This is an optimization exercise on Yosys and OpenROAD, whose aim is small area, not a production implementation.
Where RTL was checked, it was by simulation tests only, not by an equivalence proof against the original.
Some runs may be left out. An edit can pass the tests and still lose a function that they never use.
Function not checked in run 2: the RTL went through the layout flow alone.
In runs 8 and 9 the design's own scripts or RTL, not TritonCTS, make the clock network.
The clock port is modelled as an ideal driver, which makes a skipped or thinned clock tree look cheaper than it is; a real chip needs a root buffer or a tree.

<file path="config.mk">
export PLATFORM = sky130hd
export DESIGN_NAME = hdmi_tmds_audio
export DESIGN_NICKNAME = hdmi_tmds_audio
export VERILOG_FILES = /design/flow/design.v
export SDC_FILE = /design/flow/constraint.sdc
export NUM_CORES = 4
export LEC_CHECK = 0
export CAP_MARGIN = 20
export CORE_MARGIN = 2
export CORE_UTILIZATION = 40
export SLEW_MARGIN = 20
</file>
<file path="constraint.sdc">
create_clock -name core_clock -period 6.7 [get_ports {clk_pixel}]
set_input_delay 1.3400 -clock core_clock [delete_from_list [all_inputs] [get_ports {clk_pixel}]]
set_output_delay 1.3400 -clock core_clock [all_outputs]
set_load 0.01 [all_outputs]
</file>
<file path="design.v">
`timescale 1ns / 1ns
module hdmi_tmds_audio(
	input				clk_pixel,
	input				sys_nrst,
	input	[31 : 0]	hdmi_aud,
	output	[29:0]		tmds
);
	wire rst = !sys_nrst;
	genvar g;
	function automatic [7:0] ecc_step;
		input [7:0] e;
		input b;
		ecc_step = (e >> 1) ^ ((e[0] ^ b) ? 8'b10000011 : 8'd0);
	endfunction
	function automatic [7:0] ecc56;
		input [55:0] d;
		integer k;
		reg [7:0] e;
		begin
			e = 8'd0;
			for (k = 0; k < 56; k = k + 1)
				e = ecc_step(e, d[k]);
			ecc56 = e;
		end
	endfunction
	function automatic [7:0] ecc24;
		input [23:0] d;
		integer k;
		reg [7:0] e;
		begin
			e = 8'd0;
			for (k = 0; k < 24; k = k + 1)
				e = ecc_step(e, d[k]);
			ecc24 = e;
		end
	endfunction
	localparam [19:0] ACR_N = 20'd6144;
	localparam [19:0] ACR_CTS = 20'd48;
	localparam [55:0] ACR_SUB = {ACR_N[7:0], ACR_N[15:8], 4'd0, ACR_N[19:16], ACR_CTS[7:0], ACR_CTS[15:8], 4'd0, ACR_CTS[19:16], 8'd0};
	localparam [63:0] ACR_BCH = {ecc56(ACR_SUB), ACR_SUB};
	localparam [23:0] ACR_HDR = 24'h000001;
	localparam [31:0] ACR_HBCH = {ecc24(ACR_HDR), ACR_HDR};
	localparam [23:0] ASP_HDR = 24'h000F02;
	localparam [31:0] ASP_HBCH = {ecc24(ASP_HDR), ASP_HDR};
	localparam [7:0] ASP_HB = ecc24(24'h100000);
	localparam [7:0] K_L = ecc56(56'd3 << 50);
	localparam [7:0] K_R = ecc56(56'd3 << 54);
	function automatic [7:0] ecc_step2;
		input [7:0] e;
		input b0;
		input b1;
		ecc_step2 = ecc_step(ecc_step(e, b0), b1);
	endfunction
	reg [11:0] px;
	reg [10:0] py;
	wire px_end = px == 12'd2199;
	always @(posedge clk_pixel)
		if (rst) begin
			px <= 12'd2198;
			py <= 11'd1124;
		end else begin
			px <= px_end ? 12'd0 : px + 12'd1;
			if (px_end)
				py <= (py == 11'd1124) ? 11'd0 : py + 11'd1;
		end
	wire active_line = py < 11'd1080;
	wire pre_line = active_line || (py == 11'd1124);
	wire v_data = active_line && (px < 12'd1920);
	wire v_guard = pre_line && (px >= 12'd2198);
	wire v_pre = pre_line && (px >= 12'd2190) && (px < 12'd2198);
	wire di_pre = (px >= 12'd1920) && (px < 12'd1928);
	wire di_guard = ((px >= 12'd1928) && (px < 12'd1930)) || ((px >= 12'd2154) && (px < 12'd2156));
	wire island = (px >= 12'd1930) && (px < 12'd2154);
	wire hsync = (px >= 12'd2007) && (px < 12'd2051);
	wire vsync = ((py == 11'd1084) && (px >= 12'd2007)) || ((py >= 11'd1085) && (py <= 11'd1088)) || ((py == 11'd1089) && (px < 12'd2007));
	reg [11:0] sc;
	reg [15:0] smp;
	always @(posedge clk_pixel)
		if (rst) begin
			sc <= 12'd0;
			smp <= 16'd0;
		end else if (sc == 12'd3093) begin
			sc <= 12'd0;
			smp <= hdmi_aud[31:16];
		end else
			sc <= sc + 12'd1;
	wire [4:0] c = px[4:0] + 5'd22;        
	wire slot_last = c == 5'd31;
	wire slot_start = slot_last && (px >= 12'd1929) && (px < 12'd2153);
	wire slot_end = slot_last && (px >= 12'd1961) && (px <= 12'd2153);
	reg [5:0] ac;
	reg acr_wrap;
	always @(posedge clk_pixel)
		if (rst) begin
			ac <= 6'd45;
			acr_wrap <= 1'b1;
		end else if (ac == 6'd47) begin
			ac <= 6'd0;
			acr_wrap <= !acr_wrap;
		end else
			ac <= ac + 6'd1;
	reg last_wrap;
	reg slot_acr;
	reg [5:0] fq;                           
	always @(posedge clk_pixel)
		if (rst) begin
			last_wrap <= 1'b0;
			fq <= 6'd0;
		end else begin
			if (slot_start) begin
				slot_acr <= acr_wrap ^ last_wrap;
				last_wrap <= acr_wrap;
			end
			if (slot_end && !slot_acr)
				fq <= (fq == 6'd47) ? 6'd0 : fq + 6'd1;
		end
	reg [15:0] smp_old;
	reg [1:0] sw;                           
	always @(posedge clk_pixel) begin
		if (px[4:0] == 5'd3)
			smp_old <= smp;
		if (px[4:0] == 5'd9)
			sw <= (sc == 12'd5) ? 2'd1 : (sc == 12'd4) ? 2'd2 : (sc == 12'd3) ? 2'd3 : 2'd0;
	end
	wire [3:0] use_new = {sw != 2'd0, (sw == 2'd1) || (sw == 2'd2), sw == 2'd1, 1'b0};
	wire samp_ph = (c[4:3] == 2'b10) || ((c[4] == 1'b0) && ((c[3:2] == 2'b01) || (c[3:2] == 2'b10)));
	wire par_lo = c[4:2] == 3'b001 || c[4:2] == 3'b010;    
	wire par_ph = (c == 5'd25) || (c == 5'd27);
	wire ecc_ph = c[4:2] == 3'b111;
	wire [2:0] bi = {c[2] ^ !c[4], c[1:0]};
	wire [1:0] b_old = {smp_old[{bi, 1'b1}], smp_old[{bi, 1'b0}]};
	wire [1:0] b_new = {smp[{bi, 1'b1}], smp[{bi, 1'b0}]};
	reg [7:0] e_old, e_new;
	reg p_old, p_new;
	wire [1:0] s_old = samp_ph ? b_old : {par_ph & p_old, 1'b0};
	wire [1:0] s_new = samp_ph ? b_new : {par_ph & p_new, 1'b0};
	always @(posedge clk_pixel) begin
		if (slot_last) begin
			e_old <= 8'd0;
			e_new <= 8'd0;
			p_old <= 1'b0;
			p_new <= 1'b0;
		end else begin
			if (!ecc_ph) begin
				e_old <= ecc_step2(e_old, s_old[0], s_old[1]);
				e_new <= ecc_step2(e_new, s_new[0], s_new[1]);
			end
			if (par_lo) begin
				p_old <= p_old ^ b_old[0] ^ b_old[1];
				p_new <= p_new ^ b_new[0] ^ b_new[1];
			end
		end
	end
	wire q0 = fq == 6'd0;
	wire q5 = fq == 6'd5;
	wire q68 = (fq == 6'd6) || (fq == 6'd8);
	wire [3:0] cs_l = {1'b0, q0, q68, q5};
	wire [3:0] cs_r = {1'b0, q0, q5 || q68, 1'b0};
	wire [2:0] ei = {c[1:0], 1'b0};
	wire [1:0] acr_bits = {ACR_BCH[{c, 1'b1}], ACR_BCH[{c, 1'b0}]};
	wire [3:0] sub_even, sub_odd;
	wire [1:0] e_old_b = {e_old[ei + 3'd1], e_old[ei]};
	wire [1:0] e_new_b = {e_new[ei + 3'd1], e_new[ei]};
	generate
		for (g = 0; g < 4; g = g + 1) begin : subpkt
			wire [7:0] k = (cs_l[g] ? K_L : 8'd0) ^ (cs_r[g] ? K_R : 8'd0);
			wire [1:0] base = use_new[g] ? (ecc_ph ? e_new_b : s_new) : (ecc_ph ? e_old_b : s_old);
			wire [1:0] corr = ((c == 5'd25) ? {2{cs_l[g]}} : 2'b00) ^ ((c == 5'd27) ? {2{cs_r[g]}} : 2'b00) ^ (ecc_ph ? {k[ei + 3'd1], k[ei]} : 2'b00);
			wire [1:0] bits = slot_acr ? acr_bits : base ^ corr;
			assign sub_even[g] = bits[0];
			assign sub_odd[g] = bits[1];
		end
	endgenerate
	wire hdr_bit = slot_acr ? ACR_HBCH[c] : (ASP_HBCH[c] ^ (q0 && ((c == 5'd20) || (c[4:3] == 2'b11 && ASP_HB[c[2:0]]))));
	wire [2:0] mode = di_guard ? 3'd4 : island ? 3'd3 : v_guard ? 3'd2 : v_data ? 3'd1 : 3'd0;
	wire [2:0] vbit = {px == 12'd0, py == 11'd0, (px == 12'd1919) || (py == 11'd1079)};
	reg [3:0] acc [0:2];
	reg [2:0] mode_r;
	reg [3:0] d_r [0:2];
	generate
		for (g = 0; g < 3; g = g + 1) begin : ch
			wire neg = acc[g][3];
			always @(posedge clk_pixel)
				acc[g] <= (mode != 3'd1) ? 4'd0 : neg ? acc[g] + (vbit[g] ? 4'd3 : 4'd5) : acc[g] - 4'd4;
		end
	endgenerate
	always @(posedge clk_pixel) begin
		mode_r <= mode;
		d_r[0] <= (mode == 3'd1) ? {2'b00, acc[0][3], vbit[0]} : {1'b1, hdr_bit || (mode == 3'd4), vsync, hsync};
		d_r[1] <= (mode == 3'd1) ? {2'b00, acc[1][3], vbit[1]} : (mode == 3'd0) ? {3'b000, v_pre || di_pre} : sub_even;
		d_r[2] <= (mode == 3'd1) ? {2'b00, acc[2][3], vbit[2]} : (mode == 3'd0) ? {3'b000, di_pre} : sub_odd;
	end
	function automatic [9:0] terc4;
		input [3:0] d;
		case (d)
			4'b0000: terc4 = 10'b1010011100;
			4'b0001: terc4 = 10'b1001100011;
			4'b0010: terc4 = 10'b1011100100;
			4'b0011: terc4 = 10'b1011100010;
			4'b0100: terc4 = 10'b0101110001;
			4'b0101: terc4 = 10'b0100011110;
			4'b0110: terc4 = 10'b0110001110;
			4'b0111: terc4 = 10'b0100111100;
			4'b1000: terc4 = 10'b1011001100;
			4'b1001: terc4 = 10'b0100111001;
			4'b1010: terc4 = 10'b0110011100;
			4'b1011: terc4 = 10'b1011000110;
			4'b1100: terc4 = 10'b1010001110;
			4'b1101: terc4 = 10'b1001110001;
			4'b1110: terc4 = 10'b0101100011;
			default: terc4 = 10'b1011000011;
		endcase
	endfunction
	function automatic [9:0] ctl;
		input [1:0] d;
		case (d)
			2'b00: ctl = 10'b1101010100;
			2'b01: ctl = 10'b0010101011;
			2'b10: ctl = 10'b0101010100;
			default: ctl = 10'b1010101011;
		endcase
	endfunction
	function automatic [9:0] vid;
		input [1:0] d;    
		case (d)
			2'b00: vid = 10'b0100000000;
			2'b01: vid = 10'b1000000000;
			2'b10: vid = 10'b1111111111;
			default: vid = 10'b0011111111;
		endcase
	endfunction
	function automatic [9:0] enc;
		input [2:0] m;
		input [3:0] d;
		input [9:0] vguard;
		input [9:0] dguard;
		case (m)
			3'd0: enc = ctl(d[1:0]);
			3'd1: enc = vid(d[1:0]);
			3'd2: enc = vguard;
			3'd3: enc = terc4(d);
			default: enc = dguard;
		endcase
	endfunction
	assign tmds[9:0] = enc(mode_r, d_r[0], 10'b1011001100, terc4(d_r[0]));
	assign tmds[19:10] = enc(mode_r, d_r[1], 10'b0100110011, 10'b0100110011);
	assign tmds[29:20] = enc(mode_r, d_r[2], 10'b1011001100, 10'b0100110011);
endmodule
</file>
<file path="run.sh">
#!/bin/bash
# synth_recipe.tcl (not shown) runs the flow's synth.tcl, then flattens the netlist and writes it again
# the make line also repeats each setting of config.mk as NAME=value (left out here)
make -C /OpenROAD-flow-scripts/flow DESIGN_CONFIG=/design/flow/config.mk WORK_HOME=/design/flow/orfs CLKGATE_MAP_FILE= SYNTH_SCRIPT=/design/flow/synth_recipe.tcl finish
</file>
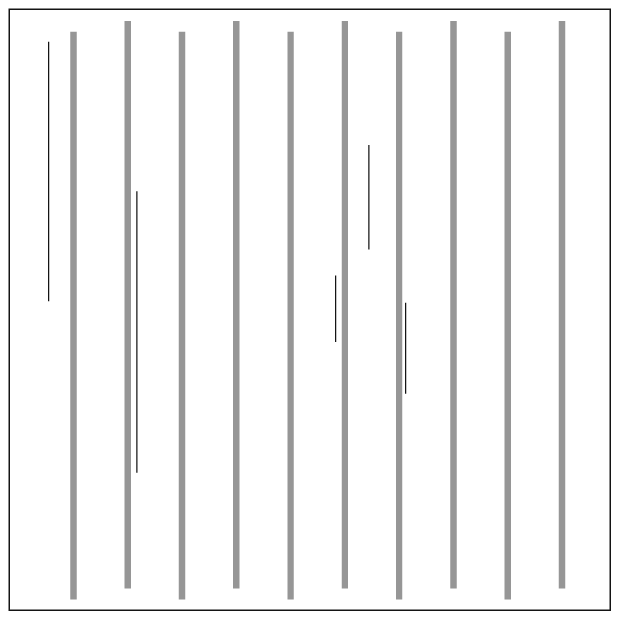
Fig. 1. Met4 routing (run 1).
Drawn at 4 px/um. Supply wires on this layer in gray.
- share of all routed wire: 1.1%
- longest straight run: 70.0 um
- main direction: vertical
- nets with wire on the layer: 4

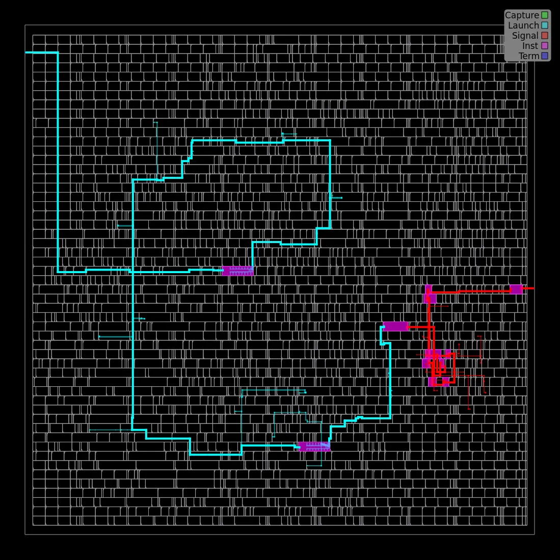
Fig. 2. The worst timing path (run 1).
Final min period: 4.276 ns
Core Util, Final: 46.22%
Finished Layout Cells: 1,289
setup TNS: 0 ns

==> key figures, run 1 <==
Status
  – Run status: no timing/DRC/antenna violations

Clock network
  – Clock sinks: 129
  – Clock Latency Late Sink: about 0.43 ns
  – CTS clk-pin slew, worst paths: around 0.06 ns
  – H-tree levels: 4
  – Post-CTS Setup Inserts: 0

Worst hold path
  – Hold WC Path Type: reg -> reg
  – Hold_sp: smp[3]$_SDFFE_PN0P_

Worst setup path
  – R2r endpoint: d_r[1][2]$_SDFF_PP0_
  – Worst Setup End Kind: primary output
  – Critical Path End: tmds[24]
  – R2R cell count: 10
  – Crit path max fanout: 8
  – R2R Path Start: px[2]$_SDFF_PN1_

GRT
  – Initial antenna violation count: 0
  – Overall Global Routing Usage: 16.77%
  – Largest net degree at the start of global routing: 47

Finish
  – # fillers: 2,093
  – FF/Latch Area: 2773 sq um
  – Nets: around 1,100
  – Share of layout cells above drive strength 1: 6.903%

Timing
  – Final setup viols: 0
  – Relative slew slack: between 30% and 40%

Synth
  – Synthesized cell area: 8509 sq um
  – Post-synth top area cell: dfxtp_1
  – Seq/Total Area, Yosys: 32.58%
  – Synth Area per Inst: between 8 and 9 sq um
  – Synthesized net count: 1,081
  – Most common cell in the netlist: dfxtp_1

Flow run
  – Max Cap Violations: 0

Route
  – DRT Pass-1 Iters: 5
  – WL final: 18.28 mm
  – Routed Antenna Nets: 0

Placement
  – I/O Buffers: 47
  – RePlAce Congestion: between 0.8 and 0.9
  – Placed insts: 1,257

Floorplan
  – Overall die height: 149.9 um
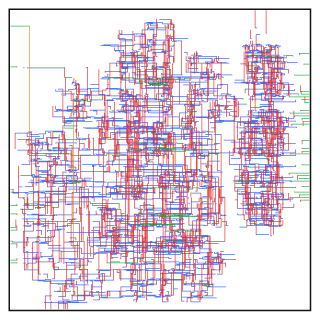
Fig. 3. Metal layers overlaid (run 1).
Drawn at 2 px/um.
- orange: metal 4 (wire length 199 um)
- red: metal 2 (wire length 8,310 um)
- green: metal 3 (wire length 698 um)
- blue: metal 1 (wire length 9,070 um)

[run 1: placed cells by master, fill, tap and decap left out, types with 11 or more instances in the layout]
| master | n |
|---|---|
| xnor2_1 | 35 |
| nand3b_1 | 11 |
| nand2_1 | 76 |
| nand4_1 | 16 |
| nor2b_1 | 24 |
| a21o_1 | 13 |
| nand3_1 | 28 |
| a21oi_1 | 53 |
| nor3_1 | 16 |
| mux2i_1 | 35 |
| and2_1 | 12 |
| edfxtp_1 | 19 |
| clkbuf_16 | 17 |
| nand2b_1 | 18 |
| inv_1 | 41 |
| mux4_2 | 12 |
| ha_1 | 51 |
| nor2_1 | 96 |
| dfxtp_1 | 110 |
| xor2_1 | 32 |
| clkdlybuf4s50_1 | 47 |
| o21ai_0 | 76 |
| and3_1 | 11 |
[run 1: logic make-up (layout without fill, tap and decap cells)]
logic type | Yosys count | count (layout) | share of synthesized area [%]
AO/OA/AOI/OAI | 229 | 229 | 17.17
XOR/XNOR | 74 | 74 | 8.455
adder cells (fa/ha/maj) | 54 | 54 | 8.205
buffers and inverters | 106 | 127 | 4.852
flip-flops | 129 | 129 | 32.58
multiplexers | 51 | 51 | 7.822
AND/OR/NAND/NOR | 350 | 350 | 20.91
[run 1: worst max-delay path, stage by stage (launching register included)]
cell             delay, ns
dfxtp_1               0.49
inv_1                 0.15
ha_1                  0.43
nor2_1                0.11
a21oi_1               0.13
o22ai_1               0.09
a31oi_1               0.20
mux2i_1               0.09
o21ai_0               0.24
clkdlybuf4s50_1       0.58
[run 1: sequential cells by signal, indices dropped and copies added (netlist names), 8 cells and up]
signal / flops
px: 12
d_r: 12
e_new: 8
sc: 12
smp: 16
acc: 12
e_old: 8
py: 11
smp_old: 16
[run 1: metal layers]
| layer | vias up | share of wire, % | track usage (%) |
|---|---|---|---|
| met5 | - | 0 | 0 |
| li1 | 3528 | - | - |
| met1 | 3198 | 50 | 22.89 |
| met4 | 0 | 1.1 | 4.906 |
| met2 | 125 | 45 | 26.87 |
| met3 | 14 | 3.8 | 3.323 |
[run 1: cell type report]
class,instances,area share (%)
Clock buffer,18,4.431
Clock inverter,14,1.447
Inverter,43,1.666
Multi-Input combinational cell,758,55.03
Sequential cell,129,28.63
Tap cell,275,3.553
Timing Repair Buffer,52,5.245
--- run 2 (changed files replaced; the others as in run 1) ---
==> design.v <==
`timescale 1ns / 1ns
module hdmi_tmds_audio(
	input				clk_pixel,
	input				sys_nrst,
	input	[31 : 0]	hdmi_aud,
	output	[29:0]		tmds
);
	wire rst = !sys_nrst;
	genvar g;
	function automatic [7:0] ecc_step;
		input [7:0] e;
		input b;
		ecc_step = (e >> 1) ^ ((e[0] ^ b) ? 8'b10000011 : 8'd0);
	endfunction
	function automatic [7:0] ecc56;
		input [55:0] d;
		integer k;
		reg [7:0] e;
		begin
			e = 8'd0;
			for (k = 0; k < 56; k = k + 1)
				e = ecc_step(e, d[k]);
			ecc56 = e;
		end
	endfunction
	function automatic [7:0] ecc24;
		input [23:0] d;
		integer k;
		reg [7:0] e;
		begin
			e = 8'd0;
			for (k = 0; k < 24; k = k + 1)
				e = ecc_step(e, d[k]);
			ecc24 = e;
		end
	endfunction
	localparam [19:0] ACR_N = 20'd6144;
	localparam [19:0] ACR_CTS = 20'd48;
	localparam [55:0] ACR_SUB = {ACR_N[7:0], ACR_N[15:8], 4'd0, ACR_N[19:16], ACR_CTS[7:0], ACR_CTS[15:8], 4'd0, ACR_CTS[19:16], 8'd0};
	localparam [63:0] ACR_BCH = {ecc56(ACR_SUB), ACR_SUB};
	localparam [23:0] ACR_HDR = 24'h000001;
	localparam [31:0] ACR_HBCH = {ecc24(ACR_HDR), ACR_HDR};
	localparam [23:0] ASP_HDR = 24'h000F02;
	localparam [31:0] ASP_HBCH = {ecc24(ASP_HDR), ASP_HDR};
	localparam [7:0] ASP_HB = ecc24(24'h100000);
	localparam [7:0] K_L = ecc56(56'd3 << 50);
	localparam [7:0] K_R = ecc56(56'd3 << 54);
	function automatic [7:0] ecc_step2;
		input [7:0] e;
		input b0;
		input b1;
		ecc_step2 = ecc_step(ecc_step(e, b0), b1);
	endfunction
	function automatic [11:0] lfsr12;
		input integer n;
		integer k;
		reg [11:0] s;
		begin
			s = 12'd0;
			for (k = 0; k < n; k = k + 1)
				s = {s[10:0], ~(s[11] ^ s[5] ^ s[3] ^ s[0])};
			lfsr12 = s;
		end
	endfunction
	function automatic [5:0] lfsr6;
		input integer n;
		integer k;
		reg [5:0] s;
		begin
			s = 6'd0;
			for (k = 0; k < n; k = k + 1)
				s = {s[4:0], ~(s[5] ^ s[4])};
			lfsr6 = s;
		end
	endfunction
	localparam [11:0] XO = 12'd22;
	reg [11:0] qx;
	reg [10:0] py;
	wire qx_end = qx == 12'd2199 + XO;
	always @(posedge clk_pixel)
		if (rst) begin
			qx <= 12'd2198 + XO;
			py <= 11'd1124;
		end else begin
			qx <= qx_end ? XO : qx + 12'd1;
			if (qx_end)
				py <= (py == 11'd1124) ? 11'd0 : py + 11'd1;
		end
	wire active_line = py < 11'd1080;
	wire pre_line = active_line || (py == 11'd1124);
	wire v_data = active_line && (qx < 12'd1920 + XO);
	wire v_guard = pre_line && (qx >= 12'd2198 + XO);
	wire v_pre = pre_line && (qx >= 12'd2190 + XO) && (qx < 12'd2198 + XO);
	wire di_pre = (qx >= 12'd1920 + XO) && (qx < 12'd1928 + XO);
	wire di_guard = ((qx >= 12'd1928 + XO) && (qx < 12'd1930 + XO)) || ((qx >= 12'd2154 + XO) && (qx < 12'd2156 + XO));
	wire island = (qx >= 12'd1930 + XO) && (qx < 12'd2154 + XO);
	wire hsync = (qx >= 12'd2007 + XO) && (qx < 12'd2051 + XO);
	wire vsync = ((py == 11'd1084) && (qx >= 12'd2007 + XO)) || ((py >= 11'd1085) && (py <= 11'd1088)) || ((py == 11'd1089) && (qx < 12'd2007 + XO));
	localparam [11:0] SC_END = lfsr12(3093);
	reg [11:0] sc;
	reg [15:0] smp;
	wire smp_take = sc == SC_END;
	always @(posedge clk_pixel)
		if (rst || smp_take)
			sc <= 12'd0;
		else
			sc <= {sc[10:0], ~(sc[11] ^ sc[5] ^ sc[3] ^ sc[0])};
	always @(posedge clk_pixel)
		if (rst)
			smp <= 16'd0;
		else if (smp_take)
			smp <= hdmi_aud[31:16];
	wire [4:0] c = qx[4:0];                
	wire slot_last = c == 5'd31;
	wire slot_start = slot_last && (qx >= 12'd1929 + XO) && (qx < 12'd2153 + XO);
	wire slot_end = slot_last && (qx >= 12'd1961 + XO) && (qx <= 12'd2153 + XO);
	localparam [5:0] AC_END = lfsr6(47);
	reg [5:0] ac;
	reg acr_pend;
	reg slot_acr;
	wire ac_wrap = ac == AC_END;
	always @(posedge clk_pixel) begin
		if (rst)
			ac <= lfsr6(45);
		else if (ac_wrap)
			ac <= 6'd0;
		else
			ac <= {ac[4:0], ~(ac[5] ^ ac[4])};
		if (rst)
			acr_pend <= 1'b1;
		else
			acr_pend <= (acr_pend && !slot_start) ^ ac_wrap;
		if (slot_start)
			slot_acr <= acr_pend;
	end
	localparam [5:0] FQ_END = lfsr6(47);
	reg [5:0] fq;
	always @(posedge clk_pixel)
		if (rst || (slot_end && !slot_acr && fq == FQ_END))
			fq <= 6'd0;
		else if (slot_end && !slot_acr)
			fq <= {fq[4:0], ~(fq[5] ^ fq[4])};
	reg [15:0] smp_old;
	reg sw1, sw3;                           
	always @(posedge clk_pixel) begin
		if (c == 5'd3 + XO[4:0])
			smp_old <= smp;
		if (slot_last) begin
			sw1 <= sc == lfsr12(5);
			sw3 <= (sc == lfsr12(5)) || (sc == lfsr12(3));
		end
	end
	wire [3:0] use_new = {sw3, sw1, sw1, 1'b0};
	wire samp_ph = (c[4:3] == 2'b10) || ((c[4] == 1'b0) && ((c[3:2] == 2'b01) || (c[3:2] == 2'b10)));
	wire par_lo = c[4:2] == 3'b001 || c[4:2] == 3'b010;    
	wire par_ph = (c == 5'd25) || (c == 5'd27);
	wire ecc_ph = c[4:2] == 3'b111;
	wire [2:0] bi = {c[2] ^ !c[4], c[1:0]};
	wire [1:0] b_old = {smp_old[{bi, 1'b1}], smp_old[{bi, 1'b0}]};
	wire [1:0] b_new = {smp[{bi, 1'b1}], smp[{bi, 1'b0}]};
	reg [7:0] e_old, e_new;
	reg p_old, p_new;
	wire [1:0] s_old = samp_ph ? b_old : {par_ph & p_old, 1'b0};
	wire [1:0] s_new = samp_ph ? b_new : {par_ph & p_new, 1'b0};
	always @(posedge clk_pixel) begin
		e_old <= ecc_ph ? {2'b00, e_old[7:2]} : ecc_step2(e_old, s_old[0], s_old[1]);
		e_new <= ecc_ph ? {2'b00, e_new[7:2]} : ecc_step2(e_new, s_new[0], s_new[1]);
		if (slot_last) begin
			p_old <= 1'b0;
			p_new <= 1'b0;
		end else if (par_lo) begin
			p_old <= p_old ^ b_old[0] ^ b_old[1];
			p_new <= p_new ^ b_new[0] ^ b_new[1];
		end
	end
	localparam [5:0] FQ0 = lfsr6(0);
	localparam [5:0] FQ5 = lfsr6(5);
	localparam [5:0] FQ6 = lfsr6(6);
	localparam [5:0] FQ8 = lfsr6(8);
	wire q0 = fq == FQ0;
	wire q5 = fq == FQ5;
	wire q68 = (fq == FQ6) || (fq == FQ8);
	wire [3:0] cs_l = {1'b0, q0, q68, q5};
	wire [3:0] cs_r = {1'b0, q0, q5 || q68, 1'b0};
	wire [2:0] ei = {c[1:0], 1'b0};
	wire [1:0] acr_bits = {ACR_BCH[{c, 1'b1}], ACR_BCH[{c, 1'b0}]};
	wire [3:0] sub_even, sub_odd;
	generate
		for (g = 0; g < 4; g = g + 1) begin : subpkt
			wire [7:0] k = (cs_l[g] ? K_L : 8'd0) ^ (cs_r[g] ? K_R : 8'd0);
			wire [1:0] base = use_new[g] ? (ecc_ph ? e_new[1:0] : s_new) : (ecc_ph ? e_old[1:0] : s_old);
			wire [1:0] corr = ((c == 5'd25) ? {2{cs_l[g]}} : 2'b00) ^ ((c == 5'd27) ? {2{cs_r[g]}} : 2'b00) ^ (ecc_ph ? {k[ei + 3'd1], k[ei]} : 2'b00);
			wire [1:0] bits = slot_acr ? acr_bits : base ^ corr;
			assign sub_even[g] = bits[0];
			assign sub_odd[g] = bits[1];
		end
	endgenerate
	wire hdr_bit = slot_acr ? ACR_HBCH[c] : (ASP_HBCH[c] ^ (q0 && ((c == 5'd20) || (c[4:3] == 2'b11 && ASP_HB[c[2:0]]))));
	wire [2:0] mode = di_guard ? 3'd4 : island ? 3'd3 : v_guard ? 3'd2 : v_data ? 3'd1 : 3'd0;
	wire [2:0] vbit = {qx == XO, py == 11'd0, (qx == 12'd1919 + XO) || (py == 11'd1079)};
	reg [3:0] acc [0:2];
	reg [2:0] mode_r;
	reg [3:0] d_r [0:2];
	generate
		for (g = 0; g < 3; g = g + 1) begin : ch
			wire neg = acc[g][3];
			always @(posedge clk_pixel)
				acc[g] <= (mode != 3'd1) ? 4'd0 : neg ? acc[g] + (vbit[g] ? 4'd3 : 4'd5) : acc[g] - 4'd4;
		end
	endgenerate
	always @(posedge clk_pixel) begin
		mode_r <= mode;
		d_r[0] <= (mode == 3'd1) ? {2'b00, acc[0][3], vbit[0]} : {1'b1, hdr_bit || (mode == 3'd4), vsync, hsync};
		d_r[1] <= (mode == 3'd1) ? {2'b00, acc[1][3], vbit[1]} : (mode == 3'd0) ? {3'b000, v_pre || di_pre} : sub_even;
		d_r[2] <= (mode == 3'd1) ? {2'b00, acc[2][3], vbit[2]} : (mode == 3'd0) ? {3'b000, di_pre} : sub_odd;
	end
	function automatic [9:0] terc4;
		input [3:0] d;
		case (d)
			4'b0000: terc4 = 10'b1010011100;
			4'b0001: terc4 = 10'b1001100011;
			4'b0010: terc4 = 10'b1011100100;
			4'b0011: terc4 = 10'b1011100010;
			4'b0100: terc4 = 10'b0101110001;
			4'b0101: terc4 = 10'b0100011110;
			4'b0110: terc4 = 10'b0110001110;
			4'b0111: terc4 = 10'b0100111100;
			4'b1000: terc4 = 10'b1011001100;
			4'b1001: terc4 = 10'b0100111001;
			4'b1010: terc4 = 10'b0110011100;
			4'b1011: terc4 = 10'b1011000110;
			4'b1100: terc4 = 10'b1010001110;
			4'b1101: terc4 = 10'b1001110001;
			4'b1110: terc4 = 10'b0101100011;
			default: terc4 = 10'b1011000011;
		endcase
	endfunction
	function automatic [9:0] ctl;
		input [1:0] d;
		case (d)
			2'b00: ctl = 10'b1101010100;
			2'b01: ctl = 10'b0010101011;
			2'b10: ctl = 10'b0101010100;
			default: ctl = 10'b1010101011;
		endcase
	endfunction
	function automatic [9:0] vid;
		input [1:0] d;    
		case (d)
			2'b00: vid = 10'b0100000000;
			2'b01: vid = 10'b1000000000;
			2'b10: vid = 10'b1111111111;
			default: vid = 10'b0011111111;
		endcase
	endfunction
	function automatic [9:0] enc;
		input [2:0] m;
		input [3:0] d;
		input [9:0] vguard;
		input [9:0] dguard;
		case (m)
			3'd0: enc = ctl(d[1:0]);
			3'd1: enc = vid(d[1:0]);
			3'd2: enc = vguard;
			3'd3: enc = terc4(d);
			default: enc = dguard;
		endcase
	endfunction
	assign tmds[9:0] = enc(mode_r, d_r[0], 10'b1011001100, terc4(d_r[0]));
	assign tmds[19:10] = enc(mode_r, d_r[1], 10'b0100110011, 10'b0100110011);
	assign tmds[29:20] = enc(mode_r, d_r[2], 10'b1011001100, 10'b0100110011);
endmodule
==> config.mk <==
export PLATFORM = sky130hd
export DESIGN_NAME = hdmi_tmds_audio
export DESIGN_NICKNAME = hdmi_tmds_audio
export VERILOG_FILES = /design/flow/design.v
export SDC_FILE = /design/flow/constraint.sdc
export NUM_CORES = 4
export LEC_CHECK = 0
export ABC_AREA = 1
export CAP_MARGIN = 20
export CORE_MARGIN = 2
export CORE_UTILIZATION = 40
export SLEW_MARGIN = 20
==> key figures, run 2 <==
Worst setup path
  – Crit path kind: reg -> out
  – Worst Setup End Kind: primary output
  – R2R Path Start: qx[1]$_SDFF_PN0_
  – Crit path max fanout: 6
  – R2r endpoint: d_r[2][0]$_DFF_P_
  – CP max-delay cell: clkdlybuf4s50_1
  – CP max stage delay: 0.57 ns
  – R2R cell count: 8
  – Worst path cell trace: nor2_1, inv_1, nor2_1, o21ai_0, o21ai_0, nor2_1, a31oi_1, clkdlybuf4s50_1
  – WP buf/inv: 2
  – CP most frequent cell: nor2_1
  – Top Family by Delay on Critical Path: buffers and inverters

Floorplan
  – CORE AREA: 19,330 sq um
  – Rows: slightly above 50
  – Overall die height: 143.8 um
  – Die ar.: 20,670 sq um

Finish
  – Antenna diodes: 0
  – Most common cell after layout, fill and taps aside: nand2_1
  – Share of layout cells above drive strength 1: approximately 7.4%
  – Final Cell Area: 9072 sq um
  – Most frequent cells in the layout: 254 x nand2_1, 141 x inv_1, 120 x nor2_1
  – Nets: 1,236
  – Largest regs: smp: 16 flops, smp_old: 16 flops
  – Layout area overhead: 16.11%

Synth
  – Asr flop ratio synth: 0%
  – Synth cell count leaders: 254 x nand2_1, 141 x inv_1, 121 x nor2_1
  – Post-synth top area cell: dfxtp_1
  – Post-synthesis mux area share: 0.2562%
  – Unique masters post-synth: 59
  – Synthesized cell area: 7814 sq um
  – Seq/Total Area, Yosys: around a third
  – Synth Area in Adders: 7.814%
  – Post-synthesis simple-gate area fraction: 31.48%
  – Post-synthesis compound-gate area fraction: 13.16%
  – Most common cell in the netlist: nand2_1
  – Synthesized net count: 1,193
  – Synth Area per Inst: about 7.0 sq um
  – Main combinational cell family by area after synthesis: simple AND/OR/NAND/NOR gates
  – Synth Area in XOR/XNOR: 2.786%
  – Post-synth top area share: 27.93%

Worst hold path
  – Hold_sp: e_old[7]$_SDFF_PP0_
  – Worst hold stages: 0
  – Worst Hold End: e_old[5]$_DFF_P_
  – Hold WC Path Type: reg -> reg

Placement
  – I/O Buffers: 47
  – Cell Area, Placed: roughly 8500 sq um
  – RePlAce Congestion: 0.8742

Timing
  – Setup TNS: 0 ns
  – Relative slew slack: 50.68%
  – RSZ-0062 raised after global routing: false
  – Final period util: between 50% and 60%
  – Fin Clk Skew: 0.007203 ns
  – Worst hold slack: ~0.33 ns
  – Final setup viols: 0
  – Actual slew at the worst max-slew pin: around 0.74 ns

GRT
  – M2 GR Usage: 29.82%
  – Overall Global Routing Usage: 18.43%
  – Initial antenna violation count: 0
  – GR Layer Usage met3: ~3%
  – Gr ovfl total: 0
  – Met1 Track Usage GR: 24.96%
  – Largest net degree at the start of global routing: 32
  – Busiest grt layer: met2
  – First-pass GRT wire length: 30.55 mm

Clock network
  – H-tree levels: 4
  – Root Driver: clkbuf_16
  – Post-CTS Setup Inserts: 0
  – Post-CTS Hold Buffers: 0
  – Clock Path Buffers: 2
  – Clock sinks: 128
  – Clock Latency Late Sink: 0.42 ns
  – CTS clk-pin slew, worst paths: roughly 0.060 ns

Route
  – WL final: 18.13 mm
  – Max Used Layer: met4
  – Via count: 6,990
  – Metal-1 WL: 9.150 mm
  – DRT Pass-1 Iters: 5
  – Met2 Wirelength: ~8 mm
  – DRT iter0 DRCs: about 320
  – Met3 WL: 637 um
  – Routed Antenna Nets: 0

Status
  – Run status: no timing/DRC/antenna violations

Flow run
  – Max Cap Violations: 0
-- run 2: cell types whose count changed after synthesis, sizes merged, moves of 32 or more --
cell and change:
nand3 +64, inv +110, nor2 +32, nand2 +184, mux2i -33, clkbuf -37
-- run 2: worst max-delay path by stage --
stage                 startpoint  endpoint  slack [ns]  cells after the start
3_5_place_dp   mode_r[2]$_DFF_P_   tmds[4]        3.13                      8
2_1_floorplan  d_r[0][0]$_DFF_P_   tmds[9]        3.84                      7
3_3_place_gp   mode_r[0]$_DFF_P_  tmds[14]        3.01                      5
6_report       mode_r[2]$_DFF_P_   tmds[4]        2.69                      8
5_1_grt        mode_r[2]$_DFF_P_   tmds[4]        2.42                      8
4_1_cts        mode_r[2]$_DFF_P_   tmds[4]        2.66                      8
-- run 2: worst register-to-register path, cell delays in order, from the launching register on --
cell	delay, ns
dfxtp_1	0.80
inv_2	0.27
ha_1	0.35
nand3_1	0.17
inv_1	0.34
a21oi_1	0.27
o21ai_0	0.15
o21ai_0	0.38
a21oi_2	0.09
-- run 2: through the flow --
| stage | setup slack (ns) | instances |
|---|---|---|
| 3_3_place_gp | 3.012 | 1401 |
| 3_5_place_dp | 3.126 | 1401 |
| 4_1_cts | 2.659 | 1433 |
| 2_1_floorplan | 3.842 | 1112 |
| 5_1_grt | 2.425 | 1433 |
| 6_report | 2.689 | 1433 |
-- run 2: cell type report --
type | instances | area [sq um]
clock inverter | 15 | 147.6
tap | 265 | 331.6
inverter | 156 | 590.6
sequential | 128 | 2753
multi-input combinational | 803 | 4339
fill | 1941 | 10260
timing repair buffer | 49 | 485.5
clock buffer | 17 | 425.4
-- run 2: cells by family after synthesis --
family | count (synthesis)
AOI/OAI and AO/OA | 178
buffers and inverters | 181
adders and majority gates | 47
muxes | 2
and+or+nand+nor | 552
xor gates and xnor gates | 24
DFF | 128
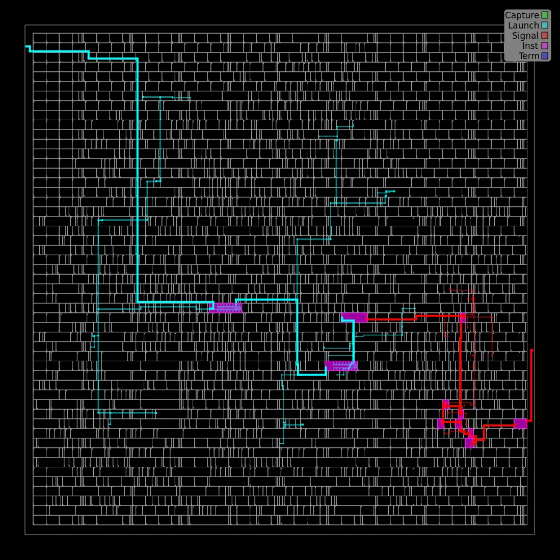
Fig. 4. The worst timing path (run 2).
Core Util, Final: 46.92%
Final min period: 4.011 ns
final worst slack: 2.689 ns
Finished Layout Cells: 1,433

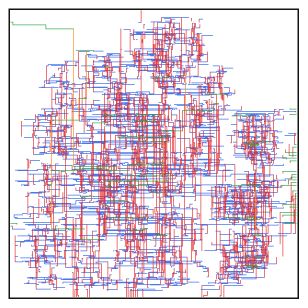
Fig. 5. Metal layers overlaid (run 2).
Drawn at 2 px/um.
- orange: metal 4 (wire length 232 um)
- blue: metal 1 (wire length 9,150 um)
- green: metal 3 (wire length 637 um)
- red: metal 2 (wire length 8,110 um)

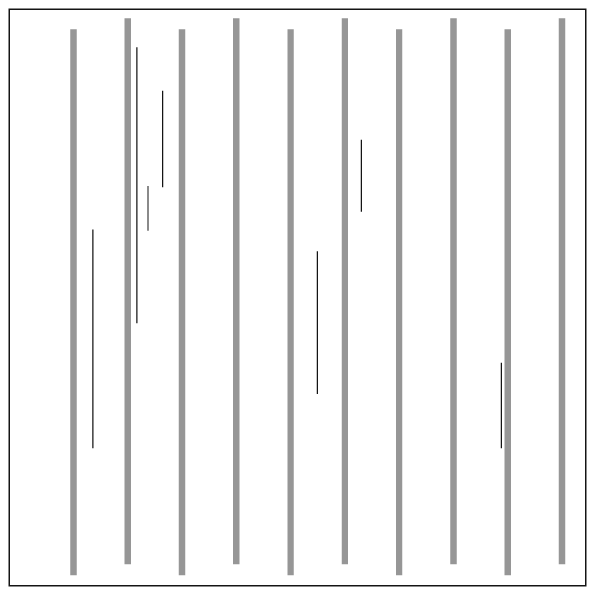
Fig. 6. Met4 routing (run 2).
Drawn at 4 px/um. Supply wires on this layer in gray.
- wire length on this layer: 232 um
- nets with wire on the layer: 3
- main direction: vertical
- longest straight run: 68.7 um
- share of all routed wire: 1.3%

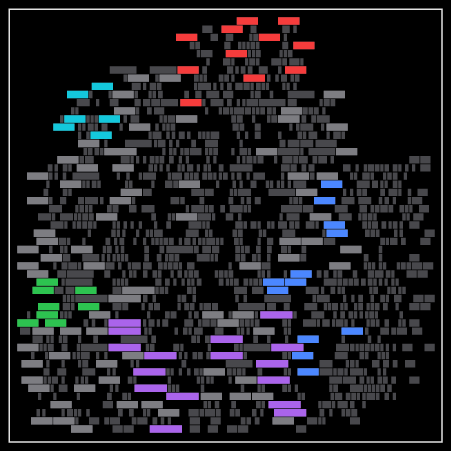
Fig. 7. Register map, names as in the netlist (run 2).
Drawn at 3 px/um. Other sequential cells in the stronger gray, the rest of the logic in the fainter gray.
- red: py (flops 11; where top center)
- green: e_old (flops 8)
- purple: smp_old (flops 16; where bottom center)
- cyan: ac (flops 6; where upper left)
- blue: d_r (flops 12)

==> run 3, diff against run 2 <==
--- a/design.v
+++ b/design.v
@@ -145,5 +145,7 @@
 	always @(posedge clk_pixel) begin
 		if (c == 5'd3 + XO[4:0])
-			smp_old <= smp;
+			smp_old <= {smp[11:0], smp[15:12]};
+		else
+			smp_old <= {smp_old[1:0], smp_old[15:2]};
 		if (slot_last) begin
 			sw1 <= sc == lfsr12(5);
@@ -151,5 +153,4 @@
 		end
 	end
-	wire [3:0] use_new = {sw3, sw1, sw1, 1'b0};
 	wire samp_ph = (c[4:3] == 2'b10) || ((c[4] == 1'b0) && ((c[3:2] == 2'b01) || (c[3:2] == 2'b10)));
 	wire par_lo = c[4:2] == 3'b001 || c[4:2] == 3'b010;    
@@ -157,5 +158,5 @@
 	wire ecc_ph = c[4:2] == 3'b111;
 	wire [2:0] bi = {c[2] ^ !c[4], c[1:0]};
-	wire [1:0] b_old = {smp_old[{bi, 1'b1}], smp_old[{bi, 1'b0}]};
+	wire [1:0] b_old = c[4] ? smp_old[9:8] : smp_old[1:0];
 	wire [1:0] b_new = {smp[{bi, 1'b1}], smp[{bi, 1'b0}]};
 	reg [7:0] e_old, e_new;
@@ -184,12 +185,16 @@
 	wire [3:0] cs_r = {1'b0, q0, q5 || q68, 1'b0};
 	wire [2:0] ei = {c[1:0], 1'b0};
+	wire [1:0] st_old = ecc_ph ? e_old[1:0] : s_old;
+	wire [1:0] st_new = ecc_ph ? e_new[1:0] : s_new;
+	wire [1:0] st12 = sw1 ? st_new : st_old;
+	wire [1:0] st3 = sw3 ? st_new : st_old;
+	wire [7:0] st = {st3, st12, st12, st_old};
+	wire [1:0] add_l = (c == 5'd25) ? 2'b11 : ecc_ph ? {K_L[ei + 3'd1], K_L[ei]} : 2'b00;
+	wire [1:0] add_r = (c == 5'd27) ? 2'b11 : ecc_ph ? {K_R[ei + 3'd1], K_R[ei]} : 2'b00;
 	wire [1:0] acr_bits = {ACR_BCH[{c, 1'b1}], ACR_BCH[{c, 1'b0}]};
 	wire [3:0] sub_even, sub_odd;
 	generate
 		for (g = 0; g < 4; g = g + 1) begin : subpkt
-			wire [7:0] k = (cs_l[g] ? K_L : 8'd0) ^ (cs_r[g] ? K_R : 8'd0);
-			wire [1:0] base = use_new[g] ? (ecc_ph ? e_new[1:0] : s_new) : (ecc_ph ? e_old[1:0] : s_old);
-			wire [1:0] corr = ((c == 5'd25) ? {2{cs_l[g]}} : 2'b00) ^ ((c == 5'd27) ? {2{cs_r[g]}} : 2'b00) ^ (ecc_ph ? {k[ei + 3'd1], k[ei]} : 2'b00);
-			wire [1:0] bits = slot_acr ? acr_bits : base ^ corr;
+			wire [1:0] bits = slot_acr ? acr_bits : st[2 * g +: 2] ^ (add_l & {2{cs_l[g]}}) ^ (add_r & {2{cs_r[g]}});
 			assign sub_even[g] = bits[0];
 			assign sub_odd[g] = bits[1];
@@ -198,20 +203,28 @@
 	wire hdr_bit = slot_acr ? ACR_HBCH[c] : (ASP_HBCH[c] ^ (q0 && ((c == 5'd20) || (c[4:3] == 2'b11 && ASP_HB[c[2:0]]))));
 	wire [2:0] mode = di_guard ? 3'd4 : island ? 3'd3 : v_guard ? 3'd2 : v_data ? 3'd1 : 3'd0;
-	wire [2:0] vbit = {qx == XO, py == 11'd0, (qx == 12'd1919 + XO) || (py == 11'd1079)};
-	reg [3:0] acc [0:2];
+	reg [3:0] dz;                           
+	reg [2:0] dn;                           
+	always @(posedge clk_pixel)
+		if (mode != 3'd1) begin
+			dz <= 4'd0;
+			dn <= 3'd0;
+		end else begin
+			dz <= (dz == 4'd8) ? 4'd0 : dz + 4'd1;
+			dn <= (dn == 3'd6) ? 3'd0 : dn + 3'd1;
+		end
+	wire neg_z = dz[0];
+	wire neg_n = (dn == 3'd1) || (dn == 3'd2) || (dn == 3'd4) || (dn == 3'd6);
+	wire line0 = py == 11'd0;
+	wire line1079 = py == 11'd1079;
+	wire [2:0] vbit = {qx == XO, line0, (qx == 12'd1919 + XO) || line1079};
+	wire [2:0] vneg = {neg_z, line0 ? neg_n : neg_z, line1079 ? neg_n : neg_z};
 	reg [2:0] mode_r;
-	reg [3:0] d_r [0:2];
-	generate
-		for (g = 0; g < 3; g = g + 1) begin : ch
-			wire neg = acc[g][3];
-			always @(posedge clk_pixel)
-				acc[g] <= (mode != 3'd1) ? 4'd0 : neg ? acc[g] + (vbit[g] ? 4'd3 : 4'd5) : acc[g] - 4'd4;
-		end
-	endgenerate
+	reg [2:0] d0_r;
+	reg [3:0] d1_r, d2_r;
 	always @(posedge clk_pixel) begin
 		mode_r <= mode;
-		d_r[0] <= (mode == 3'd1) ? {2'b00, acc[0][3], vbit[0]} : {1'b1, hdr_bit || (mode == 3'd4), vsync, hsync};
-		d_r[1] <= (mode == 3'd1) ? {2'b00, acc[1][3], vbit[1]} : (mode == 3'd0) ? {3'b000, v_pre || di_pre} : sub_even;
-		d_r[2] <= (mode == 3'd1) ? {2'b00, acc[2][3], vbit[2]} : (mode == 3'd0) ? {3'b000, di_pre} : sub_odd;
+		d0_r <= (mode == 3'd1) ? {1'b0, vneg[0], vbit[0]} : (mode == 3'd2) ? 3'b000 : {hdr_bit || (mode == 3'd4), vsync, hsync};
+		d1_r <= (mode == 3'd1) ? {2'b00, vneg[1], vbit[1]} : (mode == 3'd0) ? {3'b000, v_pre || di_pre} : sub_even;
+		d2_r <= (mode == 3'd1) ? {2'b00, vneg[2], vbit[2]} : (mode == 3'd0) ? {3'b000, di_pre} : (mode == 3'd2) ? 4'b1000 : sub_odd;
 	end
 	function automatic [9:0] terc4;
@@ -267,6 +280,6 @@
 		endcase
 	endfunction
-	assign tmds[9:0] = enc(mode_r, d_r[0], 10'b1011001100, terc4(d_r[0]));
-	assign tmds[19:10] = enc(mode_r, d_r[1], 10'b0100110011, 10'b0100110011);
-	assign tmds[29:20] = enc(mode_r, d_r[2], 10'b1011001100, 10'b0100110011);
+	assign tmds[9:0] = (mode_r == 3'd0) ? ctl(d0_r[1:0]) : (mode_r == 3'd1) ? vid(d0_r[1:0]) : terc4({1'b1, d0_r});
+	assign tmds[19:10] = (mode_r == 3'd0) ? ctl(d1_r[1:0]) : (mode_r == 3'd1) ? vid(d1_r[1:0]) : (mode_r == 3'd3) ? terc4(d1_r) : 10'b0100110011;
+	assign tmds[29:20] = (mode_r == 3'd0) ? ctl(d2_r[1:0]) : (mode_r == 3'd1) ? vid(d2_r[1:0]) : (mode_r == 3'd4) ? 10'b0100110011 : terc4(d2_r);
 endmodule
--- a/config.mk
+++ b/config.mk
@@ -6,7 +6,9 @@
 export NUM_CORES = 4
 export LEC_CHECK = 0
-export ABC_AREA = 1
 export CAP_MARGIN = 20
 export CORE_MARGIN = 2
 export CORE_UTILIZATION = 40
+export CTS_BUF_LIST = sky130_fd_sc_hd__clkbuf_4
+export CTS_CLUSTER_DIAMETER = 60
+export CTS_CLUSTER_SIZE = 30
 export SLEW_MARGIN = 20
==> key figures, run 3 <==
Status
  – Run status: no timing/DRC/antenna violations

Floorplan
  – Rows: between 40 and 50
  – Die ar.: roughly 18,000 sq um
  – Die Wd: 135.8 um
  – CORE AREA: between 15,000 and 20,000 sq um
  – Overall die height: 135.8 um

Timing
  – Actual slew at the worst max-slew pin: 0.8115 ns
  – Setup TNS: 0 ns
  – Final setup viols: 0
  – Worst hold slack: 0.3285 ns
  – Pins Over Slew Limit: 0
  – Relative slew slack: 45.75%
  – Final period util: about 63%
  – Fin Clk Skew: 0.02351 ns
  – RSZ-0062 raised after global routing: false

Worst setup path
  – Crit path max fanout: 17
  – Critical Path End: tmds[19]
  – R2R Path Start: qx[1]$_SDFF_PN0_
  – Crit path kind: reg -> out
  – R2r endpoint: d1_r[2]$_SDFF_PP0_
  – Crit start category: flip-flop
  – Crit. Startpoint: mode_r[0]$_DFF_P_
  – Worst Setup End Kind: primary output
  – R2R cell count: 9

Finish
  – Largest regs: smp: 16 flops, smp_old: 16 flops
  – Share of layout cells above drive strength 1: ~8.0%
  – Most common cell after layout, fill and taps aside: dfxtp_1
  – Most frequent cells in the layout: 119 x dfxtp_1, 68 x nor2_1, 56 x o21ai_0
  – Nets: just over 900
  – Layout area overhead: 13.81%
  – # fillers: approximately 1,700

GRT
  – Met1 Track Usage GR: 23.33%
  – Largest net degree at the start of global routing: 55
  – GR Layer Usage met3: approximately 3.3%
  – Overall Global Routing Usage: 17.37%
  – Initial antenna violation count: 1
  – Busiest grt layer: met2
  – M2 GR Usage: 27.53%
  – First-pass GRT wire length: 25.84 mm
  – Gr ovfl total: 0
  – Number of global-route vias before repair: 5,250

Clock network
  – H-tree levels: 4
  – Clock Latency Late Sink: between 0.5 and 0.6 ns
  – TritonCTS clock tree: done
  – Post-CTS Hold Buffers: 0
  – Root Driver: clkbuf_4
  – Post-CTS Setup Inserts: 0
  – CTS clk-pin slew, worst paths: approximately 0.11 ns
  – Clock Path Buffers: 2
  – Clock sinks: 122

Synth
  – Asr flop ratio synth: 0%
  – Post-synth top area cell: dfxtp_1
  – Synthesized cell area: between 6000 and 7000 sq um
  – Synth Area in Adders: 7.131%
  – Seq/Total Area, Yosys: 35.58%
  – Synth Area in XOR/XNOR: 6.663%
  – Post-synthesis mux area share: 10.01%
  – Post-synthesis simple-gate area fraction: 20.85%
  – Synthesized net count: 877
  – Synth Area per Inst: 8.642 sq um
  – Most common cell in the netlist: dfxtp_1
  – Unique masters post-synth: 70
  – Post-synthesis compound-gate area fraction: 15.42%
  – Main combinational cell family by area after synthesis: simple AND/OR/NAND/NOR gates
  – Post-synth top area share: 34.29%
  – Synth cell count leaders: 119 x dfxtp_1, 68 x nor2_1, 56 x o21ai_0

Placement
  – RePlAce Congestion: 0.8368
  – I/O Buffers: 47

Route
  – WL final: 15.12 mm
  – DRT Pass-1 Iters: 5
  – Via count: 5,602
  – Met3 WL: around 580 um
  – Metal-1 WL: around 7.4 mm
  – Routed Antenna Nets: 0
  – Met2 Wirelength: 6.874 mm
  – Wire per inst: 14.11 um
  – Max Used Layer: met4
  – DRT iter0 DRCs: 191

Flow run
  – Max Cap Violations: 0

Worst hold path
  – Hold WC Path Type: reg -> reg
==> run 3: metrics by stage <==
| step | utilization (%) | setup WS [ns] | area, sq um | cells |
|---|---|---|---|---|
| after detailed placement | 44.14 | 3.072 | 7556 | 1039 |
| after floorplan | - | 3.739 | 6948 | 804 |
| after global placement | 44.14 | 3.006 | 7556 | 1039 |
| after CTS | 46.18 | 2.423 | 7905 | 1071 |
| final | 46.20 | 2.476 | 7908 | 1072 |
| after global routing | 46.20 | 2.178 | 7908 | 1072 |
==> run 3: logic make-up after synthesis <==
| family | count (synthesis) |
|---|---|
| AO/OA/AOI/OAI | 176 |
| XOR/XNOR | 52 |
| adder cells (fa/ha/maj) | 39 |
| buffers and inverters | 75 |
| flip-flops | 122 |
| multiplexers | 62 |
| AND/OR/NAND/NOR | 278 |
==> run 3: critical path, cell delays in order, from the launching register on <==
cell	delay (ns)
dfxtp_1	0.77
nand3b_1	0.34
a31o_2	0.33
a21oi_1	0.17
nor2b_1	0.06
a21oi_1	0.12
clkdlybuf4s50_1	0.55
==> run 3: worst min-delay path by stage <==
stage               slack [ns]               end  cells past startpoint           startpoint
detailed placement        0.31  e_old[2]$_DFF_P_                      0     e_old[4]$_DFF_P_
floorplan                 0.31  e_new[2]$_DFF_P_                      0     e_new[4]$_DFF_P_
global placement          0.31  e_old[5]$_DFF_P_                      0  e_old[7]$_SDFF_PP0_
global route              0.34  e_new[5]$_DFF_P_                      0  e_new[7]$_SDFF_PP0_
finish                    0.33  e_new[5]$_DFF_P_                      0  e_new[7]$_SDFF_PP0_
CTS                       0.33  e_new[5]$_DFF_P_                      0  e_new[7]$_SDFF_PP0_
==> run 3: final cells by class <==
| cell class | instances | area [sq um] | share of cell area [%] |
|---|---|---|---|
| antenna | 1 | 2.502 | 0.03165 |
| multi-input combinational | 607 | 4174 | 52.78 |
| clock buffer | 20 | 150.1 | 1.899 |
| tap | 225 | 281.5 | 3.560 |
| inverter | 34 | 127.6 | 1.614 |
| sequential | 122 | 2472 | 31.27 |
| clock inverter | 12 | 198.9 | 2.516 |
| timing repair buffer | 51 | 500.5 | 6.329 |
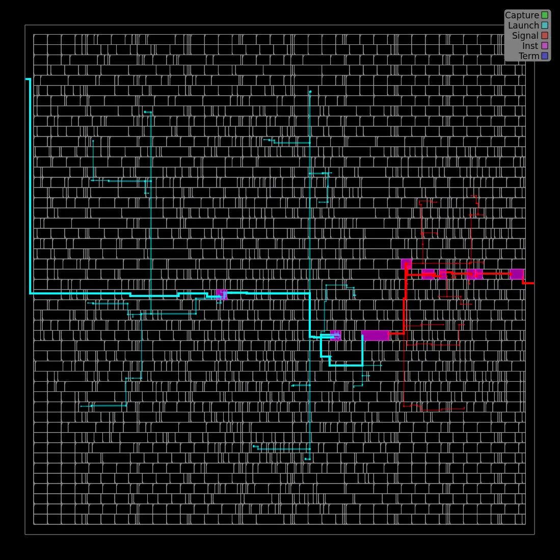
Fig. 8. The worst timing path (run 3).
Finished Layout Cells: 1,072
final worst slack: 2.476 ns
Final min period: 4.224 ns
Core Util, Final: 46.20%

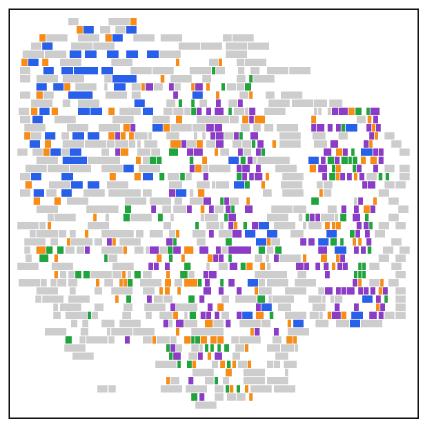
Fig. 9. Selected gate families (run 3).
Drawn at 3 px/um.
- green: nand cells (cells 98)
- purple: aoi and oai cells (cells 162)
- orange: nor cells (cells 134; where all over the die)
- blue: mux cells (cells 62)

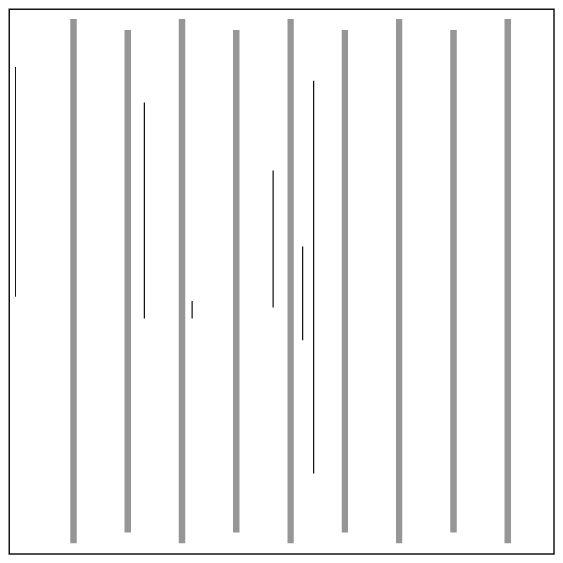
Fig. 10. Met4 routing (run 3).
Drawn at 4 px/um. Supply wires on this layer in gray.
- main direction: vertical
- share of all routed wire: 1.8%
- wire length on this layer: 270 um
- longest straight run: 97.9 um

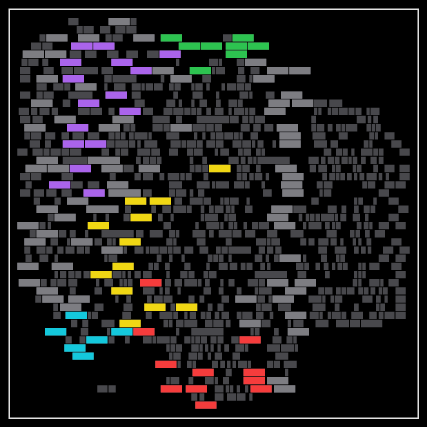
Fig. 11. Register map, names as in the netlist (run 3).
Drawn at 3 px/um. Other sequential cells in the stronger gray, the rest of the logic in the fainter gray.
- cyan: ac (flops 6; where lower left)
- purple: smp_old (flops 16; where upper left)
- green: e_old (flops 8; where top center)
- yellow: qx (flops 12)
- red: py (flops 11; where bottom center)
- not colored: 69

==> run 4, diff against run 3 <==
--- a/config.mk
+++ b/config.mk
@@ -9,6 +9,3 @@
 export CORE_MARGIN = 2
 export CORE_UTILIZATION = 40
-export CTS_BUF_LIST = sky130_fd_sc_hd__clkbuf_4
-export CTS_CLUSTER_DIAMETER = 60
-export CTS_CLUSTER_SIZE = 30
 export SLEW_MARGIN = 20
==> key figures, run 4 <==
Status
  – Run status: no timing/DRC/antenna violations

Timing
  – Final period util: 61.07%
  – Final setup viols: 0
  – Fin Clk Skew: ~0.015 ns
  – Fmax: between 0.2 and 0.25 GHz
  – RSZ-0062 raised after global routing: false
  – Actual slew at the worst max-slew pin: 0.8135 ns
  – Final Hold Viols: 0
  – Worst hold slack: 0.3215 ns
  – Pins Over Slew Limit: 0
  – Relative slew slack: ~46%
  – Setup TNS: 0 ns

Flow run
  – Max Cap Violations: 0

Synth
  – Synth cell count leaders: 119 x dfxtp_1, 68 x nor2_1, 56 x o21ai_0
  – Most common cell in the netlist: dfxtp_1
  – Yosys warns: 1
  – Main flop type after synthesis: dfxtp_1
  – Unique masters post-synth: 70
  – Seq/Total Area, Yosys: between 30% and 40%
  – Post-synth top area share: 34.29%
  – Post-Synthesis Cells: 804
  – Top cells by area, synth: dfxtp_1 34%, ha_1 6.8%, mux2i_1 5.5%
  – Synthesized cell area: 6948 sq um
  – Asr flop ratio synth: 0%
  – Synthesized net count: 877
  – Post-synth EDFFs: 3
  – Seq cells post-synth: 122
  – Synth Area per Inst: about 8.6 sq um
  – Post-synth top area cell: dfxtp_1

GRT
  – Largest net degree at the start of global routing: 55
  – Initial antenna violation count: 0
  – Gr ovfl total: 0
  – Overall Global Routing Usage: approximately 18%
  – Number of global-route vias before repair: 5,227
  – First-pass GRT wire length: ~26 mm

Clock network
  – Post-CTS Hold Buffers: 0
  – Clock Latency Late Sink: 0.42 ns
  – PostCTS Resize Cnt: 0
  – Post-CTS Setup Inserts: 0
  – Clock Path Buffers: 2
  – Root Driver: clkbuf_16
  – CTS clk-pin slew, worst paths: around 0.050 ns
  – CTS Buf Count: 17
  – TritonCTS clock tree: done
  – H-tree levels: 4
  – Clock sinks: 122

Finish
  – Share of layout cells above drive strength 1: 7.801%
  – Most frequent cells in the layout: 119 x dfxtp_1, 68 x nor2_1, 56 x o21ai_0
  – Antenna diodes: 0
  – Nets: between 900 and 1,000
  – Layout area overhead: 18.04%
  – Most common cell after layout, fill and taps aside: dfxtp_1
  – Largest regs: smp: 16 flops, smp_old: 16 flops

Worst setup path
  – Crit path kind: reg -> out
  – Req. time, crit path: about 5.4 ns
  – Worst Setup End Kind: primary output
  – Crit start category: flip-flop
  – CP arrival: 2.75 ns
  – R2R Path Start: qx[1]$_SDFF_PN0_
  – Crit path max fanout: 17
  – Crit. Startpoint: mode_r[0]$_DFF_P_

Route
  – Wire per inst: 14.24 um
  – Via density: 5.178
  – Post-route DRC: 0
  – DRT iter0 DRCs: around 200
  – DRT Pass-1 Iters: 5
  – Via count: 5,546
  – WL final: 15.25 mm
  – Routed Antenna Nets: 0

Placement
  – RePlAce Congestion: 0.8368
  – Final HPWL DP: roughly 11 mm
  – I/O Buffers: 47

Floorplan
  – # IOs: 64
  – Die ar.: 18,440 sq um
  – Die Wd: 135.8 um
  – Overall die height: 135.8 um
  – Rows: 48
  – CORE AREA: roughly 17,000 sq um
  – Starting Density: 40.59%

Worst hold path
  – Hold_sp: e_new[7]$_SDFF_PP0_
  – Hold WC Path Type: reg -> reg
## run 4: final cells by class
class / count / area, sq um
Timing Repair Buffer: 51 / 500.5
Clock buffer: 21 / 450.4
Tap cell: 225 / 281.5
Clock inverter: 11 / 195.2
Inverter: 34 / 127.6
Multi-Input combinational cell: 607 / 4174
Sequential cell: 122 / 2472
Fill cell: 1665 / 8915
## run 4: kinds of logic (layout without fill, tap and decap cells)
family          after synthesis  count (layout)  share of synthesized area, %
mux                          62              62                         10.01
fa+ha+maj                    39              39                         7.131
compound gates              176             176                         15.42
xor+xnor                     52              52                         6.663
simple gates                278             278                         20.85
flops                       122             122                         35.58
buf+inv                      75             117                         4.340
## run 4: worst paths after layout
| kind | end | slack, ns | cells past startpoint |
|---|---|---|---|
| worst min register to register | e_new[5]$_DFF_P_ | 0.32 | 0 |
| worst min-delay path | e_new[5]$_DFF_P_ | 0.32 | 0 |
| worst max-delay path | tmds[19] | 2.61 | 6 |
| worst max register to register | d1_r[2]$_SDFF_PP0_ | 3.13 | 9 |
## run 4: per-layer routing
layer | vias up | GRT usage (%) | share of wire (%)
li1 | 2870 | - | -
met1 | 2551 | 23.84 | 50
met2 | 108 | 27.36 | 45
met3 | 17 | 4.489 | 3.8
met4 | 0 | 6.076 | 1.3
met5 | - | 0 | 0
## run 4: per-stage QoR
step / worst slack, ns / instances / area [sq um] / util, %
6_report: 2.608 / 1071 / 8202 / 47.92
5_1_grt: 2.350 / 1071 / 8202 / 47.92
4_1_cts: 2.583 / 1071 / 8202 / 47.92
3_5_place_dp: 3.072 / 1039 / 7556 / 44.14
3_3_place_gp: 3.006 / 1039 / 7556 / 44.14
2_1_floorplan: 3.739 / 804 / 6948 / -
## run 4: critical path, stage by stage, from the launching register on
cell,delay [ns]
dfxtp_1,0.75
nand3b_1,0.35
a31o_2,0.33
a21oi_1,0.17
nor2b_1,0.07
a21oi_1,0.13
clkdlybuf4s50_1,0.55
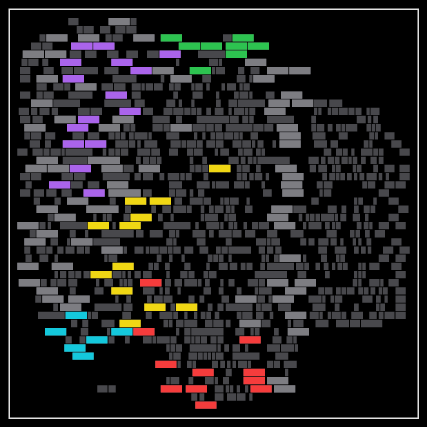
Fig. 12. Register map, names as in the netlist (run 4).
Drawn at 3 px/um. Other sequential cells in the stronger gray, the rest of the logic in the fainter gray.
- red: py (flops 11; where bottom center)
- yellow: qx (flops 12)
- purple: smp_old (flops 16; where upper left)
- cyan: ac (flops 6; where lower left)
- green: e_old (flops 8; where top center)

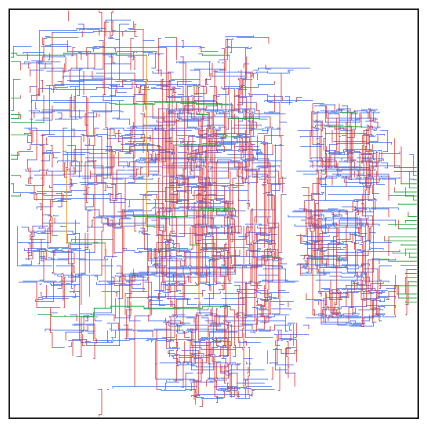
Fig. 13. Metal layers overlaid (run 4).
Drawn at 3 px/um.
- red: metal 2 (wire length 6,870 um)
- blue: metal 1 (wire length 7,600 um)
- green: metal 3 (wire length 585 um)
- orange: metal 4 (wire length 203 um)

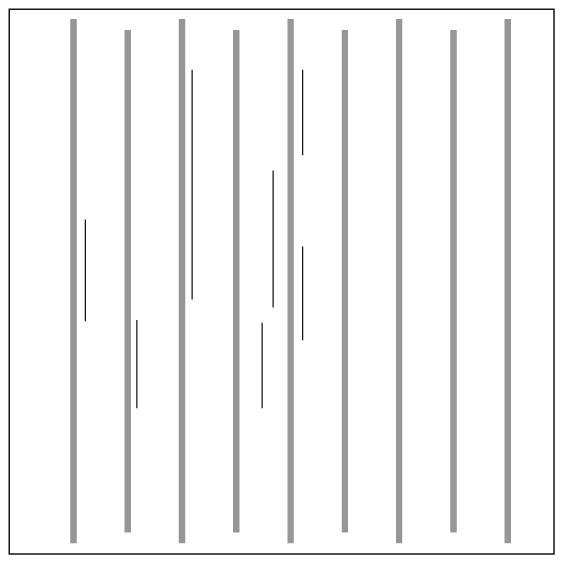
Fig. 14. Met4 routing (run 4).
Drawn at 4 px/um. Supply wires on this layer in gray.
- share of all routed wire: 1.3%
- nets with wire on the layer: 4
- main direction: vertical
- wire length on this layer: 203 um

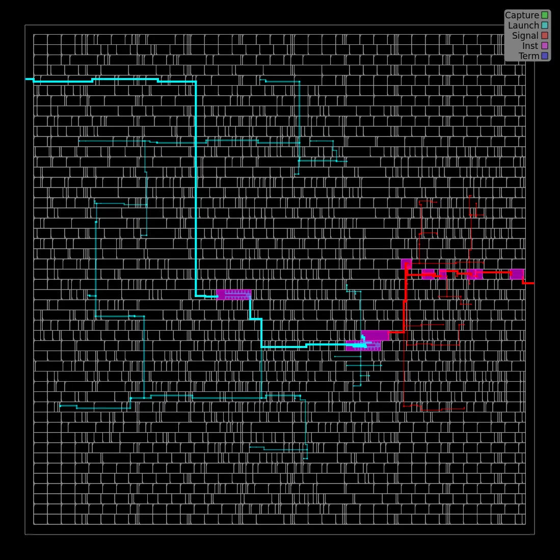
Fig. 15. The worst timing path (run 4).
Finished Layout Cells: 1,071
Final min period: 4.092 ns
final worst slack: 2.608 ns
Core Util, Final: 47.92%

==> run 5, diff against run 4 <==
==> flow/run.sh (new file) <==
#!/bin/bash
# Own layout flow: the standard synthesis, then the combinational logic of
# that netlist re-mapped with a stronger ABC script (registers untouched), then
# the standard layout from floorplan to finish on the re-mapped netlist.
set -euo pipefail
here=$(pwd)
res=$here/orfs/results/$FLOW_PLATFORM/hdmi_tmds_audio/base
yosys_bin=$FLOW_HOME/../tools/install/yosys/bin/yosys
lib=$FLOW_HOME/platforms/$FLOW_PLATFORM/lib/sky130_fd_sc_hd__tt_025C_1v80.lib

bash standard.sh synth > $here/log_1_standard_synth.log 2>&1

cp $res/1_2_yosys.v $here/std_synth.v
LIB=$lib IN_V=$here/std_synth.v OUT_V=$here/resynth.v TOP=$FLOW_TOP \
  ABC_SCRIPT=$here/flow/resynth.abc DELAY_PS=$(awk "BEGIN{print int($FLOW_PERIOD_NS*1000)}") \
  $yosys_bin -c $here/flow/resynth.tcl > $here/log_2_resynth.log 2>&1
cp $here/resynth.v $res/1_2_yosys.v
rm -f $res/1_synth.odb $res/1_synth.sdc

bash standard.sh finish > $here/log_3_standard_layout.log 2>&1
==> flow/resynth.abc (new file) <==
strash
&get -n
&deepsyn -T 20
&put
strash
&get -n
&dch -f
&nf -R 1000
&put
==> flow/resynth.tcl (new file) <==
# Re-map the combinational logic of the standard synthesis netlist with ABC.
# Flip-flops are kept as black-box instances, so their names and cell types
# are exactly those of the standard synthesis.
set lib $::env(LIB)
yosys read_liberty -ignore_miss_func $lib
yosys read_verilog $::env(IN_V)
yosys hierarchy -top $::env(TOP)
foreach m [list dfxtp_1 dfxtp_2 dfxtp_4 edfxtp_1 dfrtp_1 dfrtp_2 dfrtp_4 dfstp_1 dfstp_2 dfstp_4 dfbbn_1 dfbbp_1 dfrtn_1 conb_1] {
  catch { yosys blackbox sky130_fd_sc_hd__$m }
}
yosys flatten
yosys opt -purge
set dont_use {}
foreach c {probe_p_8 probec_p_8 lpflow_*} { lappend dont_use -dont_use sky130_fd_sc_hd__$c }
yosys abc -liberty $lib -D $::env(DELAY_PS) -script $::env(ABC_SCRIPT) {*}$dont_use
yosys opt_clean -purge
# define every library cell again so that the checks know their pin directions
yosys read_liberty -lib -nooverwrite $lib
yosys hilomap -singleton -hicell sky130_fd_sc_hd__conb_1 HI -locell sky130_fd_sc_hd__conb_1 LO
yosys check -assert -mapped
yosys stat -liberty $lib
yosys write_verilog -noattr -nohex -nodec $::env(OUT_V)
==> standard.sh (new file) <==
#!/bin/bash
# synth_recipe.tcl (not shown) runs the flow's synth.tcl, then flattens the netlist and writes it again
# the make line also repeats each setting of config.mk as NAME=value (left out here)
make -C /OpenROAD-flow-scripts/flow DESIGN_CONFIG=/design/flow/config.mk WORK_HOME=/design/flow/orfs CLKGATE_MAP_FILE= SYNTH_SCRIPT=/design/flow/synth_recipe.tcl "${@:-finish}"
--- a/config.mk
+++ b/config.mk
@@ -9,3 +9,6 @@
 export CORE_MARGIN = 2
 export CORE_UTILIZATION = 40
+export CTS_BUF_LIST = sky130_fd_sc_hd__clkbuf_8
+export CTS_CLUSTER_DIAMETER = 100
+export CTS_CLUSTER_SIZE = 40
 export SLEW_MARGIN = 20
removed: run.sh
==> key figures, run 5 <==
Timing
  – Relative slew slack: 48.48%
  – Pins Over Slew Limit: 0
  – Fmax: between 0.2 and 0.25 GHz
  – Final Hold Viols: 0
  – Fin Clk Skew: between 0.01 and 0.015 ns
  – Setup TNS: 0 ns
  – RSZ-0062 raised after global routing: false
  – Worst hold slack: 0.3276 ns
  – Final period util: 71.11%
  – Actual slew at the worst max-slew pin: 0.7717 ns

Worst setup path
  – Worst Setup End Kind: primary output
  – R2R Path Start: qx[3]$_SDFF_PN1_
  – Reg2reg setup slack: 3.13 ns
  – Crit path max fanout: 10
  – CP max stage delay: 0.50 ns
  – Req. time, crit path: between 5 and 6 ns
  – CP max-delay cell: dfxtp_1
  – Crit path kind: reg -> out
  – Top Family by Delay on Critical Path: compound AO/OA/AOI/OAI gates
  – Crit start category: flip-flop
  – Worst path cell trace: nor2b_1, and2_0, o21ai_0, a21oi_1, or2_0, a21oi_1, o22ai_1, clkinv_1, a41oi_1, a31oi_1, clkdlybuf4s50_1
  – CP most frequent cell: a21oi_1
  – R2R cell count: 15

Floorplan
  – # IOs: 64
  – Starting Density: around 40%
  – Overall die height: ~120 um
  – CORE AREA: 13,240 sq um
  – Die ar.: about 15,000 sq um
  – Die Wd: 120.6 um

Clock network
  – Post-CTS Setup Inserts: 0
  – H-tree levels: 4
  – Clock Path Buffers: 2
  – Root Driver: clkbuf_8
  – CTS Buf Count: 17
  – Clock Latency Late Sink: 0.43 ns
  – PostCTS Resize Cnt: 0
  – TritonCTS clock tree: done
  – Post-CTS Hold Buffers: 0
  – Clock sinks: 122

Synth
  – Post-Synthesis Cells: 620
  – Synthesized cell area: 5438 sq um
  – Yosys warns: 1
  – Synth Area per Inst: 8.771 sq um
  – Synthesized net count: 654

GRT
  – Overall Global Routing Usage: 17.92%
  – Initial antenna violation count: 0
  – Number of global-route vias before repair: 4,521
  – First-pass GRT wire length: 21.34 mm
  – Largest net degree at the start of global routing: 38
  – Gr ovfl total: 0

Finish
  – Largest regs: smp: 16 flops, smp_old: 16 flops
  – Nets: 721
  – Share of layout cells above drive strength 1: 4.571%
  – Antenna diodes: 0
  – Most frequent cells in the layout: 119 x dfxtp_1, 64 x nor2_1, 62 x nand2_1
  – # fillers: about 1,300

Route
  – Via count: 4,805
  – DRT Pass-1 Iters: 5
  – Post-route DRC: 0
  – Routed Antenna Nets: 0
  – Wire per inst: roughly 14 um
  – WL final: approximately 12 mm

Worst hold path
  – Hold_sp: e_old[5]$_DFF_P_
  – Worst hold stages: 0
  – Worst Hold End: e_old[3]$_DFF_P_

Flow run
  – Max Cap Violations: 0

Status
  – Run status: no timing/DRC/antenna violations

Placement
  – RePlAce Congestion: 0.8591
  – I/O Buffers: 47
==> run 5: cell types whose count changed in the layout (fill, tap and decap cells not counted), moves of 9 or more <==
cell | before | now
a22o_1 | 1 | 22
and2_0 | 0 | 29
and2_1 | 18 | 0
clkbuf_16 | 17 | 0
clkbuf_8 | 1 | 22
ha_1 | 38 | 0
inv_1 | 33 | 4
mux2_1 | 0 | 16
mux2_2 | 20 | 0
mux2i_1 | 38 | 3
nand2_1 | 53 | 62
nor2b_1 | 35 | 15
xnor2_1 | 31 | 18
==> run 5: final cells by class <==
| cell class | instances | area (sq um) | share of cell area (%) |
|---|---|---|---|
| flip-flops and latches | 122 | 2472 | 37.42 |
| clock buffers | 22 | 302.8 | 4.583 |
| inverters | 8 | 30.03 | 0.4545 |
| clock inverters | 10 | 147.6 | 2.235 |
| multi-input cells | 490 | 2955 | 44.73 |
| well taps | 176 | 220.2 | 3.333 |
| repair buffers | 48 | 478.0 | 7.235 |
==> run 5: worst register-to-register path: stages, from the launching register on <==
cell and delay [ns]:
dfxtp_1 0.66, nor2b_1 0.19, nand2_1 0.16, clkinv_1 0.11
nor3_1 0.32, nand2_1 0.18, nand2_1 0.15, nor2_1 0.06
and3_1 0.32, and3_1 0.28, and3_1 0.22, and2_0 0.23
and3_1 0.24, nand2_1 0.10, xor2_1 0.14, o21ai_0 0.08
==> run 5: stage by stage <==
step           util (%)  area [sq um]  setup slack (ns)
2_1_floorplan         -          5438             3.095
3_3_place_gp      46.37          6141             2.522
3_5_place_dp      46.39          6143             2.475
4_1_cts           49.79          6594             1.988
5_1_grt           49.89          6606             1.644
6_report          49.89          6606             1.936
==> run 5: routing by layer <==
metal / vias to the layer above / routed length [um] / track usage (%)
li1: 2400 / - / -
met1: 2190 / 5637 / 22.69
met2: 180 / 5721 / 28.88
met3: 35 / 720 / 4.811
met4: 0 / 325 / 7.413
met5: - / 0 / 0
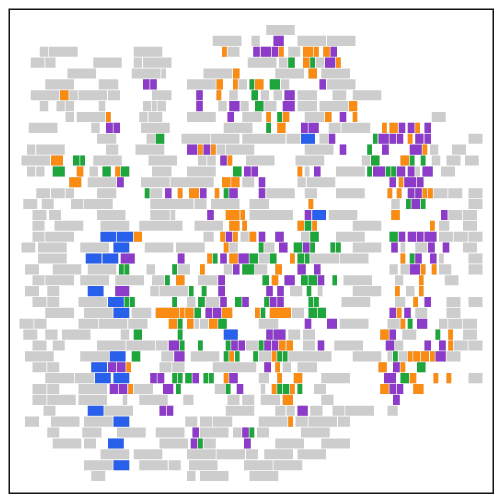
Fig. 16. Selected gate families (run 5).
Drawn at 4 px/um.
- orange: nor cells (cells 112)
- purple: aoi and oai cells (cells 135)
- green: nand cells (cells 96)
- blue: mux cells (cells 19)

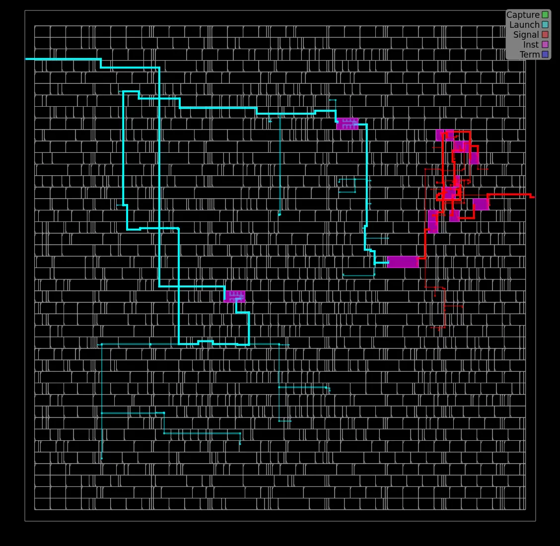
Fig. 17. The worst timing path (run 5).
final worst slack: 1.936 ns
Core Util, Final: 49.89%
Finished Layout Cells: 876
Final min period: 4.764 ns

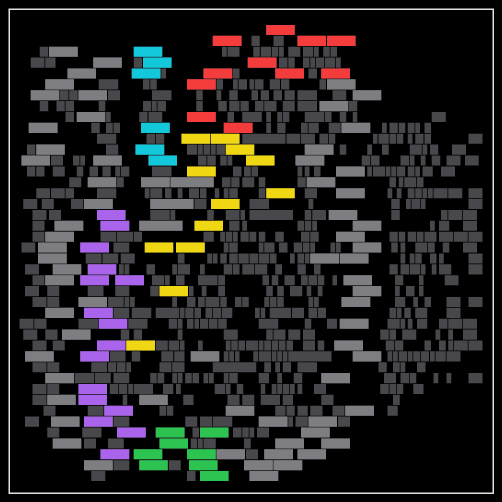
Fig. 18. Register map, names as in the netlist (run 5).
Drawn at 4 px/um. Other sequential cells in the stronger gray, the rest of the logic in the fainter gray.
- yellow: qx (flops 12)
- purple: smp_old (flops 16)
- green: e_old (flops 8)
- red: py (flops 11; where top center)
- cyan: ac (flops 6)

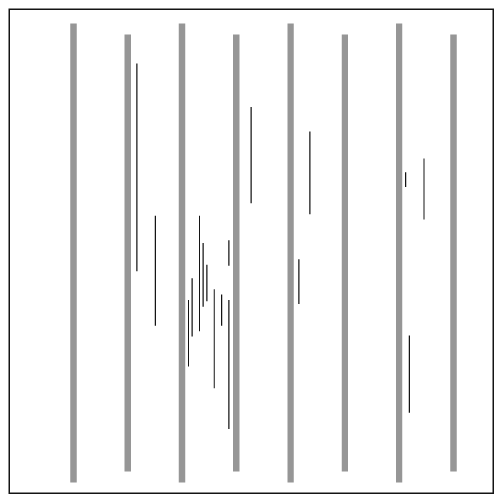
Fig. 19. Met4 routing (run 5).
Drawn at 4 px/um. Supply wires on this layer in gray.
- longest straight run: 51.7 um
- wire length on this layer: 325 um

==> run 6, diff against run 5 <==
--- a/flow/run.sh
+++ b/flow/run.sh
@@ -18,3 +18,7 @@
 rm -f $res/1_synth.odb $res/1_synth.sdc
 
-bash standard.sh finish > $here/log_3_standard_layout.log 2>&1
+# clock tree without dummy loads; the smallest buffer on the ports
+bash standard.sh \
+  "CTS_ARGS=-sink_clustering_enable -repair_clock_nets -dont_use_dummy_load -buf_list sky130_fd_sc_hd__clkbuf_8 -sink_clustering_size 40 -sink_clustering_max_diameter 100" \
+  "BUFFER_PORTS_ARGS=-buffer_cell sky130_fd_sc_hd__buf_1" \
+  finish > $here/log_3_standard_layout.log 2>&1
==> key figures, run 6 <==
Worst hold path
  – Hold WC Path Type: reg -> reg

Timing
  – Fin Clk Skew: ~0.024 ns
  – Fmax: 0.2267 GHz
  – Final setup viols: 0
  – Pins Over Slew Limit: 0
  – Relative slew slack: 48.28%
  – Actual slew at the worst max-slew pin: just under 0.8 ns

Worst setup path
  – CP most frequent cell: a21oi_1
  – Crit path max fanout: 10
  – Crit start category: flip-flop
  – Req. time, crit path: roughly 5.4 ns
  – R2R Path Start: qx[3]$_SDFF_PN1_
  – Worst path cell trace: nor2b_1, and2_0, o21ai_0, a21oi_1, or2_0, a21oi_1, o22ai_1, clkinv_1, a41oi_1, a31oi_1, buf_1
  – CP arrival: 3.07 ns
  – Worst Setup End Kind: primary output

Flow run
  – Max Cap Violations: 0

Clock network
  – Root Driver: clkbuf_8
  – TritonCTS clock tree: done
  – Clock Latency Late Sink: 0.43 ns
  – Post-CTS Setup Inserts: 0
  – Clock sinks: about 120
  – CTS clk-pin slew, worst paths: 0.06 ns
  – Post-CTS Hold Buffers: 0

Placement
  – Placed insts: 844
  – Final HPWL DP: 8.981 mm

GRT
  – Number of global-route vias before repair: 4,428
  – Gr ovfl total: 0

Synth
  – Synthesized net count: 654
  – Synth Area per Inst: about 9 sq um

Finish
  – Nets: between 700 and 800
  – Antenna diodes: 0
  – Most frequent cells in the layout: 119 x dfxtp_1, 64 x nor2_1, 62 x nand2_1
  – # fillers: 1,328

Floorplan
  – # IOs: 64
  – CORE AREA: 13,240 sq um
  – Rows: 42

Status
  – Run status: no timing/DRC/antenna violations

Route
  – Post-route DRC: 0
  – Routed Antenna Nets: 0
  – DRT iter0 DRCs: 381
-- run 6: worst min-delay path by stage --
| stage | slack [ns] | endpoint | startpoint | cells past startpoint |
|---|---|---|---|---|
| after floorplan | 0.31 | e_new[2]$_DFF_P_ | e_new[4]$_DFF_P_ | 0 |
| after global placement | 0.31 | e_new[4]$_DFF_P_ | e_new[6]$_SDFF_PP0_ | 0 |
| after detailed placement | 0.31 | e_new[4]$_DFF_P_ | e_new[6]$_SDFF_PP0_ | 0 |
| after CTS | 0.33 | e_new[4]$_DFF_P_ | e_new[6]$_SDFF_PP0_ | 0 |
| after global routing | 0.34 | e_old[2]$_DFF_P_ | e_old[4]$_DFF_P_ | 0 |
| final | 0.32 | e_new[4]$_DFF_P_ | e_new[6]$_SDFF_PP0_ | 0 |
-- run 6: cell type report --
type	instances	area share (%)
flip-flops and latches	122	40.56
multi-input cells	490	48.48
clock buffers	17	3.838
repair buffers	48	3.017
well taps	176	3.612
inverters	8	0.4926
-- run 6: metal layers --
metal | vias to the layer above | global-route usage [%] | routed length [um]
li1 | 2386 | - | -
met1 | 2117 | 22.07 | 5879
met2 | 139 | 28.81 | 5669
met3 | 17 | 4.198 | 617
met4 | 0 | 6.904 | 160
met5 | - | 0 | 0
-- run 6: through the flow --
step	setup WS [ns]	utilization [%]	cell area [sq um]
finish	2.290	46.03	6096
global placement	2.885	44.15	5847
detailed placement	2.787	44.15	5847
CTS	2.312	45.92	6081
global route	2.062	46.03	6096
floorplan	3.095	-	5438
-- run 6: worst max-delay path, delay by kind of cell (launching register included) --
kind	cells	cell delay [ns]
AND/OR/NAND/NOR	3	0.68
flip-flops	1	0.49
AO/OA/AOI/OAI	6	1.15
buffers and inverters	2	0.31
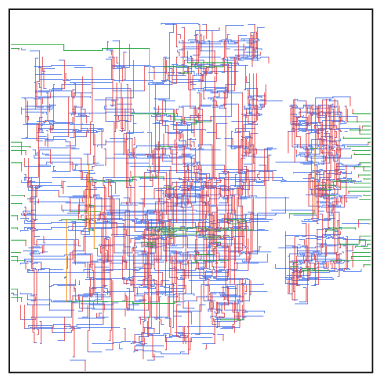
Fig. 20. Metal layers overlaid (run 6).
Drawn at 3 px/um.
- green: metal 3 (wire length 618 um)
- orange: metal 4 (wire length 161 um)
- red: metal 2 (wire length 5,670 um)
- blue: metal 1 (wire length 5,880 um)

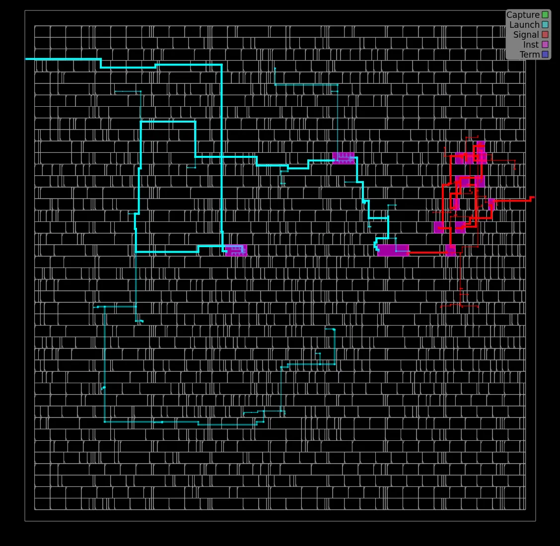
Fig. 21. The worst timing path (run 6).
Finished Layout Cells: 861
Final min period: 4.410 ns
final worst slack: 2.290 ns
Core Util, Final: 46.03%

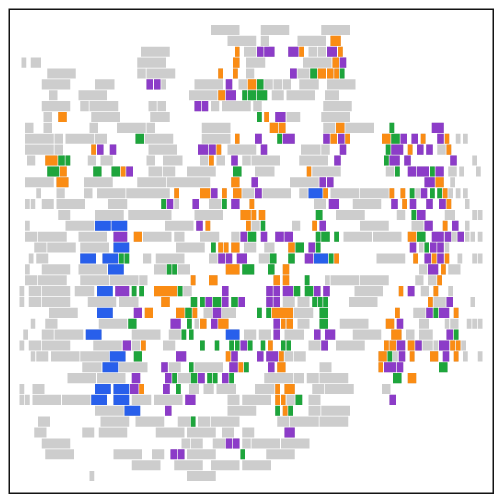
Fig. 22. Selected gate families (run 6).
Drawn at 4 px/um.
- blue: mux cells (cells 19)
- orange: nor cells (cells 112)
- purple: aoi and oai cells (cells 135)
- green: nand cells (cells 96)

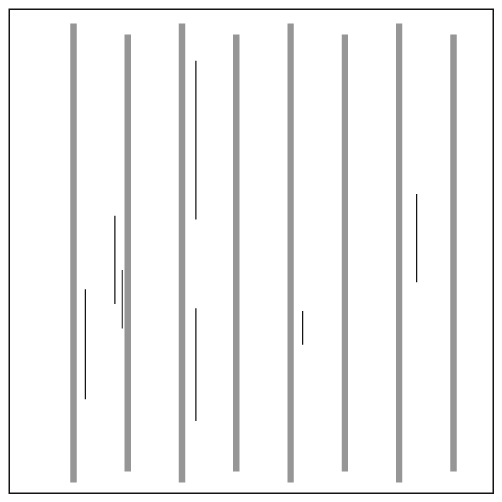
Fig. 23. Met4 routing (run 6).
Drawn at 4 px/um. Supply wires on this layer in gray.
- wire length on this layer: 161 um
- nets with wire on the layer: 5
- share of all routed wire: 1.3%
- longest straight run: 39.4 um

==> run 7, diff against run 6 <==
--- a/design.v
+++ b/design.v
@@ -75,4 +75,5 @@
 	endfunction
 	localparam [11:0] XO = 12'd22;
+	localparam [10:0] YO = 11'd0;
 	reg [11:0] qx;
 	reg [10:0] py;
@@ -81,12 +82,12 @@
 		if (rst) begin
 			qx <= 12'd2198 + XO;
-			py <= 11'd1124;
+			py <= 11'd1124 + YO;
 		end else begin
 			qx <= qx_end ? XO : qx + 12'd1;
 			if (qx_end)
-				py <= (py == 11'd1124) ? 11'd0 : py + 11'd1;
-		end
-	wire active_line = py < 11'd1080;
-	wire pre_line = active_line || (py == 11'd1124);
+				py <= (py == 11'd1124 + YO) ? YO : py + 11'd1;
+		end
+	wire active_line = (py >= YO) && (py < 11'd1080 + YO);
+	wire pre_line = active_line || (py == 11'd1124 + YO);
 	wire v_data = active_line && (qx < 12'd1920 + XO);
 	wire v_guard = pre_line && (qx >= 12'd2198 + XO);
@@ -96,5 +97,5 @@
 	wire island = (qx >= 12'd1930 + XO) && (qx < 12'd2154 + XO);
 	wire hsync = (qx >= 12'd2007 + XO) && (qx < 12'd2051 + XO);
-	wire vsync = ((py == 11'd1084) && (qx >= 12'd2007 + XO)) || ((py >= 11'd1085) && (py <= 11'd1088)) || ((py == 11'd1089) && (qx < 12'd2007 + XO));
+	wire vsync = ((py == 11'd1084 + YO) && (qx >= 12'd2007 + XO)) || ((py >= 11'd1085 + YO) && (py <= 11'd1088 + YO)) || ((py == 11'd1089 + YO) && (qx < 12'd2007 + XO));
 	localparam [11:0] SC_END = lfsr12(3093);
 	reg [11:0] sc;
@@ -115,16 +116,13 @@
 	wire slot_start = slot_last && (qx >= 12'd1929 + XO) && (qx < 12'd2153 + XO);
 	wire slot_end = slot_last && (qx >= 12'd1961 + XO) && (qx <= 12'd2153 + XO);
-	localparam [5:0] AC_END = lfsr6(47);
-	reg [5:0] ac;
+	reg [2:0] ac;
 	reg acr_pend;
 	reg slot_acr;
-	wire ac_wrap = ac == AC_END;
+	wire ac_wrap = (ac == 3'd0) && (qx[2:0] == 3'd6);       
 	always @(posedge clk_pixel) begin
 		if (rst)
-			ac <= lfsr6(45);
-		else if (ac_wrap)
-			ac <= 6'd0;
-		else
-			ac <= {ac[4:0], ~(ac[5] ^ ac[4])};
+			ac <= 3'd0;
+		else if (qx[2:0] == 3'd3)
+			ac <= (ac == 3'd5) ? 3'd0 : ac + 3'd1;
 		if (rst)
 			acr_pend <= 1'b1;
@@ -162,9 +160,9 @@
 	reg [7:0] e_old, e_new;
 	reg p_old, p_new;
-	wire [1:0] s_old = samp_ph ? b_old : {par_ph & p_old, 1'b0};
-	wire [1:0] s_new = samp_ph ? b_new : {par_ph & p_new, 1'b0};
-	always @(posedge clk_pixel) begin
-		e_old <= ecc_ph ? {2'b00, e_old[7:2]} : ecc_step2(e_old, s_old[0], s_old[1]);
-		e_new <= ecc_ph ? {2'b00, e_new[7:2]} : ecc_step2(e_new, s_new[0], s_new[1]);
+	wire [1:0] s_old = samp_ph ? b_old : ecc_ph ? e_old[1:0] : {par_ph & p_old, 1'b0};
+	wire [1:0] s_new = samp_ph ? b_new : ecc_ph ? e_new[1:0] : {par_ph & p_new, 1'b0};
+	always @(posedge clk_pixel) begin
+		e_old <= ecc_step2(e_old, s_old[0], s_old[1]);
+		e_new <= ecc_step2(e_new, s_new[0], s_new[1]);
 		if (slot_last) begin
 			p_old <= 1'b0;
@@ -185,6 +183,6 @@
 	wire [3:0] cs_r = {1'b0, q0, q5 || q68, 1'b0};
 	wire [2:0] ei = {c[1:0], 1'b0};
-	wire [1:0] st_old = ecc_ph ? e_old[1:0] : s_old;
-	wire [1:0] st_new = ecc_ph ? e_new[1:0] : s_new;
+	wire [1:0] st_old = s_old;
+	wire [1:0] st_new = s_new;
 	wire [1:0] st12 = sw1 ? st_new : st_old;
 	wire [1:0] st3 = sw3 ? st_new : st_old;
@@ -215,6 +213,6 @@
 	wire neg_z = dz[0];
 	wire neg_n = (dn == 3'd1) || (dn == 3'd2) || (dn == 3'd4) || (dn == 3'd6);
-	wire line0 = py == 11'd0;
-	wire line1079 = py == 11'd1079;
+	wire line0 = py == YO;
+	wire line1079 = py == 11'd1079 + YO;
 	wire [2:0] vbit = {qx == XO, line0, (qx == 12'd1919 + XO) || line1079};
 	wire [2:0] vneg = {neg_z, line0 ? neg_n : neg_z, line1079 ? neg_n : neg_z};
==> key figures, run 7 <==
Timing
  – Fmax: 0.2281 GHz
  – Relative slew slack: 31.97%
  – Final Hold Viols: 0
  – Final setup viols: 0
  – Fin Clk Skew: 0.01660 ns
  – Pins Over Slew Limit: 0
  – Final period util: 65.43%
  – Setup TNS: 0 ns
  – Final min period: 4.384 ns

GRT
  – Overall Global Routing Usage: about 18%
  – Number of global-route vias before repair: about 4,400
  – Largest net degree at the start of global routing: 35
  – Gr ovfl total: 0
  – Initial antenna violation count: 0

Clock network
  – Root Driver: clkbuf_8
  – Post-CTS Setup Inserts: 0
  – H-tree levels: 4
  – PostCTS Resize Cnt: 0
  – Clock sinks: 119
  – TritonCTS clock tree: done

Finish
  – Final Cell Area: around 6000 sq um
  – Largest regs: smp: 16 flops, smp_old: 16 flops
  – Antenna diodes: 0
  – Most common cell after layout, fill and taps aside: dfxtp_1

Worst setup path
  – R2r endpoint: py[10]$_SDFFE_PN1N_
  – CP arrival: 3.04 ns
  – Worst Setup End Kind: primary output
  – Reg2reg setup slack: roughly 3.5 ns
  – Top Family by Delay on Critical Path: simple AND/OR/NAND/NOR gates
  – R2R Path Start: qx[9]$_SDFF_PP0_
  – WP buf/inv: 1
  – CP max stage delay: 0.65 ns
  – Req. time, crit path: 5.36 ns
  – R2R cell count: 12
  – Crit path kind: reg -> out
  – Worst path cell trace: nor2_1, and2_0, a22oi_1, nand2b_1, a21o_1, o21a_1, o21ai_0, o31ai_1, buf_1

Worst hold path
  – Worst hold stages: 0
  – Hold_sp: e_new[4]$_DFF_P_

Floorplan
  – CORE AREA: approximately 13,000 sq um
  – Die Wd: 119.3 um
  – Die ar.: approximately 14,000 sq um
  – Overall die height: 119.3 um

Placement
  – I/O Buffers: 47
  – Cell Area, Placed: ~5700 sq um
  – Final HPWL DP: between 9 and 10 mm
  – Placed insts: approximately 830

Status
  – Run status: no timing/DRC/antenna violations

Route
  – Via count: approximately 4,700
  – Wire per inst: 14.84 um
  – DRT Pass-1 Iters: 5
  – Via density: 5.589
  – DRT iter0 DRCs: 376

Synth
  – Synthesized net count: between 600 and 700
  – Post-Synthesis Cells: about 600
  – Synth Area per Inst: 8.802 sq um
-- run 7: cell types whose count changed in the layout (fill, tap and decap cells not counted), sizes merged, moves of 5 or more --
cell,before,now
nand2,62,67
nand4,4,9
o21ai,48,37
nand3,13,25
a21oi,44,39
and2,29,22
a21boi,1,6
nor2,64,56
-- run 7: how the worst max path moves through the flow --
stage	startpoint	endpoint	slack, ns
finish	mode_r[1]$_DFF_P_	tmds[1]	2.32
global route	mode_r[1]$_DFF_P_	tmds[1]	1.95
CTS	mode_r[1]$_DFF_P_	tmds[1]	2.31
detailed placement	mode_r[1]$_DFF_P_	tmds[1]	2.79
global placement	mode_r[1]$_DFF_P_	tmds[1]	2.85
floorplan	mode_r[1]$_DFF_P_	tmds[1]	3.02
-- run 7: stage by stage --
step	setup WS [ns]	hold slack (ns)
5_1_grt	1.953	0.3403
4_1_cts	2.311	0.3273
3_3_place_gp	2.850	0.3120
3_5_place_dp	2.792	0.3132
6_report	2.316	0.3208
2_1_floorplan	3.015	0.3096
-- run 7: metal layers --
layer	up-vias	GRT usage (%)	wire [um]
li1	2369	-	-
met1	2183	23.52	5789
met2	145	28.77	5735
met3	26	5.220	718
met4	0	8.408	292
met5	-	0	0
-- run 7: cell type report --
cell class              instances  area, sq um
fillers                      1298         7128
repair buffers                 48        183.9
well taps                     176        220.2
clock buffers                  17        234.0
multi-input cells             476         2873
inverters                       9        33.78
flip-flops and latches        119         2412
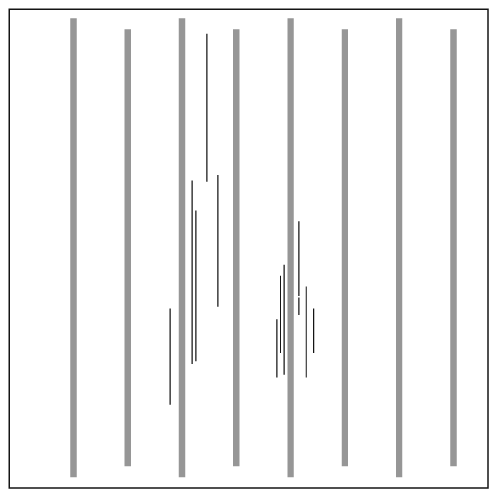
Fig. 24. Met4 routing (run 7).
Drawn at 4 px/um. Supply wires on this layer in gray.
- wire length on this layer: 292 um
- nets with wire on the layer: 10
- share of all routed wire: 2.3%
- main direction: vertical
- longest straight run: 45.6 um

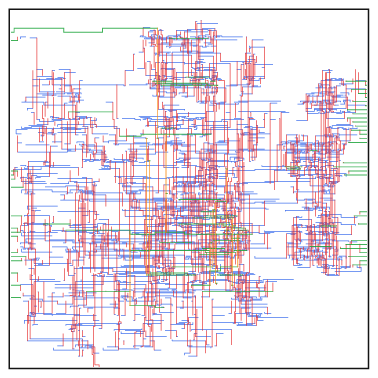
Fig. 25. Metal layers overlaid (run 7).
Drawn at 3 px/um.
- orange: metal 4 (wire length 292 um)
- green: metal 3 (wire length 719 um)
- blue: metal 1 (wire length 5,790 um)
- red: metal 2 (wire length 5,740 um)

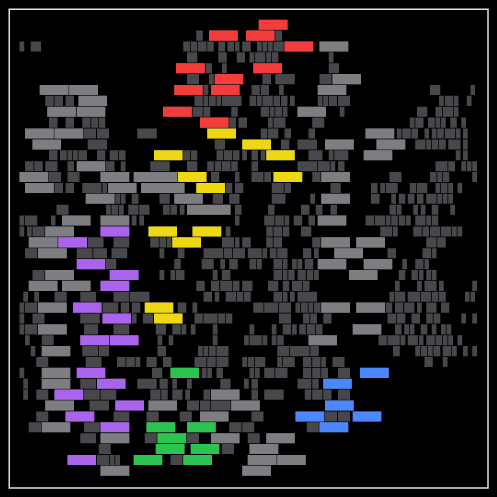
Fig. 26. Register map, names as in the netlist (run 7).
Drawn at 4 px/um. Other sequential cells in the stronger gray, the rest of the logic in the fainter gray.
- yellow: qx (flops 12)
- red: py (flops 11; where top center)
- purple: smp_old (flops 16)
- blue: fq (flops 6)
- green: e_old (flops 8)

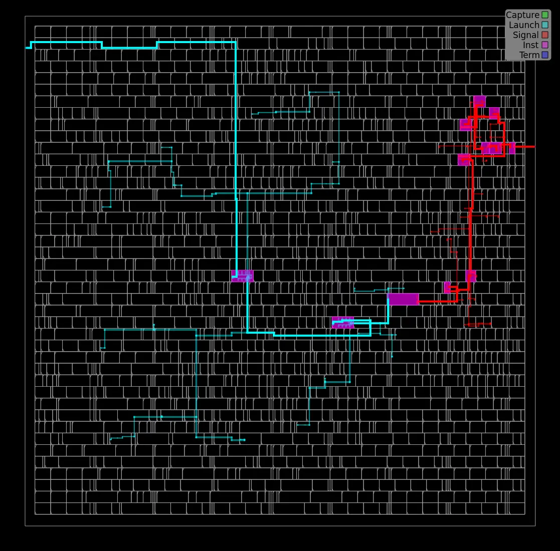
Fig. 27. The worst timing path (run 7).
Core Util, Final: 45.53%
Finished Layout Cells: 845

==> run 8, diff against run 7 <==
--- a/flow/run.sh
+++ b/flow/run.sh
@@ -18,7 +18,7 @@
 rm -f $res/1_synth.odb $res/1_synth.sdc
 
-# clock tree without dummy loads; the smallest buffer on the ports
+# own clock tree (flow/mycts.tcl); the smallest buffer on the ports
 bash standard.sh \
-  "CTS_ARGS=-sink_clustering_enable -repair_clock_nets -dont_use_dummy_load -buf_list sky130_fd_sc_hd__clkbuf_8 -sink_clustering_size 40 -sink_clustering_max_diameter 100" \
+  "PRE_CTS_TCL=$here/flow/mycts.tcl" \
   "BUFFER_PORTS_ARGS=-buffer_cell sky130_fd_sc_hd__buf_1" \
   finish > $here/log_3_standard_layout.log 2>&1
==> flow/mycts.tcl (new file) <==
# Sourced by ORFS's CTS step before clock_tree_synthesis (PRE_CTS_TCL): build
# a two-level clock tree here (port -> root buffer -> 8 leaf buffers, each
# leaf driving the flip-flops of one eighth of the placement) and let the
# step's own clock_tree_synthesis call only mark the clock as propagated.
source [file join [file dirname [info script]] mytree.tcl]
my_clock_tree 8 sky130_fd_sc_hd__clkbuf_8 sky130_fd_sc_hd__clkbuf_8
rename clock_tree_synthesis tritoncts_not_used
proc clock_tree_synthesis { args } {
  set_propagated_clock [all_clocks]
  puts "clock tree built by flow/mycts.tcl"
}
==> flow/mytree.tcl (new file) <==
# Manual clock tree: the clock port drives NLEAF leaf buffers, each driving
# the flip-flops of one region of the placement (split at coordinate medians).
proc my_clock_tree { nleaf bufname {rootname ""} } {
  set block [ord::get_db_block]
  set db [ord::get_db]
  set clknet [$block findNet clk_pixel]
  set master [$db findMaster $bufname]
  set sinks {}
  foreach it [$clknet getITerms] {
    set inst [$it getInst]
    set loc [$inst getLocation]
    lappend sinks [list $it [lindex $loc 0] [lindex $loc 1]]
  }
  # recursive median split, alternating x and y
  set groups [list $sinks]
  set axis 1
  while {[llength $groups] < $nleaf} {
    set new {}
    foreach g $groups {
      set s [lsort -integer -index $axis $g]
      set h [expr {[llength $s] / 2}]
      lappend new [lrange $s 0 [expr {$h - 1}]] [lrange $s $h end]
    }
    set groups $new
    set axis [expr {3 - $axis}]
  }
  set src $clknet
  if {$rootname ne ""} {
    # a root buffer between the port and the leaves, at the centre of the sinks
    set rx 0; set ry 0
    foreach e $sinks { set rx [expr {$rx + [lindex $e 1]}]; set ry [expr {$ry + [lindex $e 2]}] }
    set root [odb::dbInst_create $block [$db findMaster $rootname] "clkroot"]
    set src [odb::dbNet_create $block "clknet_root"]
    $src setSigType CLOCK
    [$root findITerm A] connect $clknet
    [$root findITerm X] connect $src
    $root setLocation [expr {$rx / [llength $sinks]}] [expr {$ry / [llength $sinks]}]
    $root setPlacementStatus PLACED
  }
  set i 0
  foreach g $groups {
    set sx 0; set sy 0
    foreach e $g { set sx [expr {$sx + [lindex $e 1]}]; set sy [expr {$sy + [lindex $e 2]}] }
    set n [llength $g]
    set inst [odb::dbInst_create $block $master "clkleaf_$i"]
    set net [odb::dbNet_create $block "clknet_leaf_$i"]
    $net setSigType CLOCK
    [$inst findITerm A] connect $src
    [$inst findITerm X] connect $net
    foreach e $g { set it [lindex $e 0]; $it disconnect; $it connect $net }
    $inst setLocation [expr {$sx / $n}] [expr {$sy / $n}]
    $inst setPlacementStatus PLACED
    incr i
  }
  puts "my_clock_tree: $nleaf leaves of $bufname"
}
==> key figures, run 8 <==
Route
  – Via count: 4,668
  – Met2 Wirelength: ~5.6 mm
  – Metal-1 WL: approximately 5.8 mm
  – Post-route DRC: 0
  – Via density: approximately 5.6
  – Met3 WL: just under 700 um
  – WL final: between 10 and 15 mm
  – DRT Pass-1 Iters: 5
  – Max Used Layer: met4
  – Wire per inst: 14.80 um
  – Routed Antenna Nets: 0

Worst setup path
  – Top Family by Delay on Critical Path: simple AND/OR/NAND/NOR gates
  – Crit path max fanout: 14
  – Req. time, crit path: 5.36 ns
  – Worst Setup End Kind: primary output
  – Worst path cell trace: nor2_1, and2_0, a22oi_1, nand2b_1, a21o_1, o21a_1, o21ai_0, o31ai_1, buf_1
  – CP arrival: 3.03 ns
  – WP buf/inv: 1
  – CP max stage delay: 0.65 ns
  – CP max-delay cell: nor2_1

Timing
  – Final Hold Viols: 0
  – Pins Over Slew Limit: 0
  – Actual slew at the worst max-slew pin: 1.019 ns
  – Fmax: 0.2290 GHz
  – RSZ-0062 raised after global routing: false
  – Relative slew slack: 32.04%
  – Final setup viols: 0
  – Setup TNS: 0 ns
  – Final period util: 65.17%
  – Fin Clk Skew: 0.01069 ns

Synth
  – Synth Area per Inst: 8.802 sq um
  – Synthesized cell area: 5316 sq um
  – Synthesized net count: ~640

Clock network
  – PostCTS Resize Cnt: 0
  – Post-CTS Hold Buffers: 0
  – Clock Latency Late Sink: 0.38 ns
  – Post-CTS Setup Inserts: 0

GRT
  – Initial antenna violation count: 0
  – Number of global-route vias before repair: approximately 4,300
  – Overall Global Routing Usage: 17.07%
  – Gr ovfl total: 0
  – First-pass GRT wire length: 21.03 mm
  – Largest net degree at the start of global routing: 35

Placement
  – RePlAce Congestion: 0.8995
  – I/O Buffers: 47

Status
  – Run status: no timing/DRC/antenna violations

Finish
  – Most frequent cells in the layout: 116 x dfxtp_1, 67 x nand2_1, 56 x nor2_1
  – Layout area overhead: 9.979%
  – Share of layout cells above drive strength 1: 1.664%
  – # fillers: roughly 1,300
  – Most common cell after layout, fill and taps aside: dfxtp_1
  – FF/Latch Area: about 2400 sq um
  – Largest regs: smp: 16 flops, smp_old: 16 flops
  – Nets: approximately 700

Floorplan
  – Die ar.: 14,230 sq um
  – Overall die height: roughly 120 um
  – # IOs: 64
  – Die Wd: between 100 and 150 um
  – Rows: 42

Flow run
  – Max Cap Violations: 0

Worst hold path
  – Hold WC Path Type: reg -> reg
[run 8: final timing paths]
path,startpoint,endpoint,slack (ns),cells past startpoint
min reg2reg,e_old[7]$_DFF_P_,e_old[5]$_DFF_P_,0.33,0
min,e_old[7]$_DFF_P_,e_old[5]$_DFF_P_,0.33,0
max reg2reg,qx[9]$_SDFF_PP0_,py[10]$_SDFFE_PN1N_,3.49,12
max,mode_r[1]$_DFF_P_,tmds[1],2.33,9
[run 8: final cells by class]
| class | count | share of cell area [%] |
|---|---|---|
| multi-input cells | 476 | 49.13 |
| flip-flops and latches | 119 | 41.26 |
| well taps | 176 | 3.766 |
| repair buffers | 48 | 3.146 |
| plain buffers | 9 | 2.119 |
| inverters | 9 | 0.5778 |
[run 8: per-stage QoR]
| stage | utilization, % | cell area, sq um | hold slack [ns] | setup slack, ns | std cells |
|---|---|---|---|---|---|
| floorplan | - | 5316 | 0.3096 | 3.015 | 604 |
| global placement | 43.72 | 5720 | 0.3120 | 2.850 | 828 |
| detailed placement | 43.74 | 5723 | 0.3132 | 2.792 | 828 |
| CTS | 44.68 | 5847 | 0.3357 | 2.326 | 837 |
| global route | 44.68 | 5847 | 0.3497 | 1.979 | 837 |
| finish | 44.68 | 5847 | 0.3318 | 2.333 | 837 |
[run 8: metal layers]
| metal | up-vias | global-route usage (%) |
|---|---|---|
| met5 | - | 0 |
| met4 | 0 | 3.943 |
| met3 | 24 | 2.059 |
| li1 | 2359 | - |
| met1 | 2145 | 23.37 |
| met2 | 140 | 28.77 |
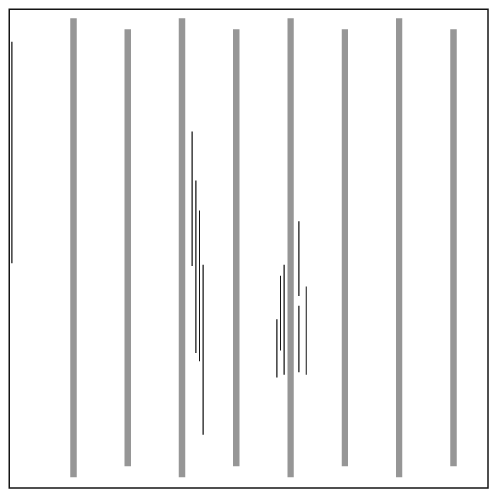
Fig. 28. Met4 routing (run 8).
Drawn at 4 px/um. Supply wires on this layer in gray.
- wire length on this layer: 327 um
- main direction: vertical

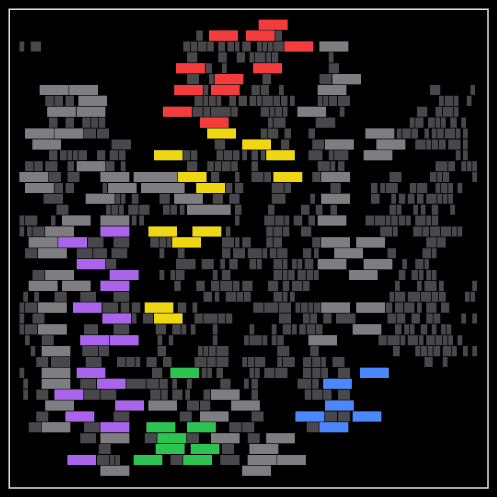
Fig. 29. Register map, names as in the netlist (run 8).
Drawn at 4 px/um. Other sequential cells in the stronger gray, the rest of the logic in the fainter gray.
- yellow: qx (flops 12)
- purple: smp_old (flops 16)
- green: e_old (flops 8)
- red: py (flops 11; where top center)
- blue: fq (flops 6)
- not colored: 66

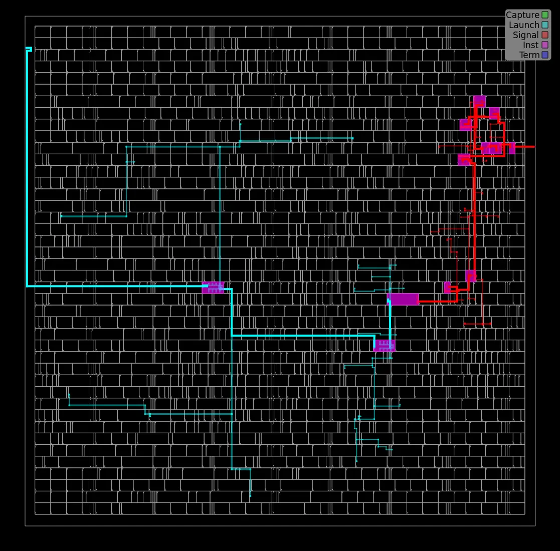
Fig. 30. The worst timing path (run 8).
Finished Layout Cells: 837
Final min period: 4.367 ns
Core Util, Final: 44.68%
final worst slack: 2.333 ns

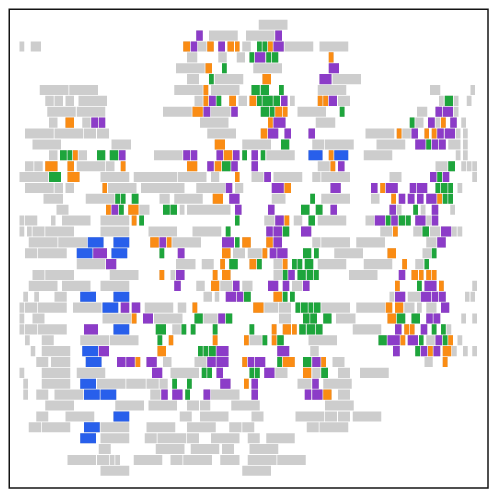
Fig. 31. Selected gate families (run 8).
Drawn at 4 px/um.
- orange: nor cells (cells 97)
- green: nand cells (cells 115)
- purple: aoi and oai cells (cells 132)
- blue: mux cells (cells 18)

==> run 9, diff against run 8 <==
--- a/design.v
+++ b/design.v
@@ -75,5 +75,4 @@
 	endfunction
 	localparam [11:0] XO = 12'd22;
-	localparam [10:0] YO = 11'd0;
 	reg [11:0] qx;
 	reg [10:0] py;
@@ -82,12 +81,12 @@
 		if (rst) begin
 			qx <= 12'd2198 + XO;
-			py <= 11'd1124 + YO;
+			py <= 11'd1124;
 		end else begin
 			qx <= qx_end ? XO : qx + 12'd1;
 			if (qx_end)
-				py <= (py == 11'd1124 + YO) ? YO : py + 11'd1;
-		end
-	wire active_line = (py >= YO) && (py < 11'd1080 + YO);
-	wire pre_line = active_line || (py == 11'd1124 + YO);
+				py <= (py == 11'd1124) ? 11'd0 : py + 11'd1;
+		end
+	wire active_line = py < 11'd1080;
+	wire pre_line = active_line || (py == 11'd1124);
 	wire v_data = active_line && (qx < 12'd1920 + XO);
 	wire v_guard = pre_line && (qx >= 12'd2198 + XO);
@@ -97,5 +96,5 @@
 	wire island = (qx >= 12'd1930 + XO) && (qx < 12'd2154 + XO);
 	wire hsync = (qx >= 12'd2007 + XO) && (qx < 12'd2051 + XO);
-	wire vsync = ((py == 11'd1084 + YO) && (qx >= 12'd2007 + XO)) || ((py >= 11'd1085 + YO) && (py <= 11'd1088 + YO)) || ((py == 11'd1089 + YO) && (qx < 12'd2007 + XO));
+	wire vsync = ((py == 11'd1084) && (qx >= 12'd2007 + XO)) || ((py >= 11'd1085) && (py <= 11'd1088)) || ((py == 11'd1089) && (qx < 12'd2007 + XO));
 	localparam [11:0] SC_END = lfsr12(3093);
 	reg [11:0] sc;
@@ -160,9 +159,9 @@
 	reg [7:0] e_old, e_new;
 	reg p_old, p_new;
-	wire [1:0] s_old = samp_ph ? b_old : ecc_ph ? e_old[1:0] : {par_ph & p_old, 1'b0};
-	wire [1:0] s_new = samp_ph ? b_new : ecc_ph ? e_new[1:0] : {par_ph & p_new, 1'b0};
-	always @(posedge clk_pixel) begin
-		e_old <= ecc_step2(e_old, s_old[0], s_old[1]);
-		e_new <= ecc_step2(e_new, s_new[0], s_new[1]);
+	wire [1:0] s_old = samp_ph ? b_old : {par_ph & p_old, 1'b0};
+	wire [1:0] s_new = samp_ph ? b_new : {par_ph & p_new, 1'b0};
+	always @(posedge clk_pixel) begin
+		e_old <= ecc_ph ? {2'b00, e_old[7:2]} : ecc_step2(e_old, s_old[0], s_old[1]);
+		e_new <= ecc_ph ? {2'b00, e_new[7:2]} : ecc_step2(e_new, s_new[0], s_new[1]);
 		if (slot_last) begin
 			p_old <= 1'b0;
@@ -183,6 +182,6 @@
 	wire [3:0] cs_r = {1'b0, q0, q5 || q68, 1'b0};
 	wire [2:0] ei = {c[1:0], 1'b0};
-	wire [1:0] st_old = s_old;
-	wire [1:0] st_new = s_new;
+	wire [1:0] st_old = ecc_ph ? e_old[1:0] : s_old;
+	wire [1:0] st_new = ecc_ph ? e_new[1:0] : s_new;
 	wire [1:0] st12 = sw1 ? st_new : st_old;
 	wire [1:0] st3 = sw3 ? st_new : st_old;
@@ -213,6 +212,6 @@
 	wire neg_z = dz[0];
 	wire neg_n = (dn == 3'd1) || (dn == 3'd2) || (dn == 3'd4) || (dn == 3'd6);
-	wire line0 = py == YO;
-	wire line1079 = py == 11'd1079 + YO;
+	wire line0 = py == 11'd0;
+	wire line1079 = py == 11'd1079;
 	wire [2:0] vbit = {qx == XO, line0, (qx == 12'd1919 + XO) || line1079};
 	wire [2:0] vneg = {neg_z, line0 ? neg_n : neg_z, line1079 ? neg_n : neg_z};
==> key figures, run 9 <==
Clock network
  – Post-CTS Hold Buffers: 0
  – Post-CTS Setup Inserts: 0
  – Clock Latency Late Sink: between 0.3 and 0.4 ns
  – PostCTS Resize Cnt: 0
  – CTS clk-pin slew, worst paths: around 0.09 ns

Flow run
  – Max Cap Violations: 0

Floorplan
  – Overall die height: 119.3 um
  – # IOs: 64
  – CORE AREA: 13,140 sq um
  – Rows: 42
  – Die Wd: 119.3 um
  – Starting Density: roughly 40%
  – Die ar.: approximately 14,000 sq um

Timing
  – Final setup viols: 0
  – Final period util: 60.25%
  – Fin Clk Skew: 0.01862 ns
  – Relative slew slack: 41.81%
  – Setup TNS: 0 ns
  – Fmax: 0.2477 GHz
  – Final min period: 4.037 ns
  – Pins Over Slew Limit: 0
  – RSZ-0062 raised after global routing: false
  – Final Hold Viols: 0
  – Actual slew at the worst max-slew pin: 0.8710 ns

Synth
  – Synthesized net count: 644
  – Synthesized cell area: 5320 sq um
  – Post-Synthesis Cells: 610
  – Yosys warns: 1
  – Synth Area per Inst: between 8 and 9 sq um

GRT
  – Largest net degree at the start of global routing: 35
  – Overall Global Routing Usage: about 17%
  – Number of global-route vias before repair: roughly 4,400
  – First-pass GRT wire length: 20.42 mm
  – Initial antenna violation count: 0
  – Gr ovfl total: 0

Worst setup path
  – Crit path max fanout: 13
  – Crit path kind: reg -> out
  – Crit start category: flip-flop
  – CP arrival: roughly 2.7 ns
  – Worst Setup End Kind: primary output
  – Req. time, crit path: 5.36 ns

Route
  – DRT Pass-1 Iters: 5
  – Post-route DRC: 0
  – WL final: 12.07 mm
  – Via count: between 4,000 and 5,000
  – Via density: 5.484
  – Routed Antenna Nets: 0
  – DRT iter0 DRCs: 350
  – Wire per inst: 14.31 um

Finish
  – Largest regs: smp: 16 flops, smp_old: 16 flops
  – Share of layout cells above drive strength 1: 1.799%
  – Most common cell after layout, fill and taps aside: dfxtp_1
  – Most frequent cells in the layout: 116 x dfxtp_1, 73 x nor2_1, 62 x a21oi_1
  – Layout area overhead: 10.18%
  – Nets: 703
  – Antenna diodes: 0
  – # fillers: 1,321

Placement
  – I/O Buffers: 47
  – Setup Slack @ Placement: 3.092 ns
  – RePlAce Congestion: 0.8564
  – Final HPWL DP: 8.939 mm

Status
  – Run status: no timing/DRC/antenna violations

Worst hold path
  – Hold WC Path Type: reg -> reg
==> run 9: final cells by class <==
cell class	instances	area [sq um]	share of cell area (%)
inverters	10	37.54	0.6403
plain buffers	9	123.9	2.113
multi-input cells	481	2884	49.20
flip-flops and latches	119	2412	41.15
repair buffers	48	183.9	3.138
well taps	176	220.2	3.757
==> run 9: metal layers <==
metal / global-route usage (%) / wire length, um / share of wire (%) / vias to the layer above
met1: 20.89 / 5552 / 46 / 2140
met2: 30.68 / 5638 / 47 / 126
met5: 0 / 0 / 0 / -
li1: - / - / - / 2336
met3: 1.485 / 587 / 4.9 / 21
met4: 3.382 / 286 / 2.4 / 0
==> run 9: worst max-delay path, cell delays in order (launching register included) <==
cell and delay (ns):
dfxtp_1 0.56, nor2_1 0.15, xor2_1 0.30, nand2_1 0.12, o21ai_0 0.21, a21boi_0 0.42
a211o_1 0.19, o21ai_0 0.07, a21oi_1 0.13, buf_1 0.16
==> run 9: path summary, 6_finish.rpt <==
check	start	endpoint	slack, ns	cells past startpoint
worst max register to register	qx[0]$_SDFF_PP0_	py[10]$_SDFFE_PN1N_	3.21	9
worst min register to register	e_old[5]$_DFF_P_	e_old[3]$_DFF_P_	0.33	0
worst max-delay path	d2_r[0]$_DFF_P_	tmds[24]	2.66	9
worst min-delay path	e_old[5]$_DFF_P_	e_old[3]$_DFF_P_	0.33	0
==> run 9: through the flow <==
stage                     util (%)  cells  hold slack (ns)  cell area, sq um
after floorplan                  -    610           0.3096              5320
after global placement       43.61    834           0.3131              5729
after detailed placement     43.61    834           0.3135              5729
after CTS                    44.55    843           0.3303              5853
after global routing         44.62    843           0.3385              5862
final                        44.62    843           0.3261              5862
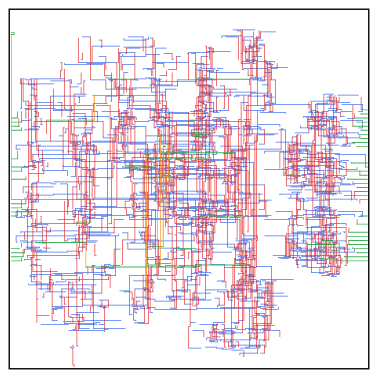
Fig. 32. Metal layers overlaid (run 9).
Drawn at 3 px/um.
- red: metal 2 (wire length 5,640 um)
- green: metal 3 (wire length 588 um)
- blue: metal 1 (wire length 5,550 um)
- orange: metal 4 (wire length 287 um)

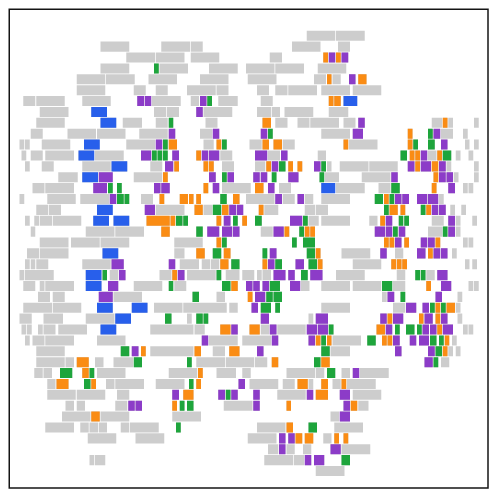
Fig. 33. Selected gate families (run 9).
Drawn at 4 px/um.
- purple: aoi and oai cells (cells 142)
- green: nand cells (cells 96)
- orange: nor cells (cells 112)
- blue: mux cells (cells 18)

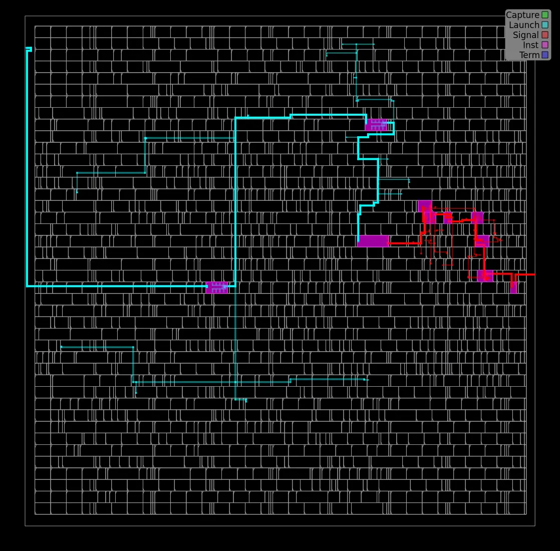
Fig. 34. The worst timing path (run 9).
final worst slack: 2.663 ns
Core Util, Final: 44.62%
Finished Layout Cells: 843

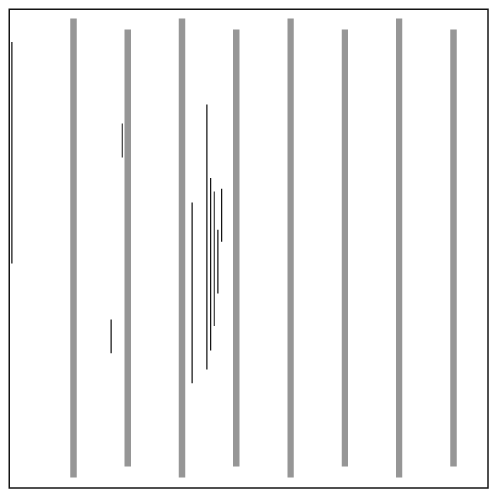
Fig. 35. Met4 routing (run 9).
Drawn at 4 px/um. Supply wires on this layer in gray.
- share of all routed wire: 2.4%
- main direction: vertical


==> gallery <==
Selected gate families.
picture 1
Drawn at 4 px/um.
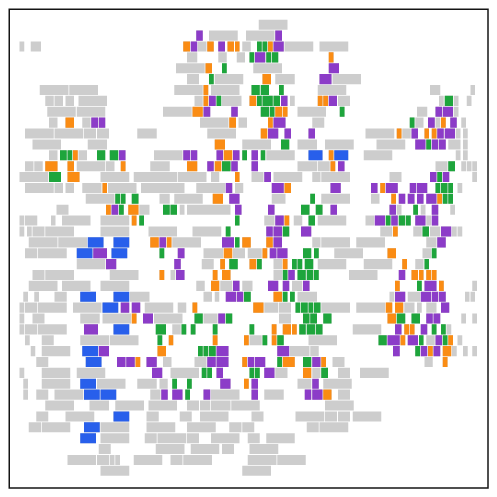
picture 2
Drawn at 3 px/um.
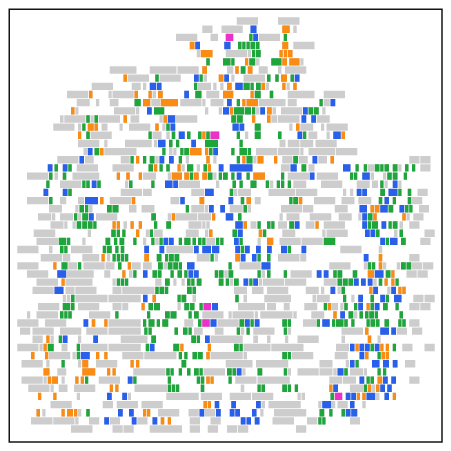
picture 3
Drawn at 3 px/um.
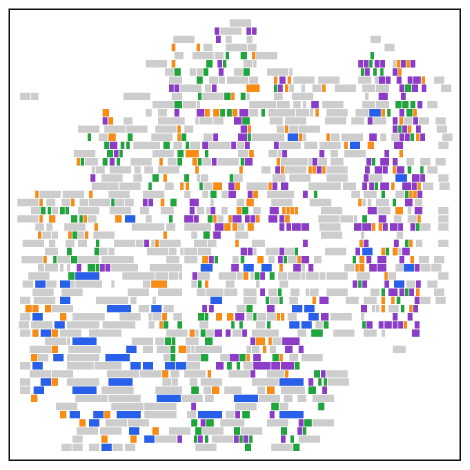
picture 4
Drawn at 3 px/um.
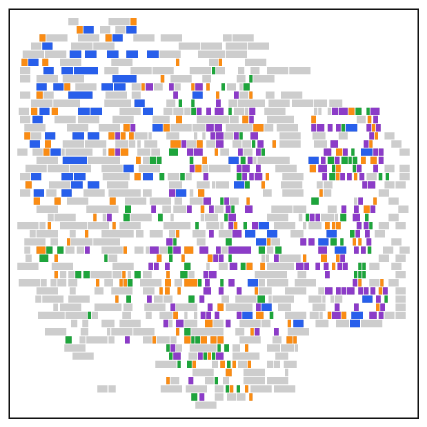
run 4: picture 4
run 2: picture 2
run 1: picture 3
run 7: picture 1
Of these, fewest cells: picture 1

[afterwards: timing with drivers on the ports]
No port has a modelled driver above. Below, the same layouts with a new extraction and two added sets of constraints.
Step 1: set_driving_cell puts a clkbuf_16 on clk_pixel and a buf_2 on each other input, an assumption about the parent block.
Step 2 also shifts input and output timing later by t, the mid clock arrival at the registers, as if the neighbouring blocks saw the same clock.
Three values: no drivers, after step 1, after step 2; two values: the first two.
| run | shift t [ns] | slack for setup (ns) | hold WS [ns] | worst setup path after step 2 | worst register clock-pin slew, ns |
|---|---|---|---|---|---|
| run 1 | 0.463 | 2.424 / 2.383 / 2.822 | 0.451 / 0.451 / 0.451 | register to register | 0.06 / 0.06 |
| run 2 | 0.463 | 2.689 / 2.646 / 3.109 | 0.327 / 0.327 / 0.327 | register to output | 0.06 / 0.06 |
| run 3 | 0.568 | 2.476 / 2.443 / 3.011 | 0.329 / 0.329 / 0.329 | register to output | 0.12 / 0.12 |
| run 4 | 0.459 | 2.608 / 2.568 / 3.026 | 0.321 / 0.321 / 0.321 | register to output | 0.06 / 0.06 |
| run 5 | 0.461 | 1.936 / 1.900 / 2.361 | 0.328 / 0.328 / 0.328 | register to output | 0.07 / 0.07 |
| run 6 | 0.453 | 2.290 / 2.258 / 2.711 | 0.324 / 0.324 / 0.324 | register to output | 0.07 / 0.07 |
| run 7 | 0.460 | 2.316 / 2.282 / 2.742 | 0.321 / 0.321 / 0.321 | register to output | 0.07 / 0.07 |
| run 8 | 0.408 | 2.333 / 2.303 / 2.711 | 0.332 / 0.332 / 0.332 | register to output | 0.09 / 0.09 |
| run 9 | 0.405 | 2.663 / 2.633 / 3.038 | 0.326 / 0.326 / 0.326 | register to output | 0.10 / 0.10 |
After both steps setup and hold are still met in every run listed.
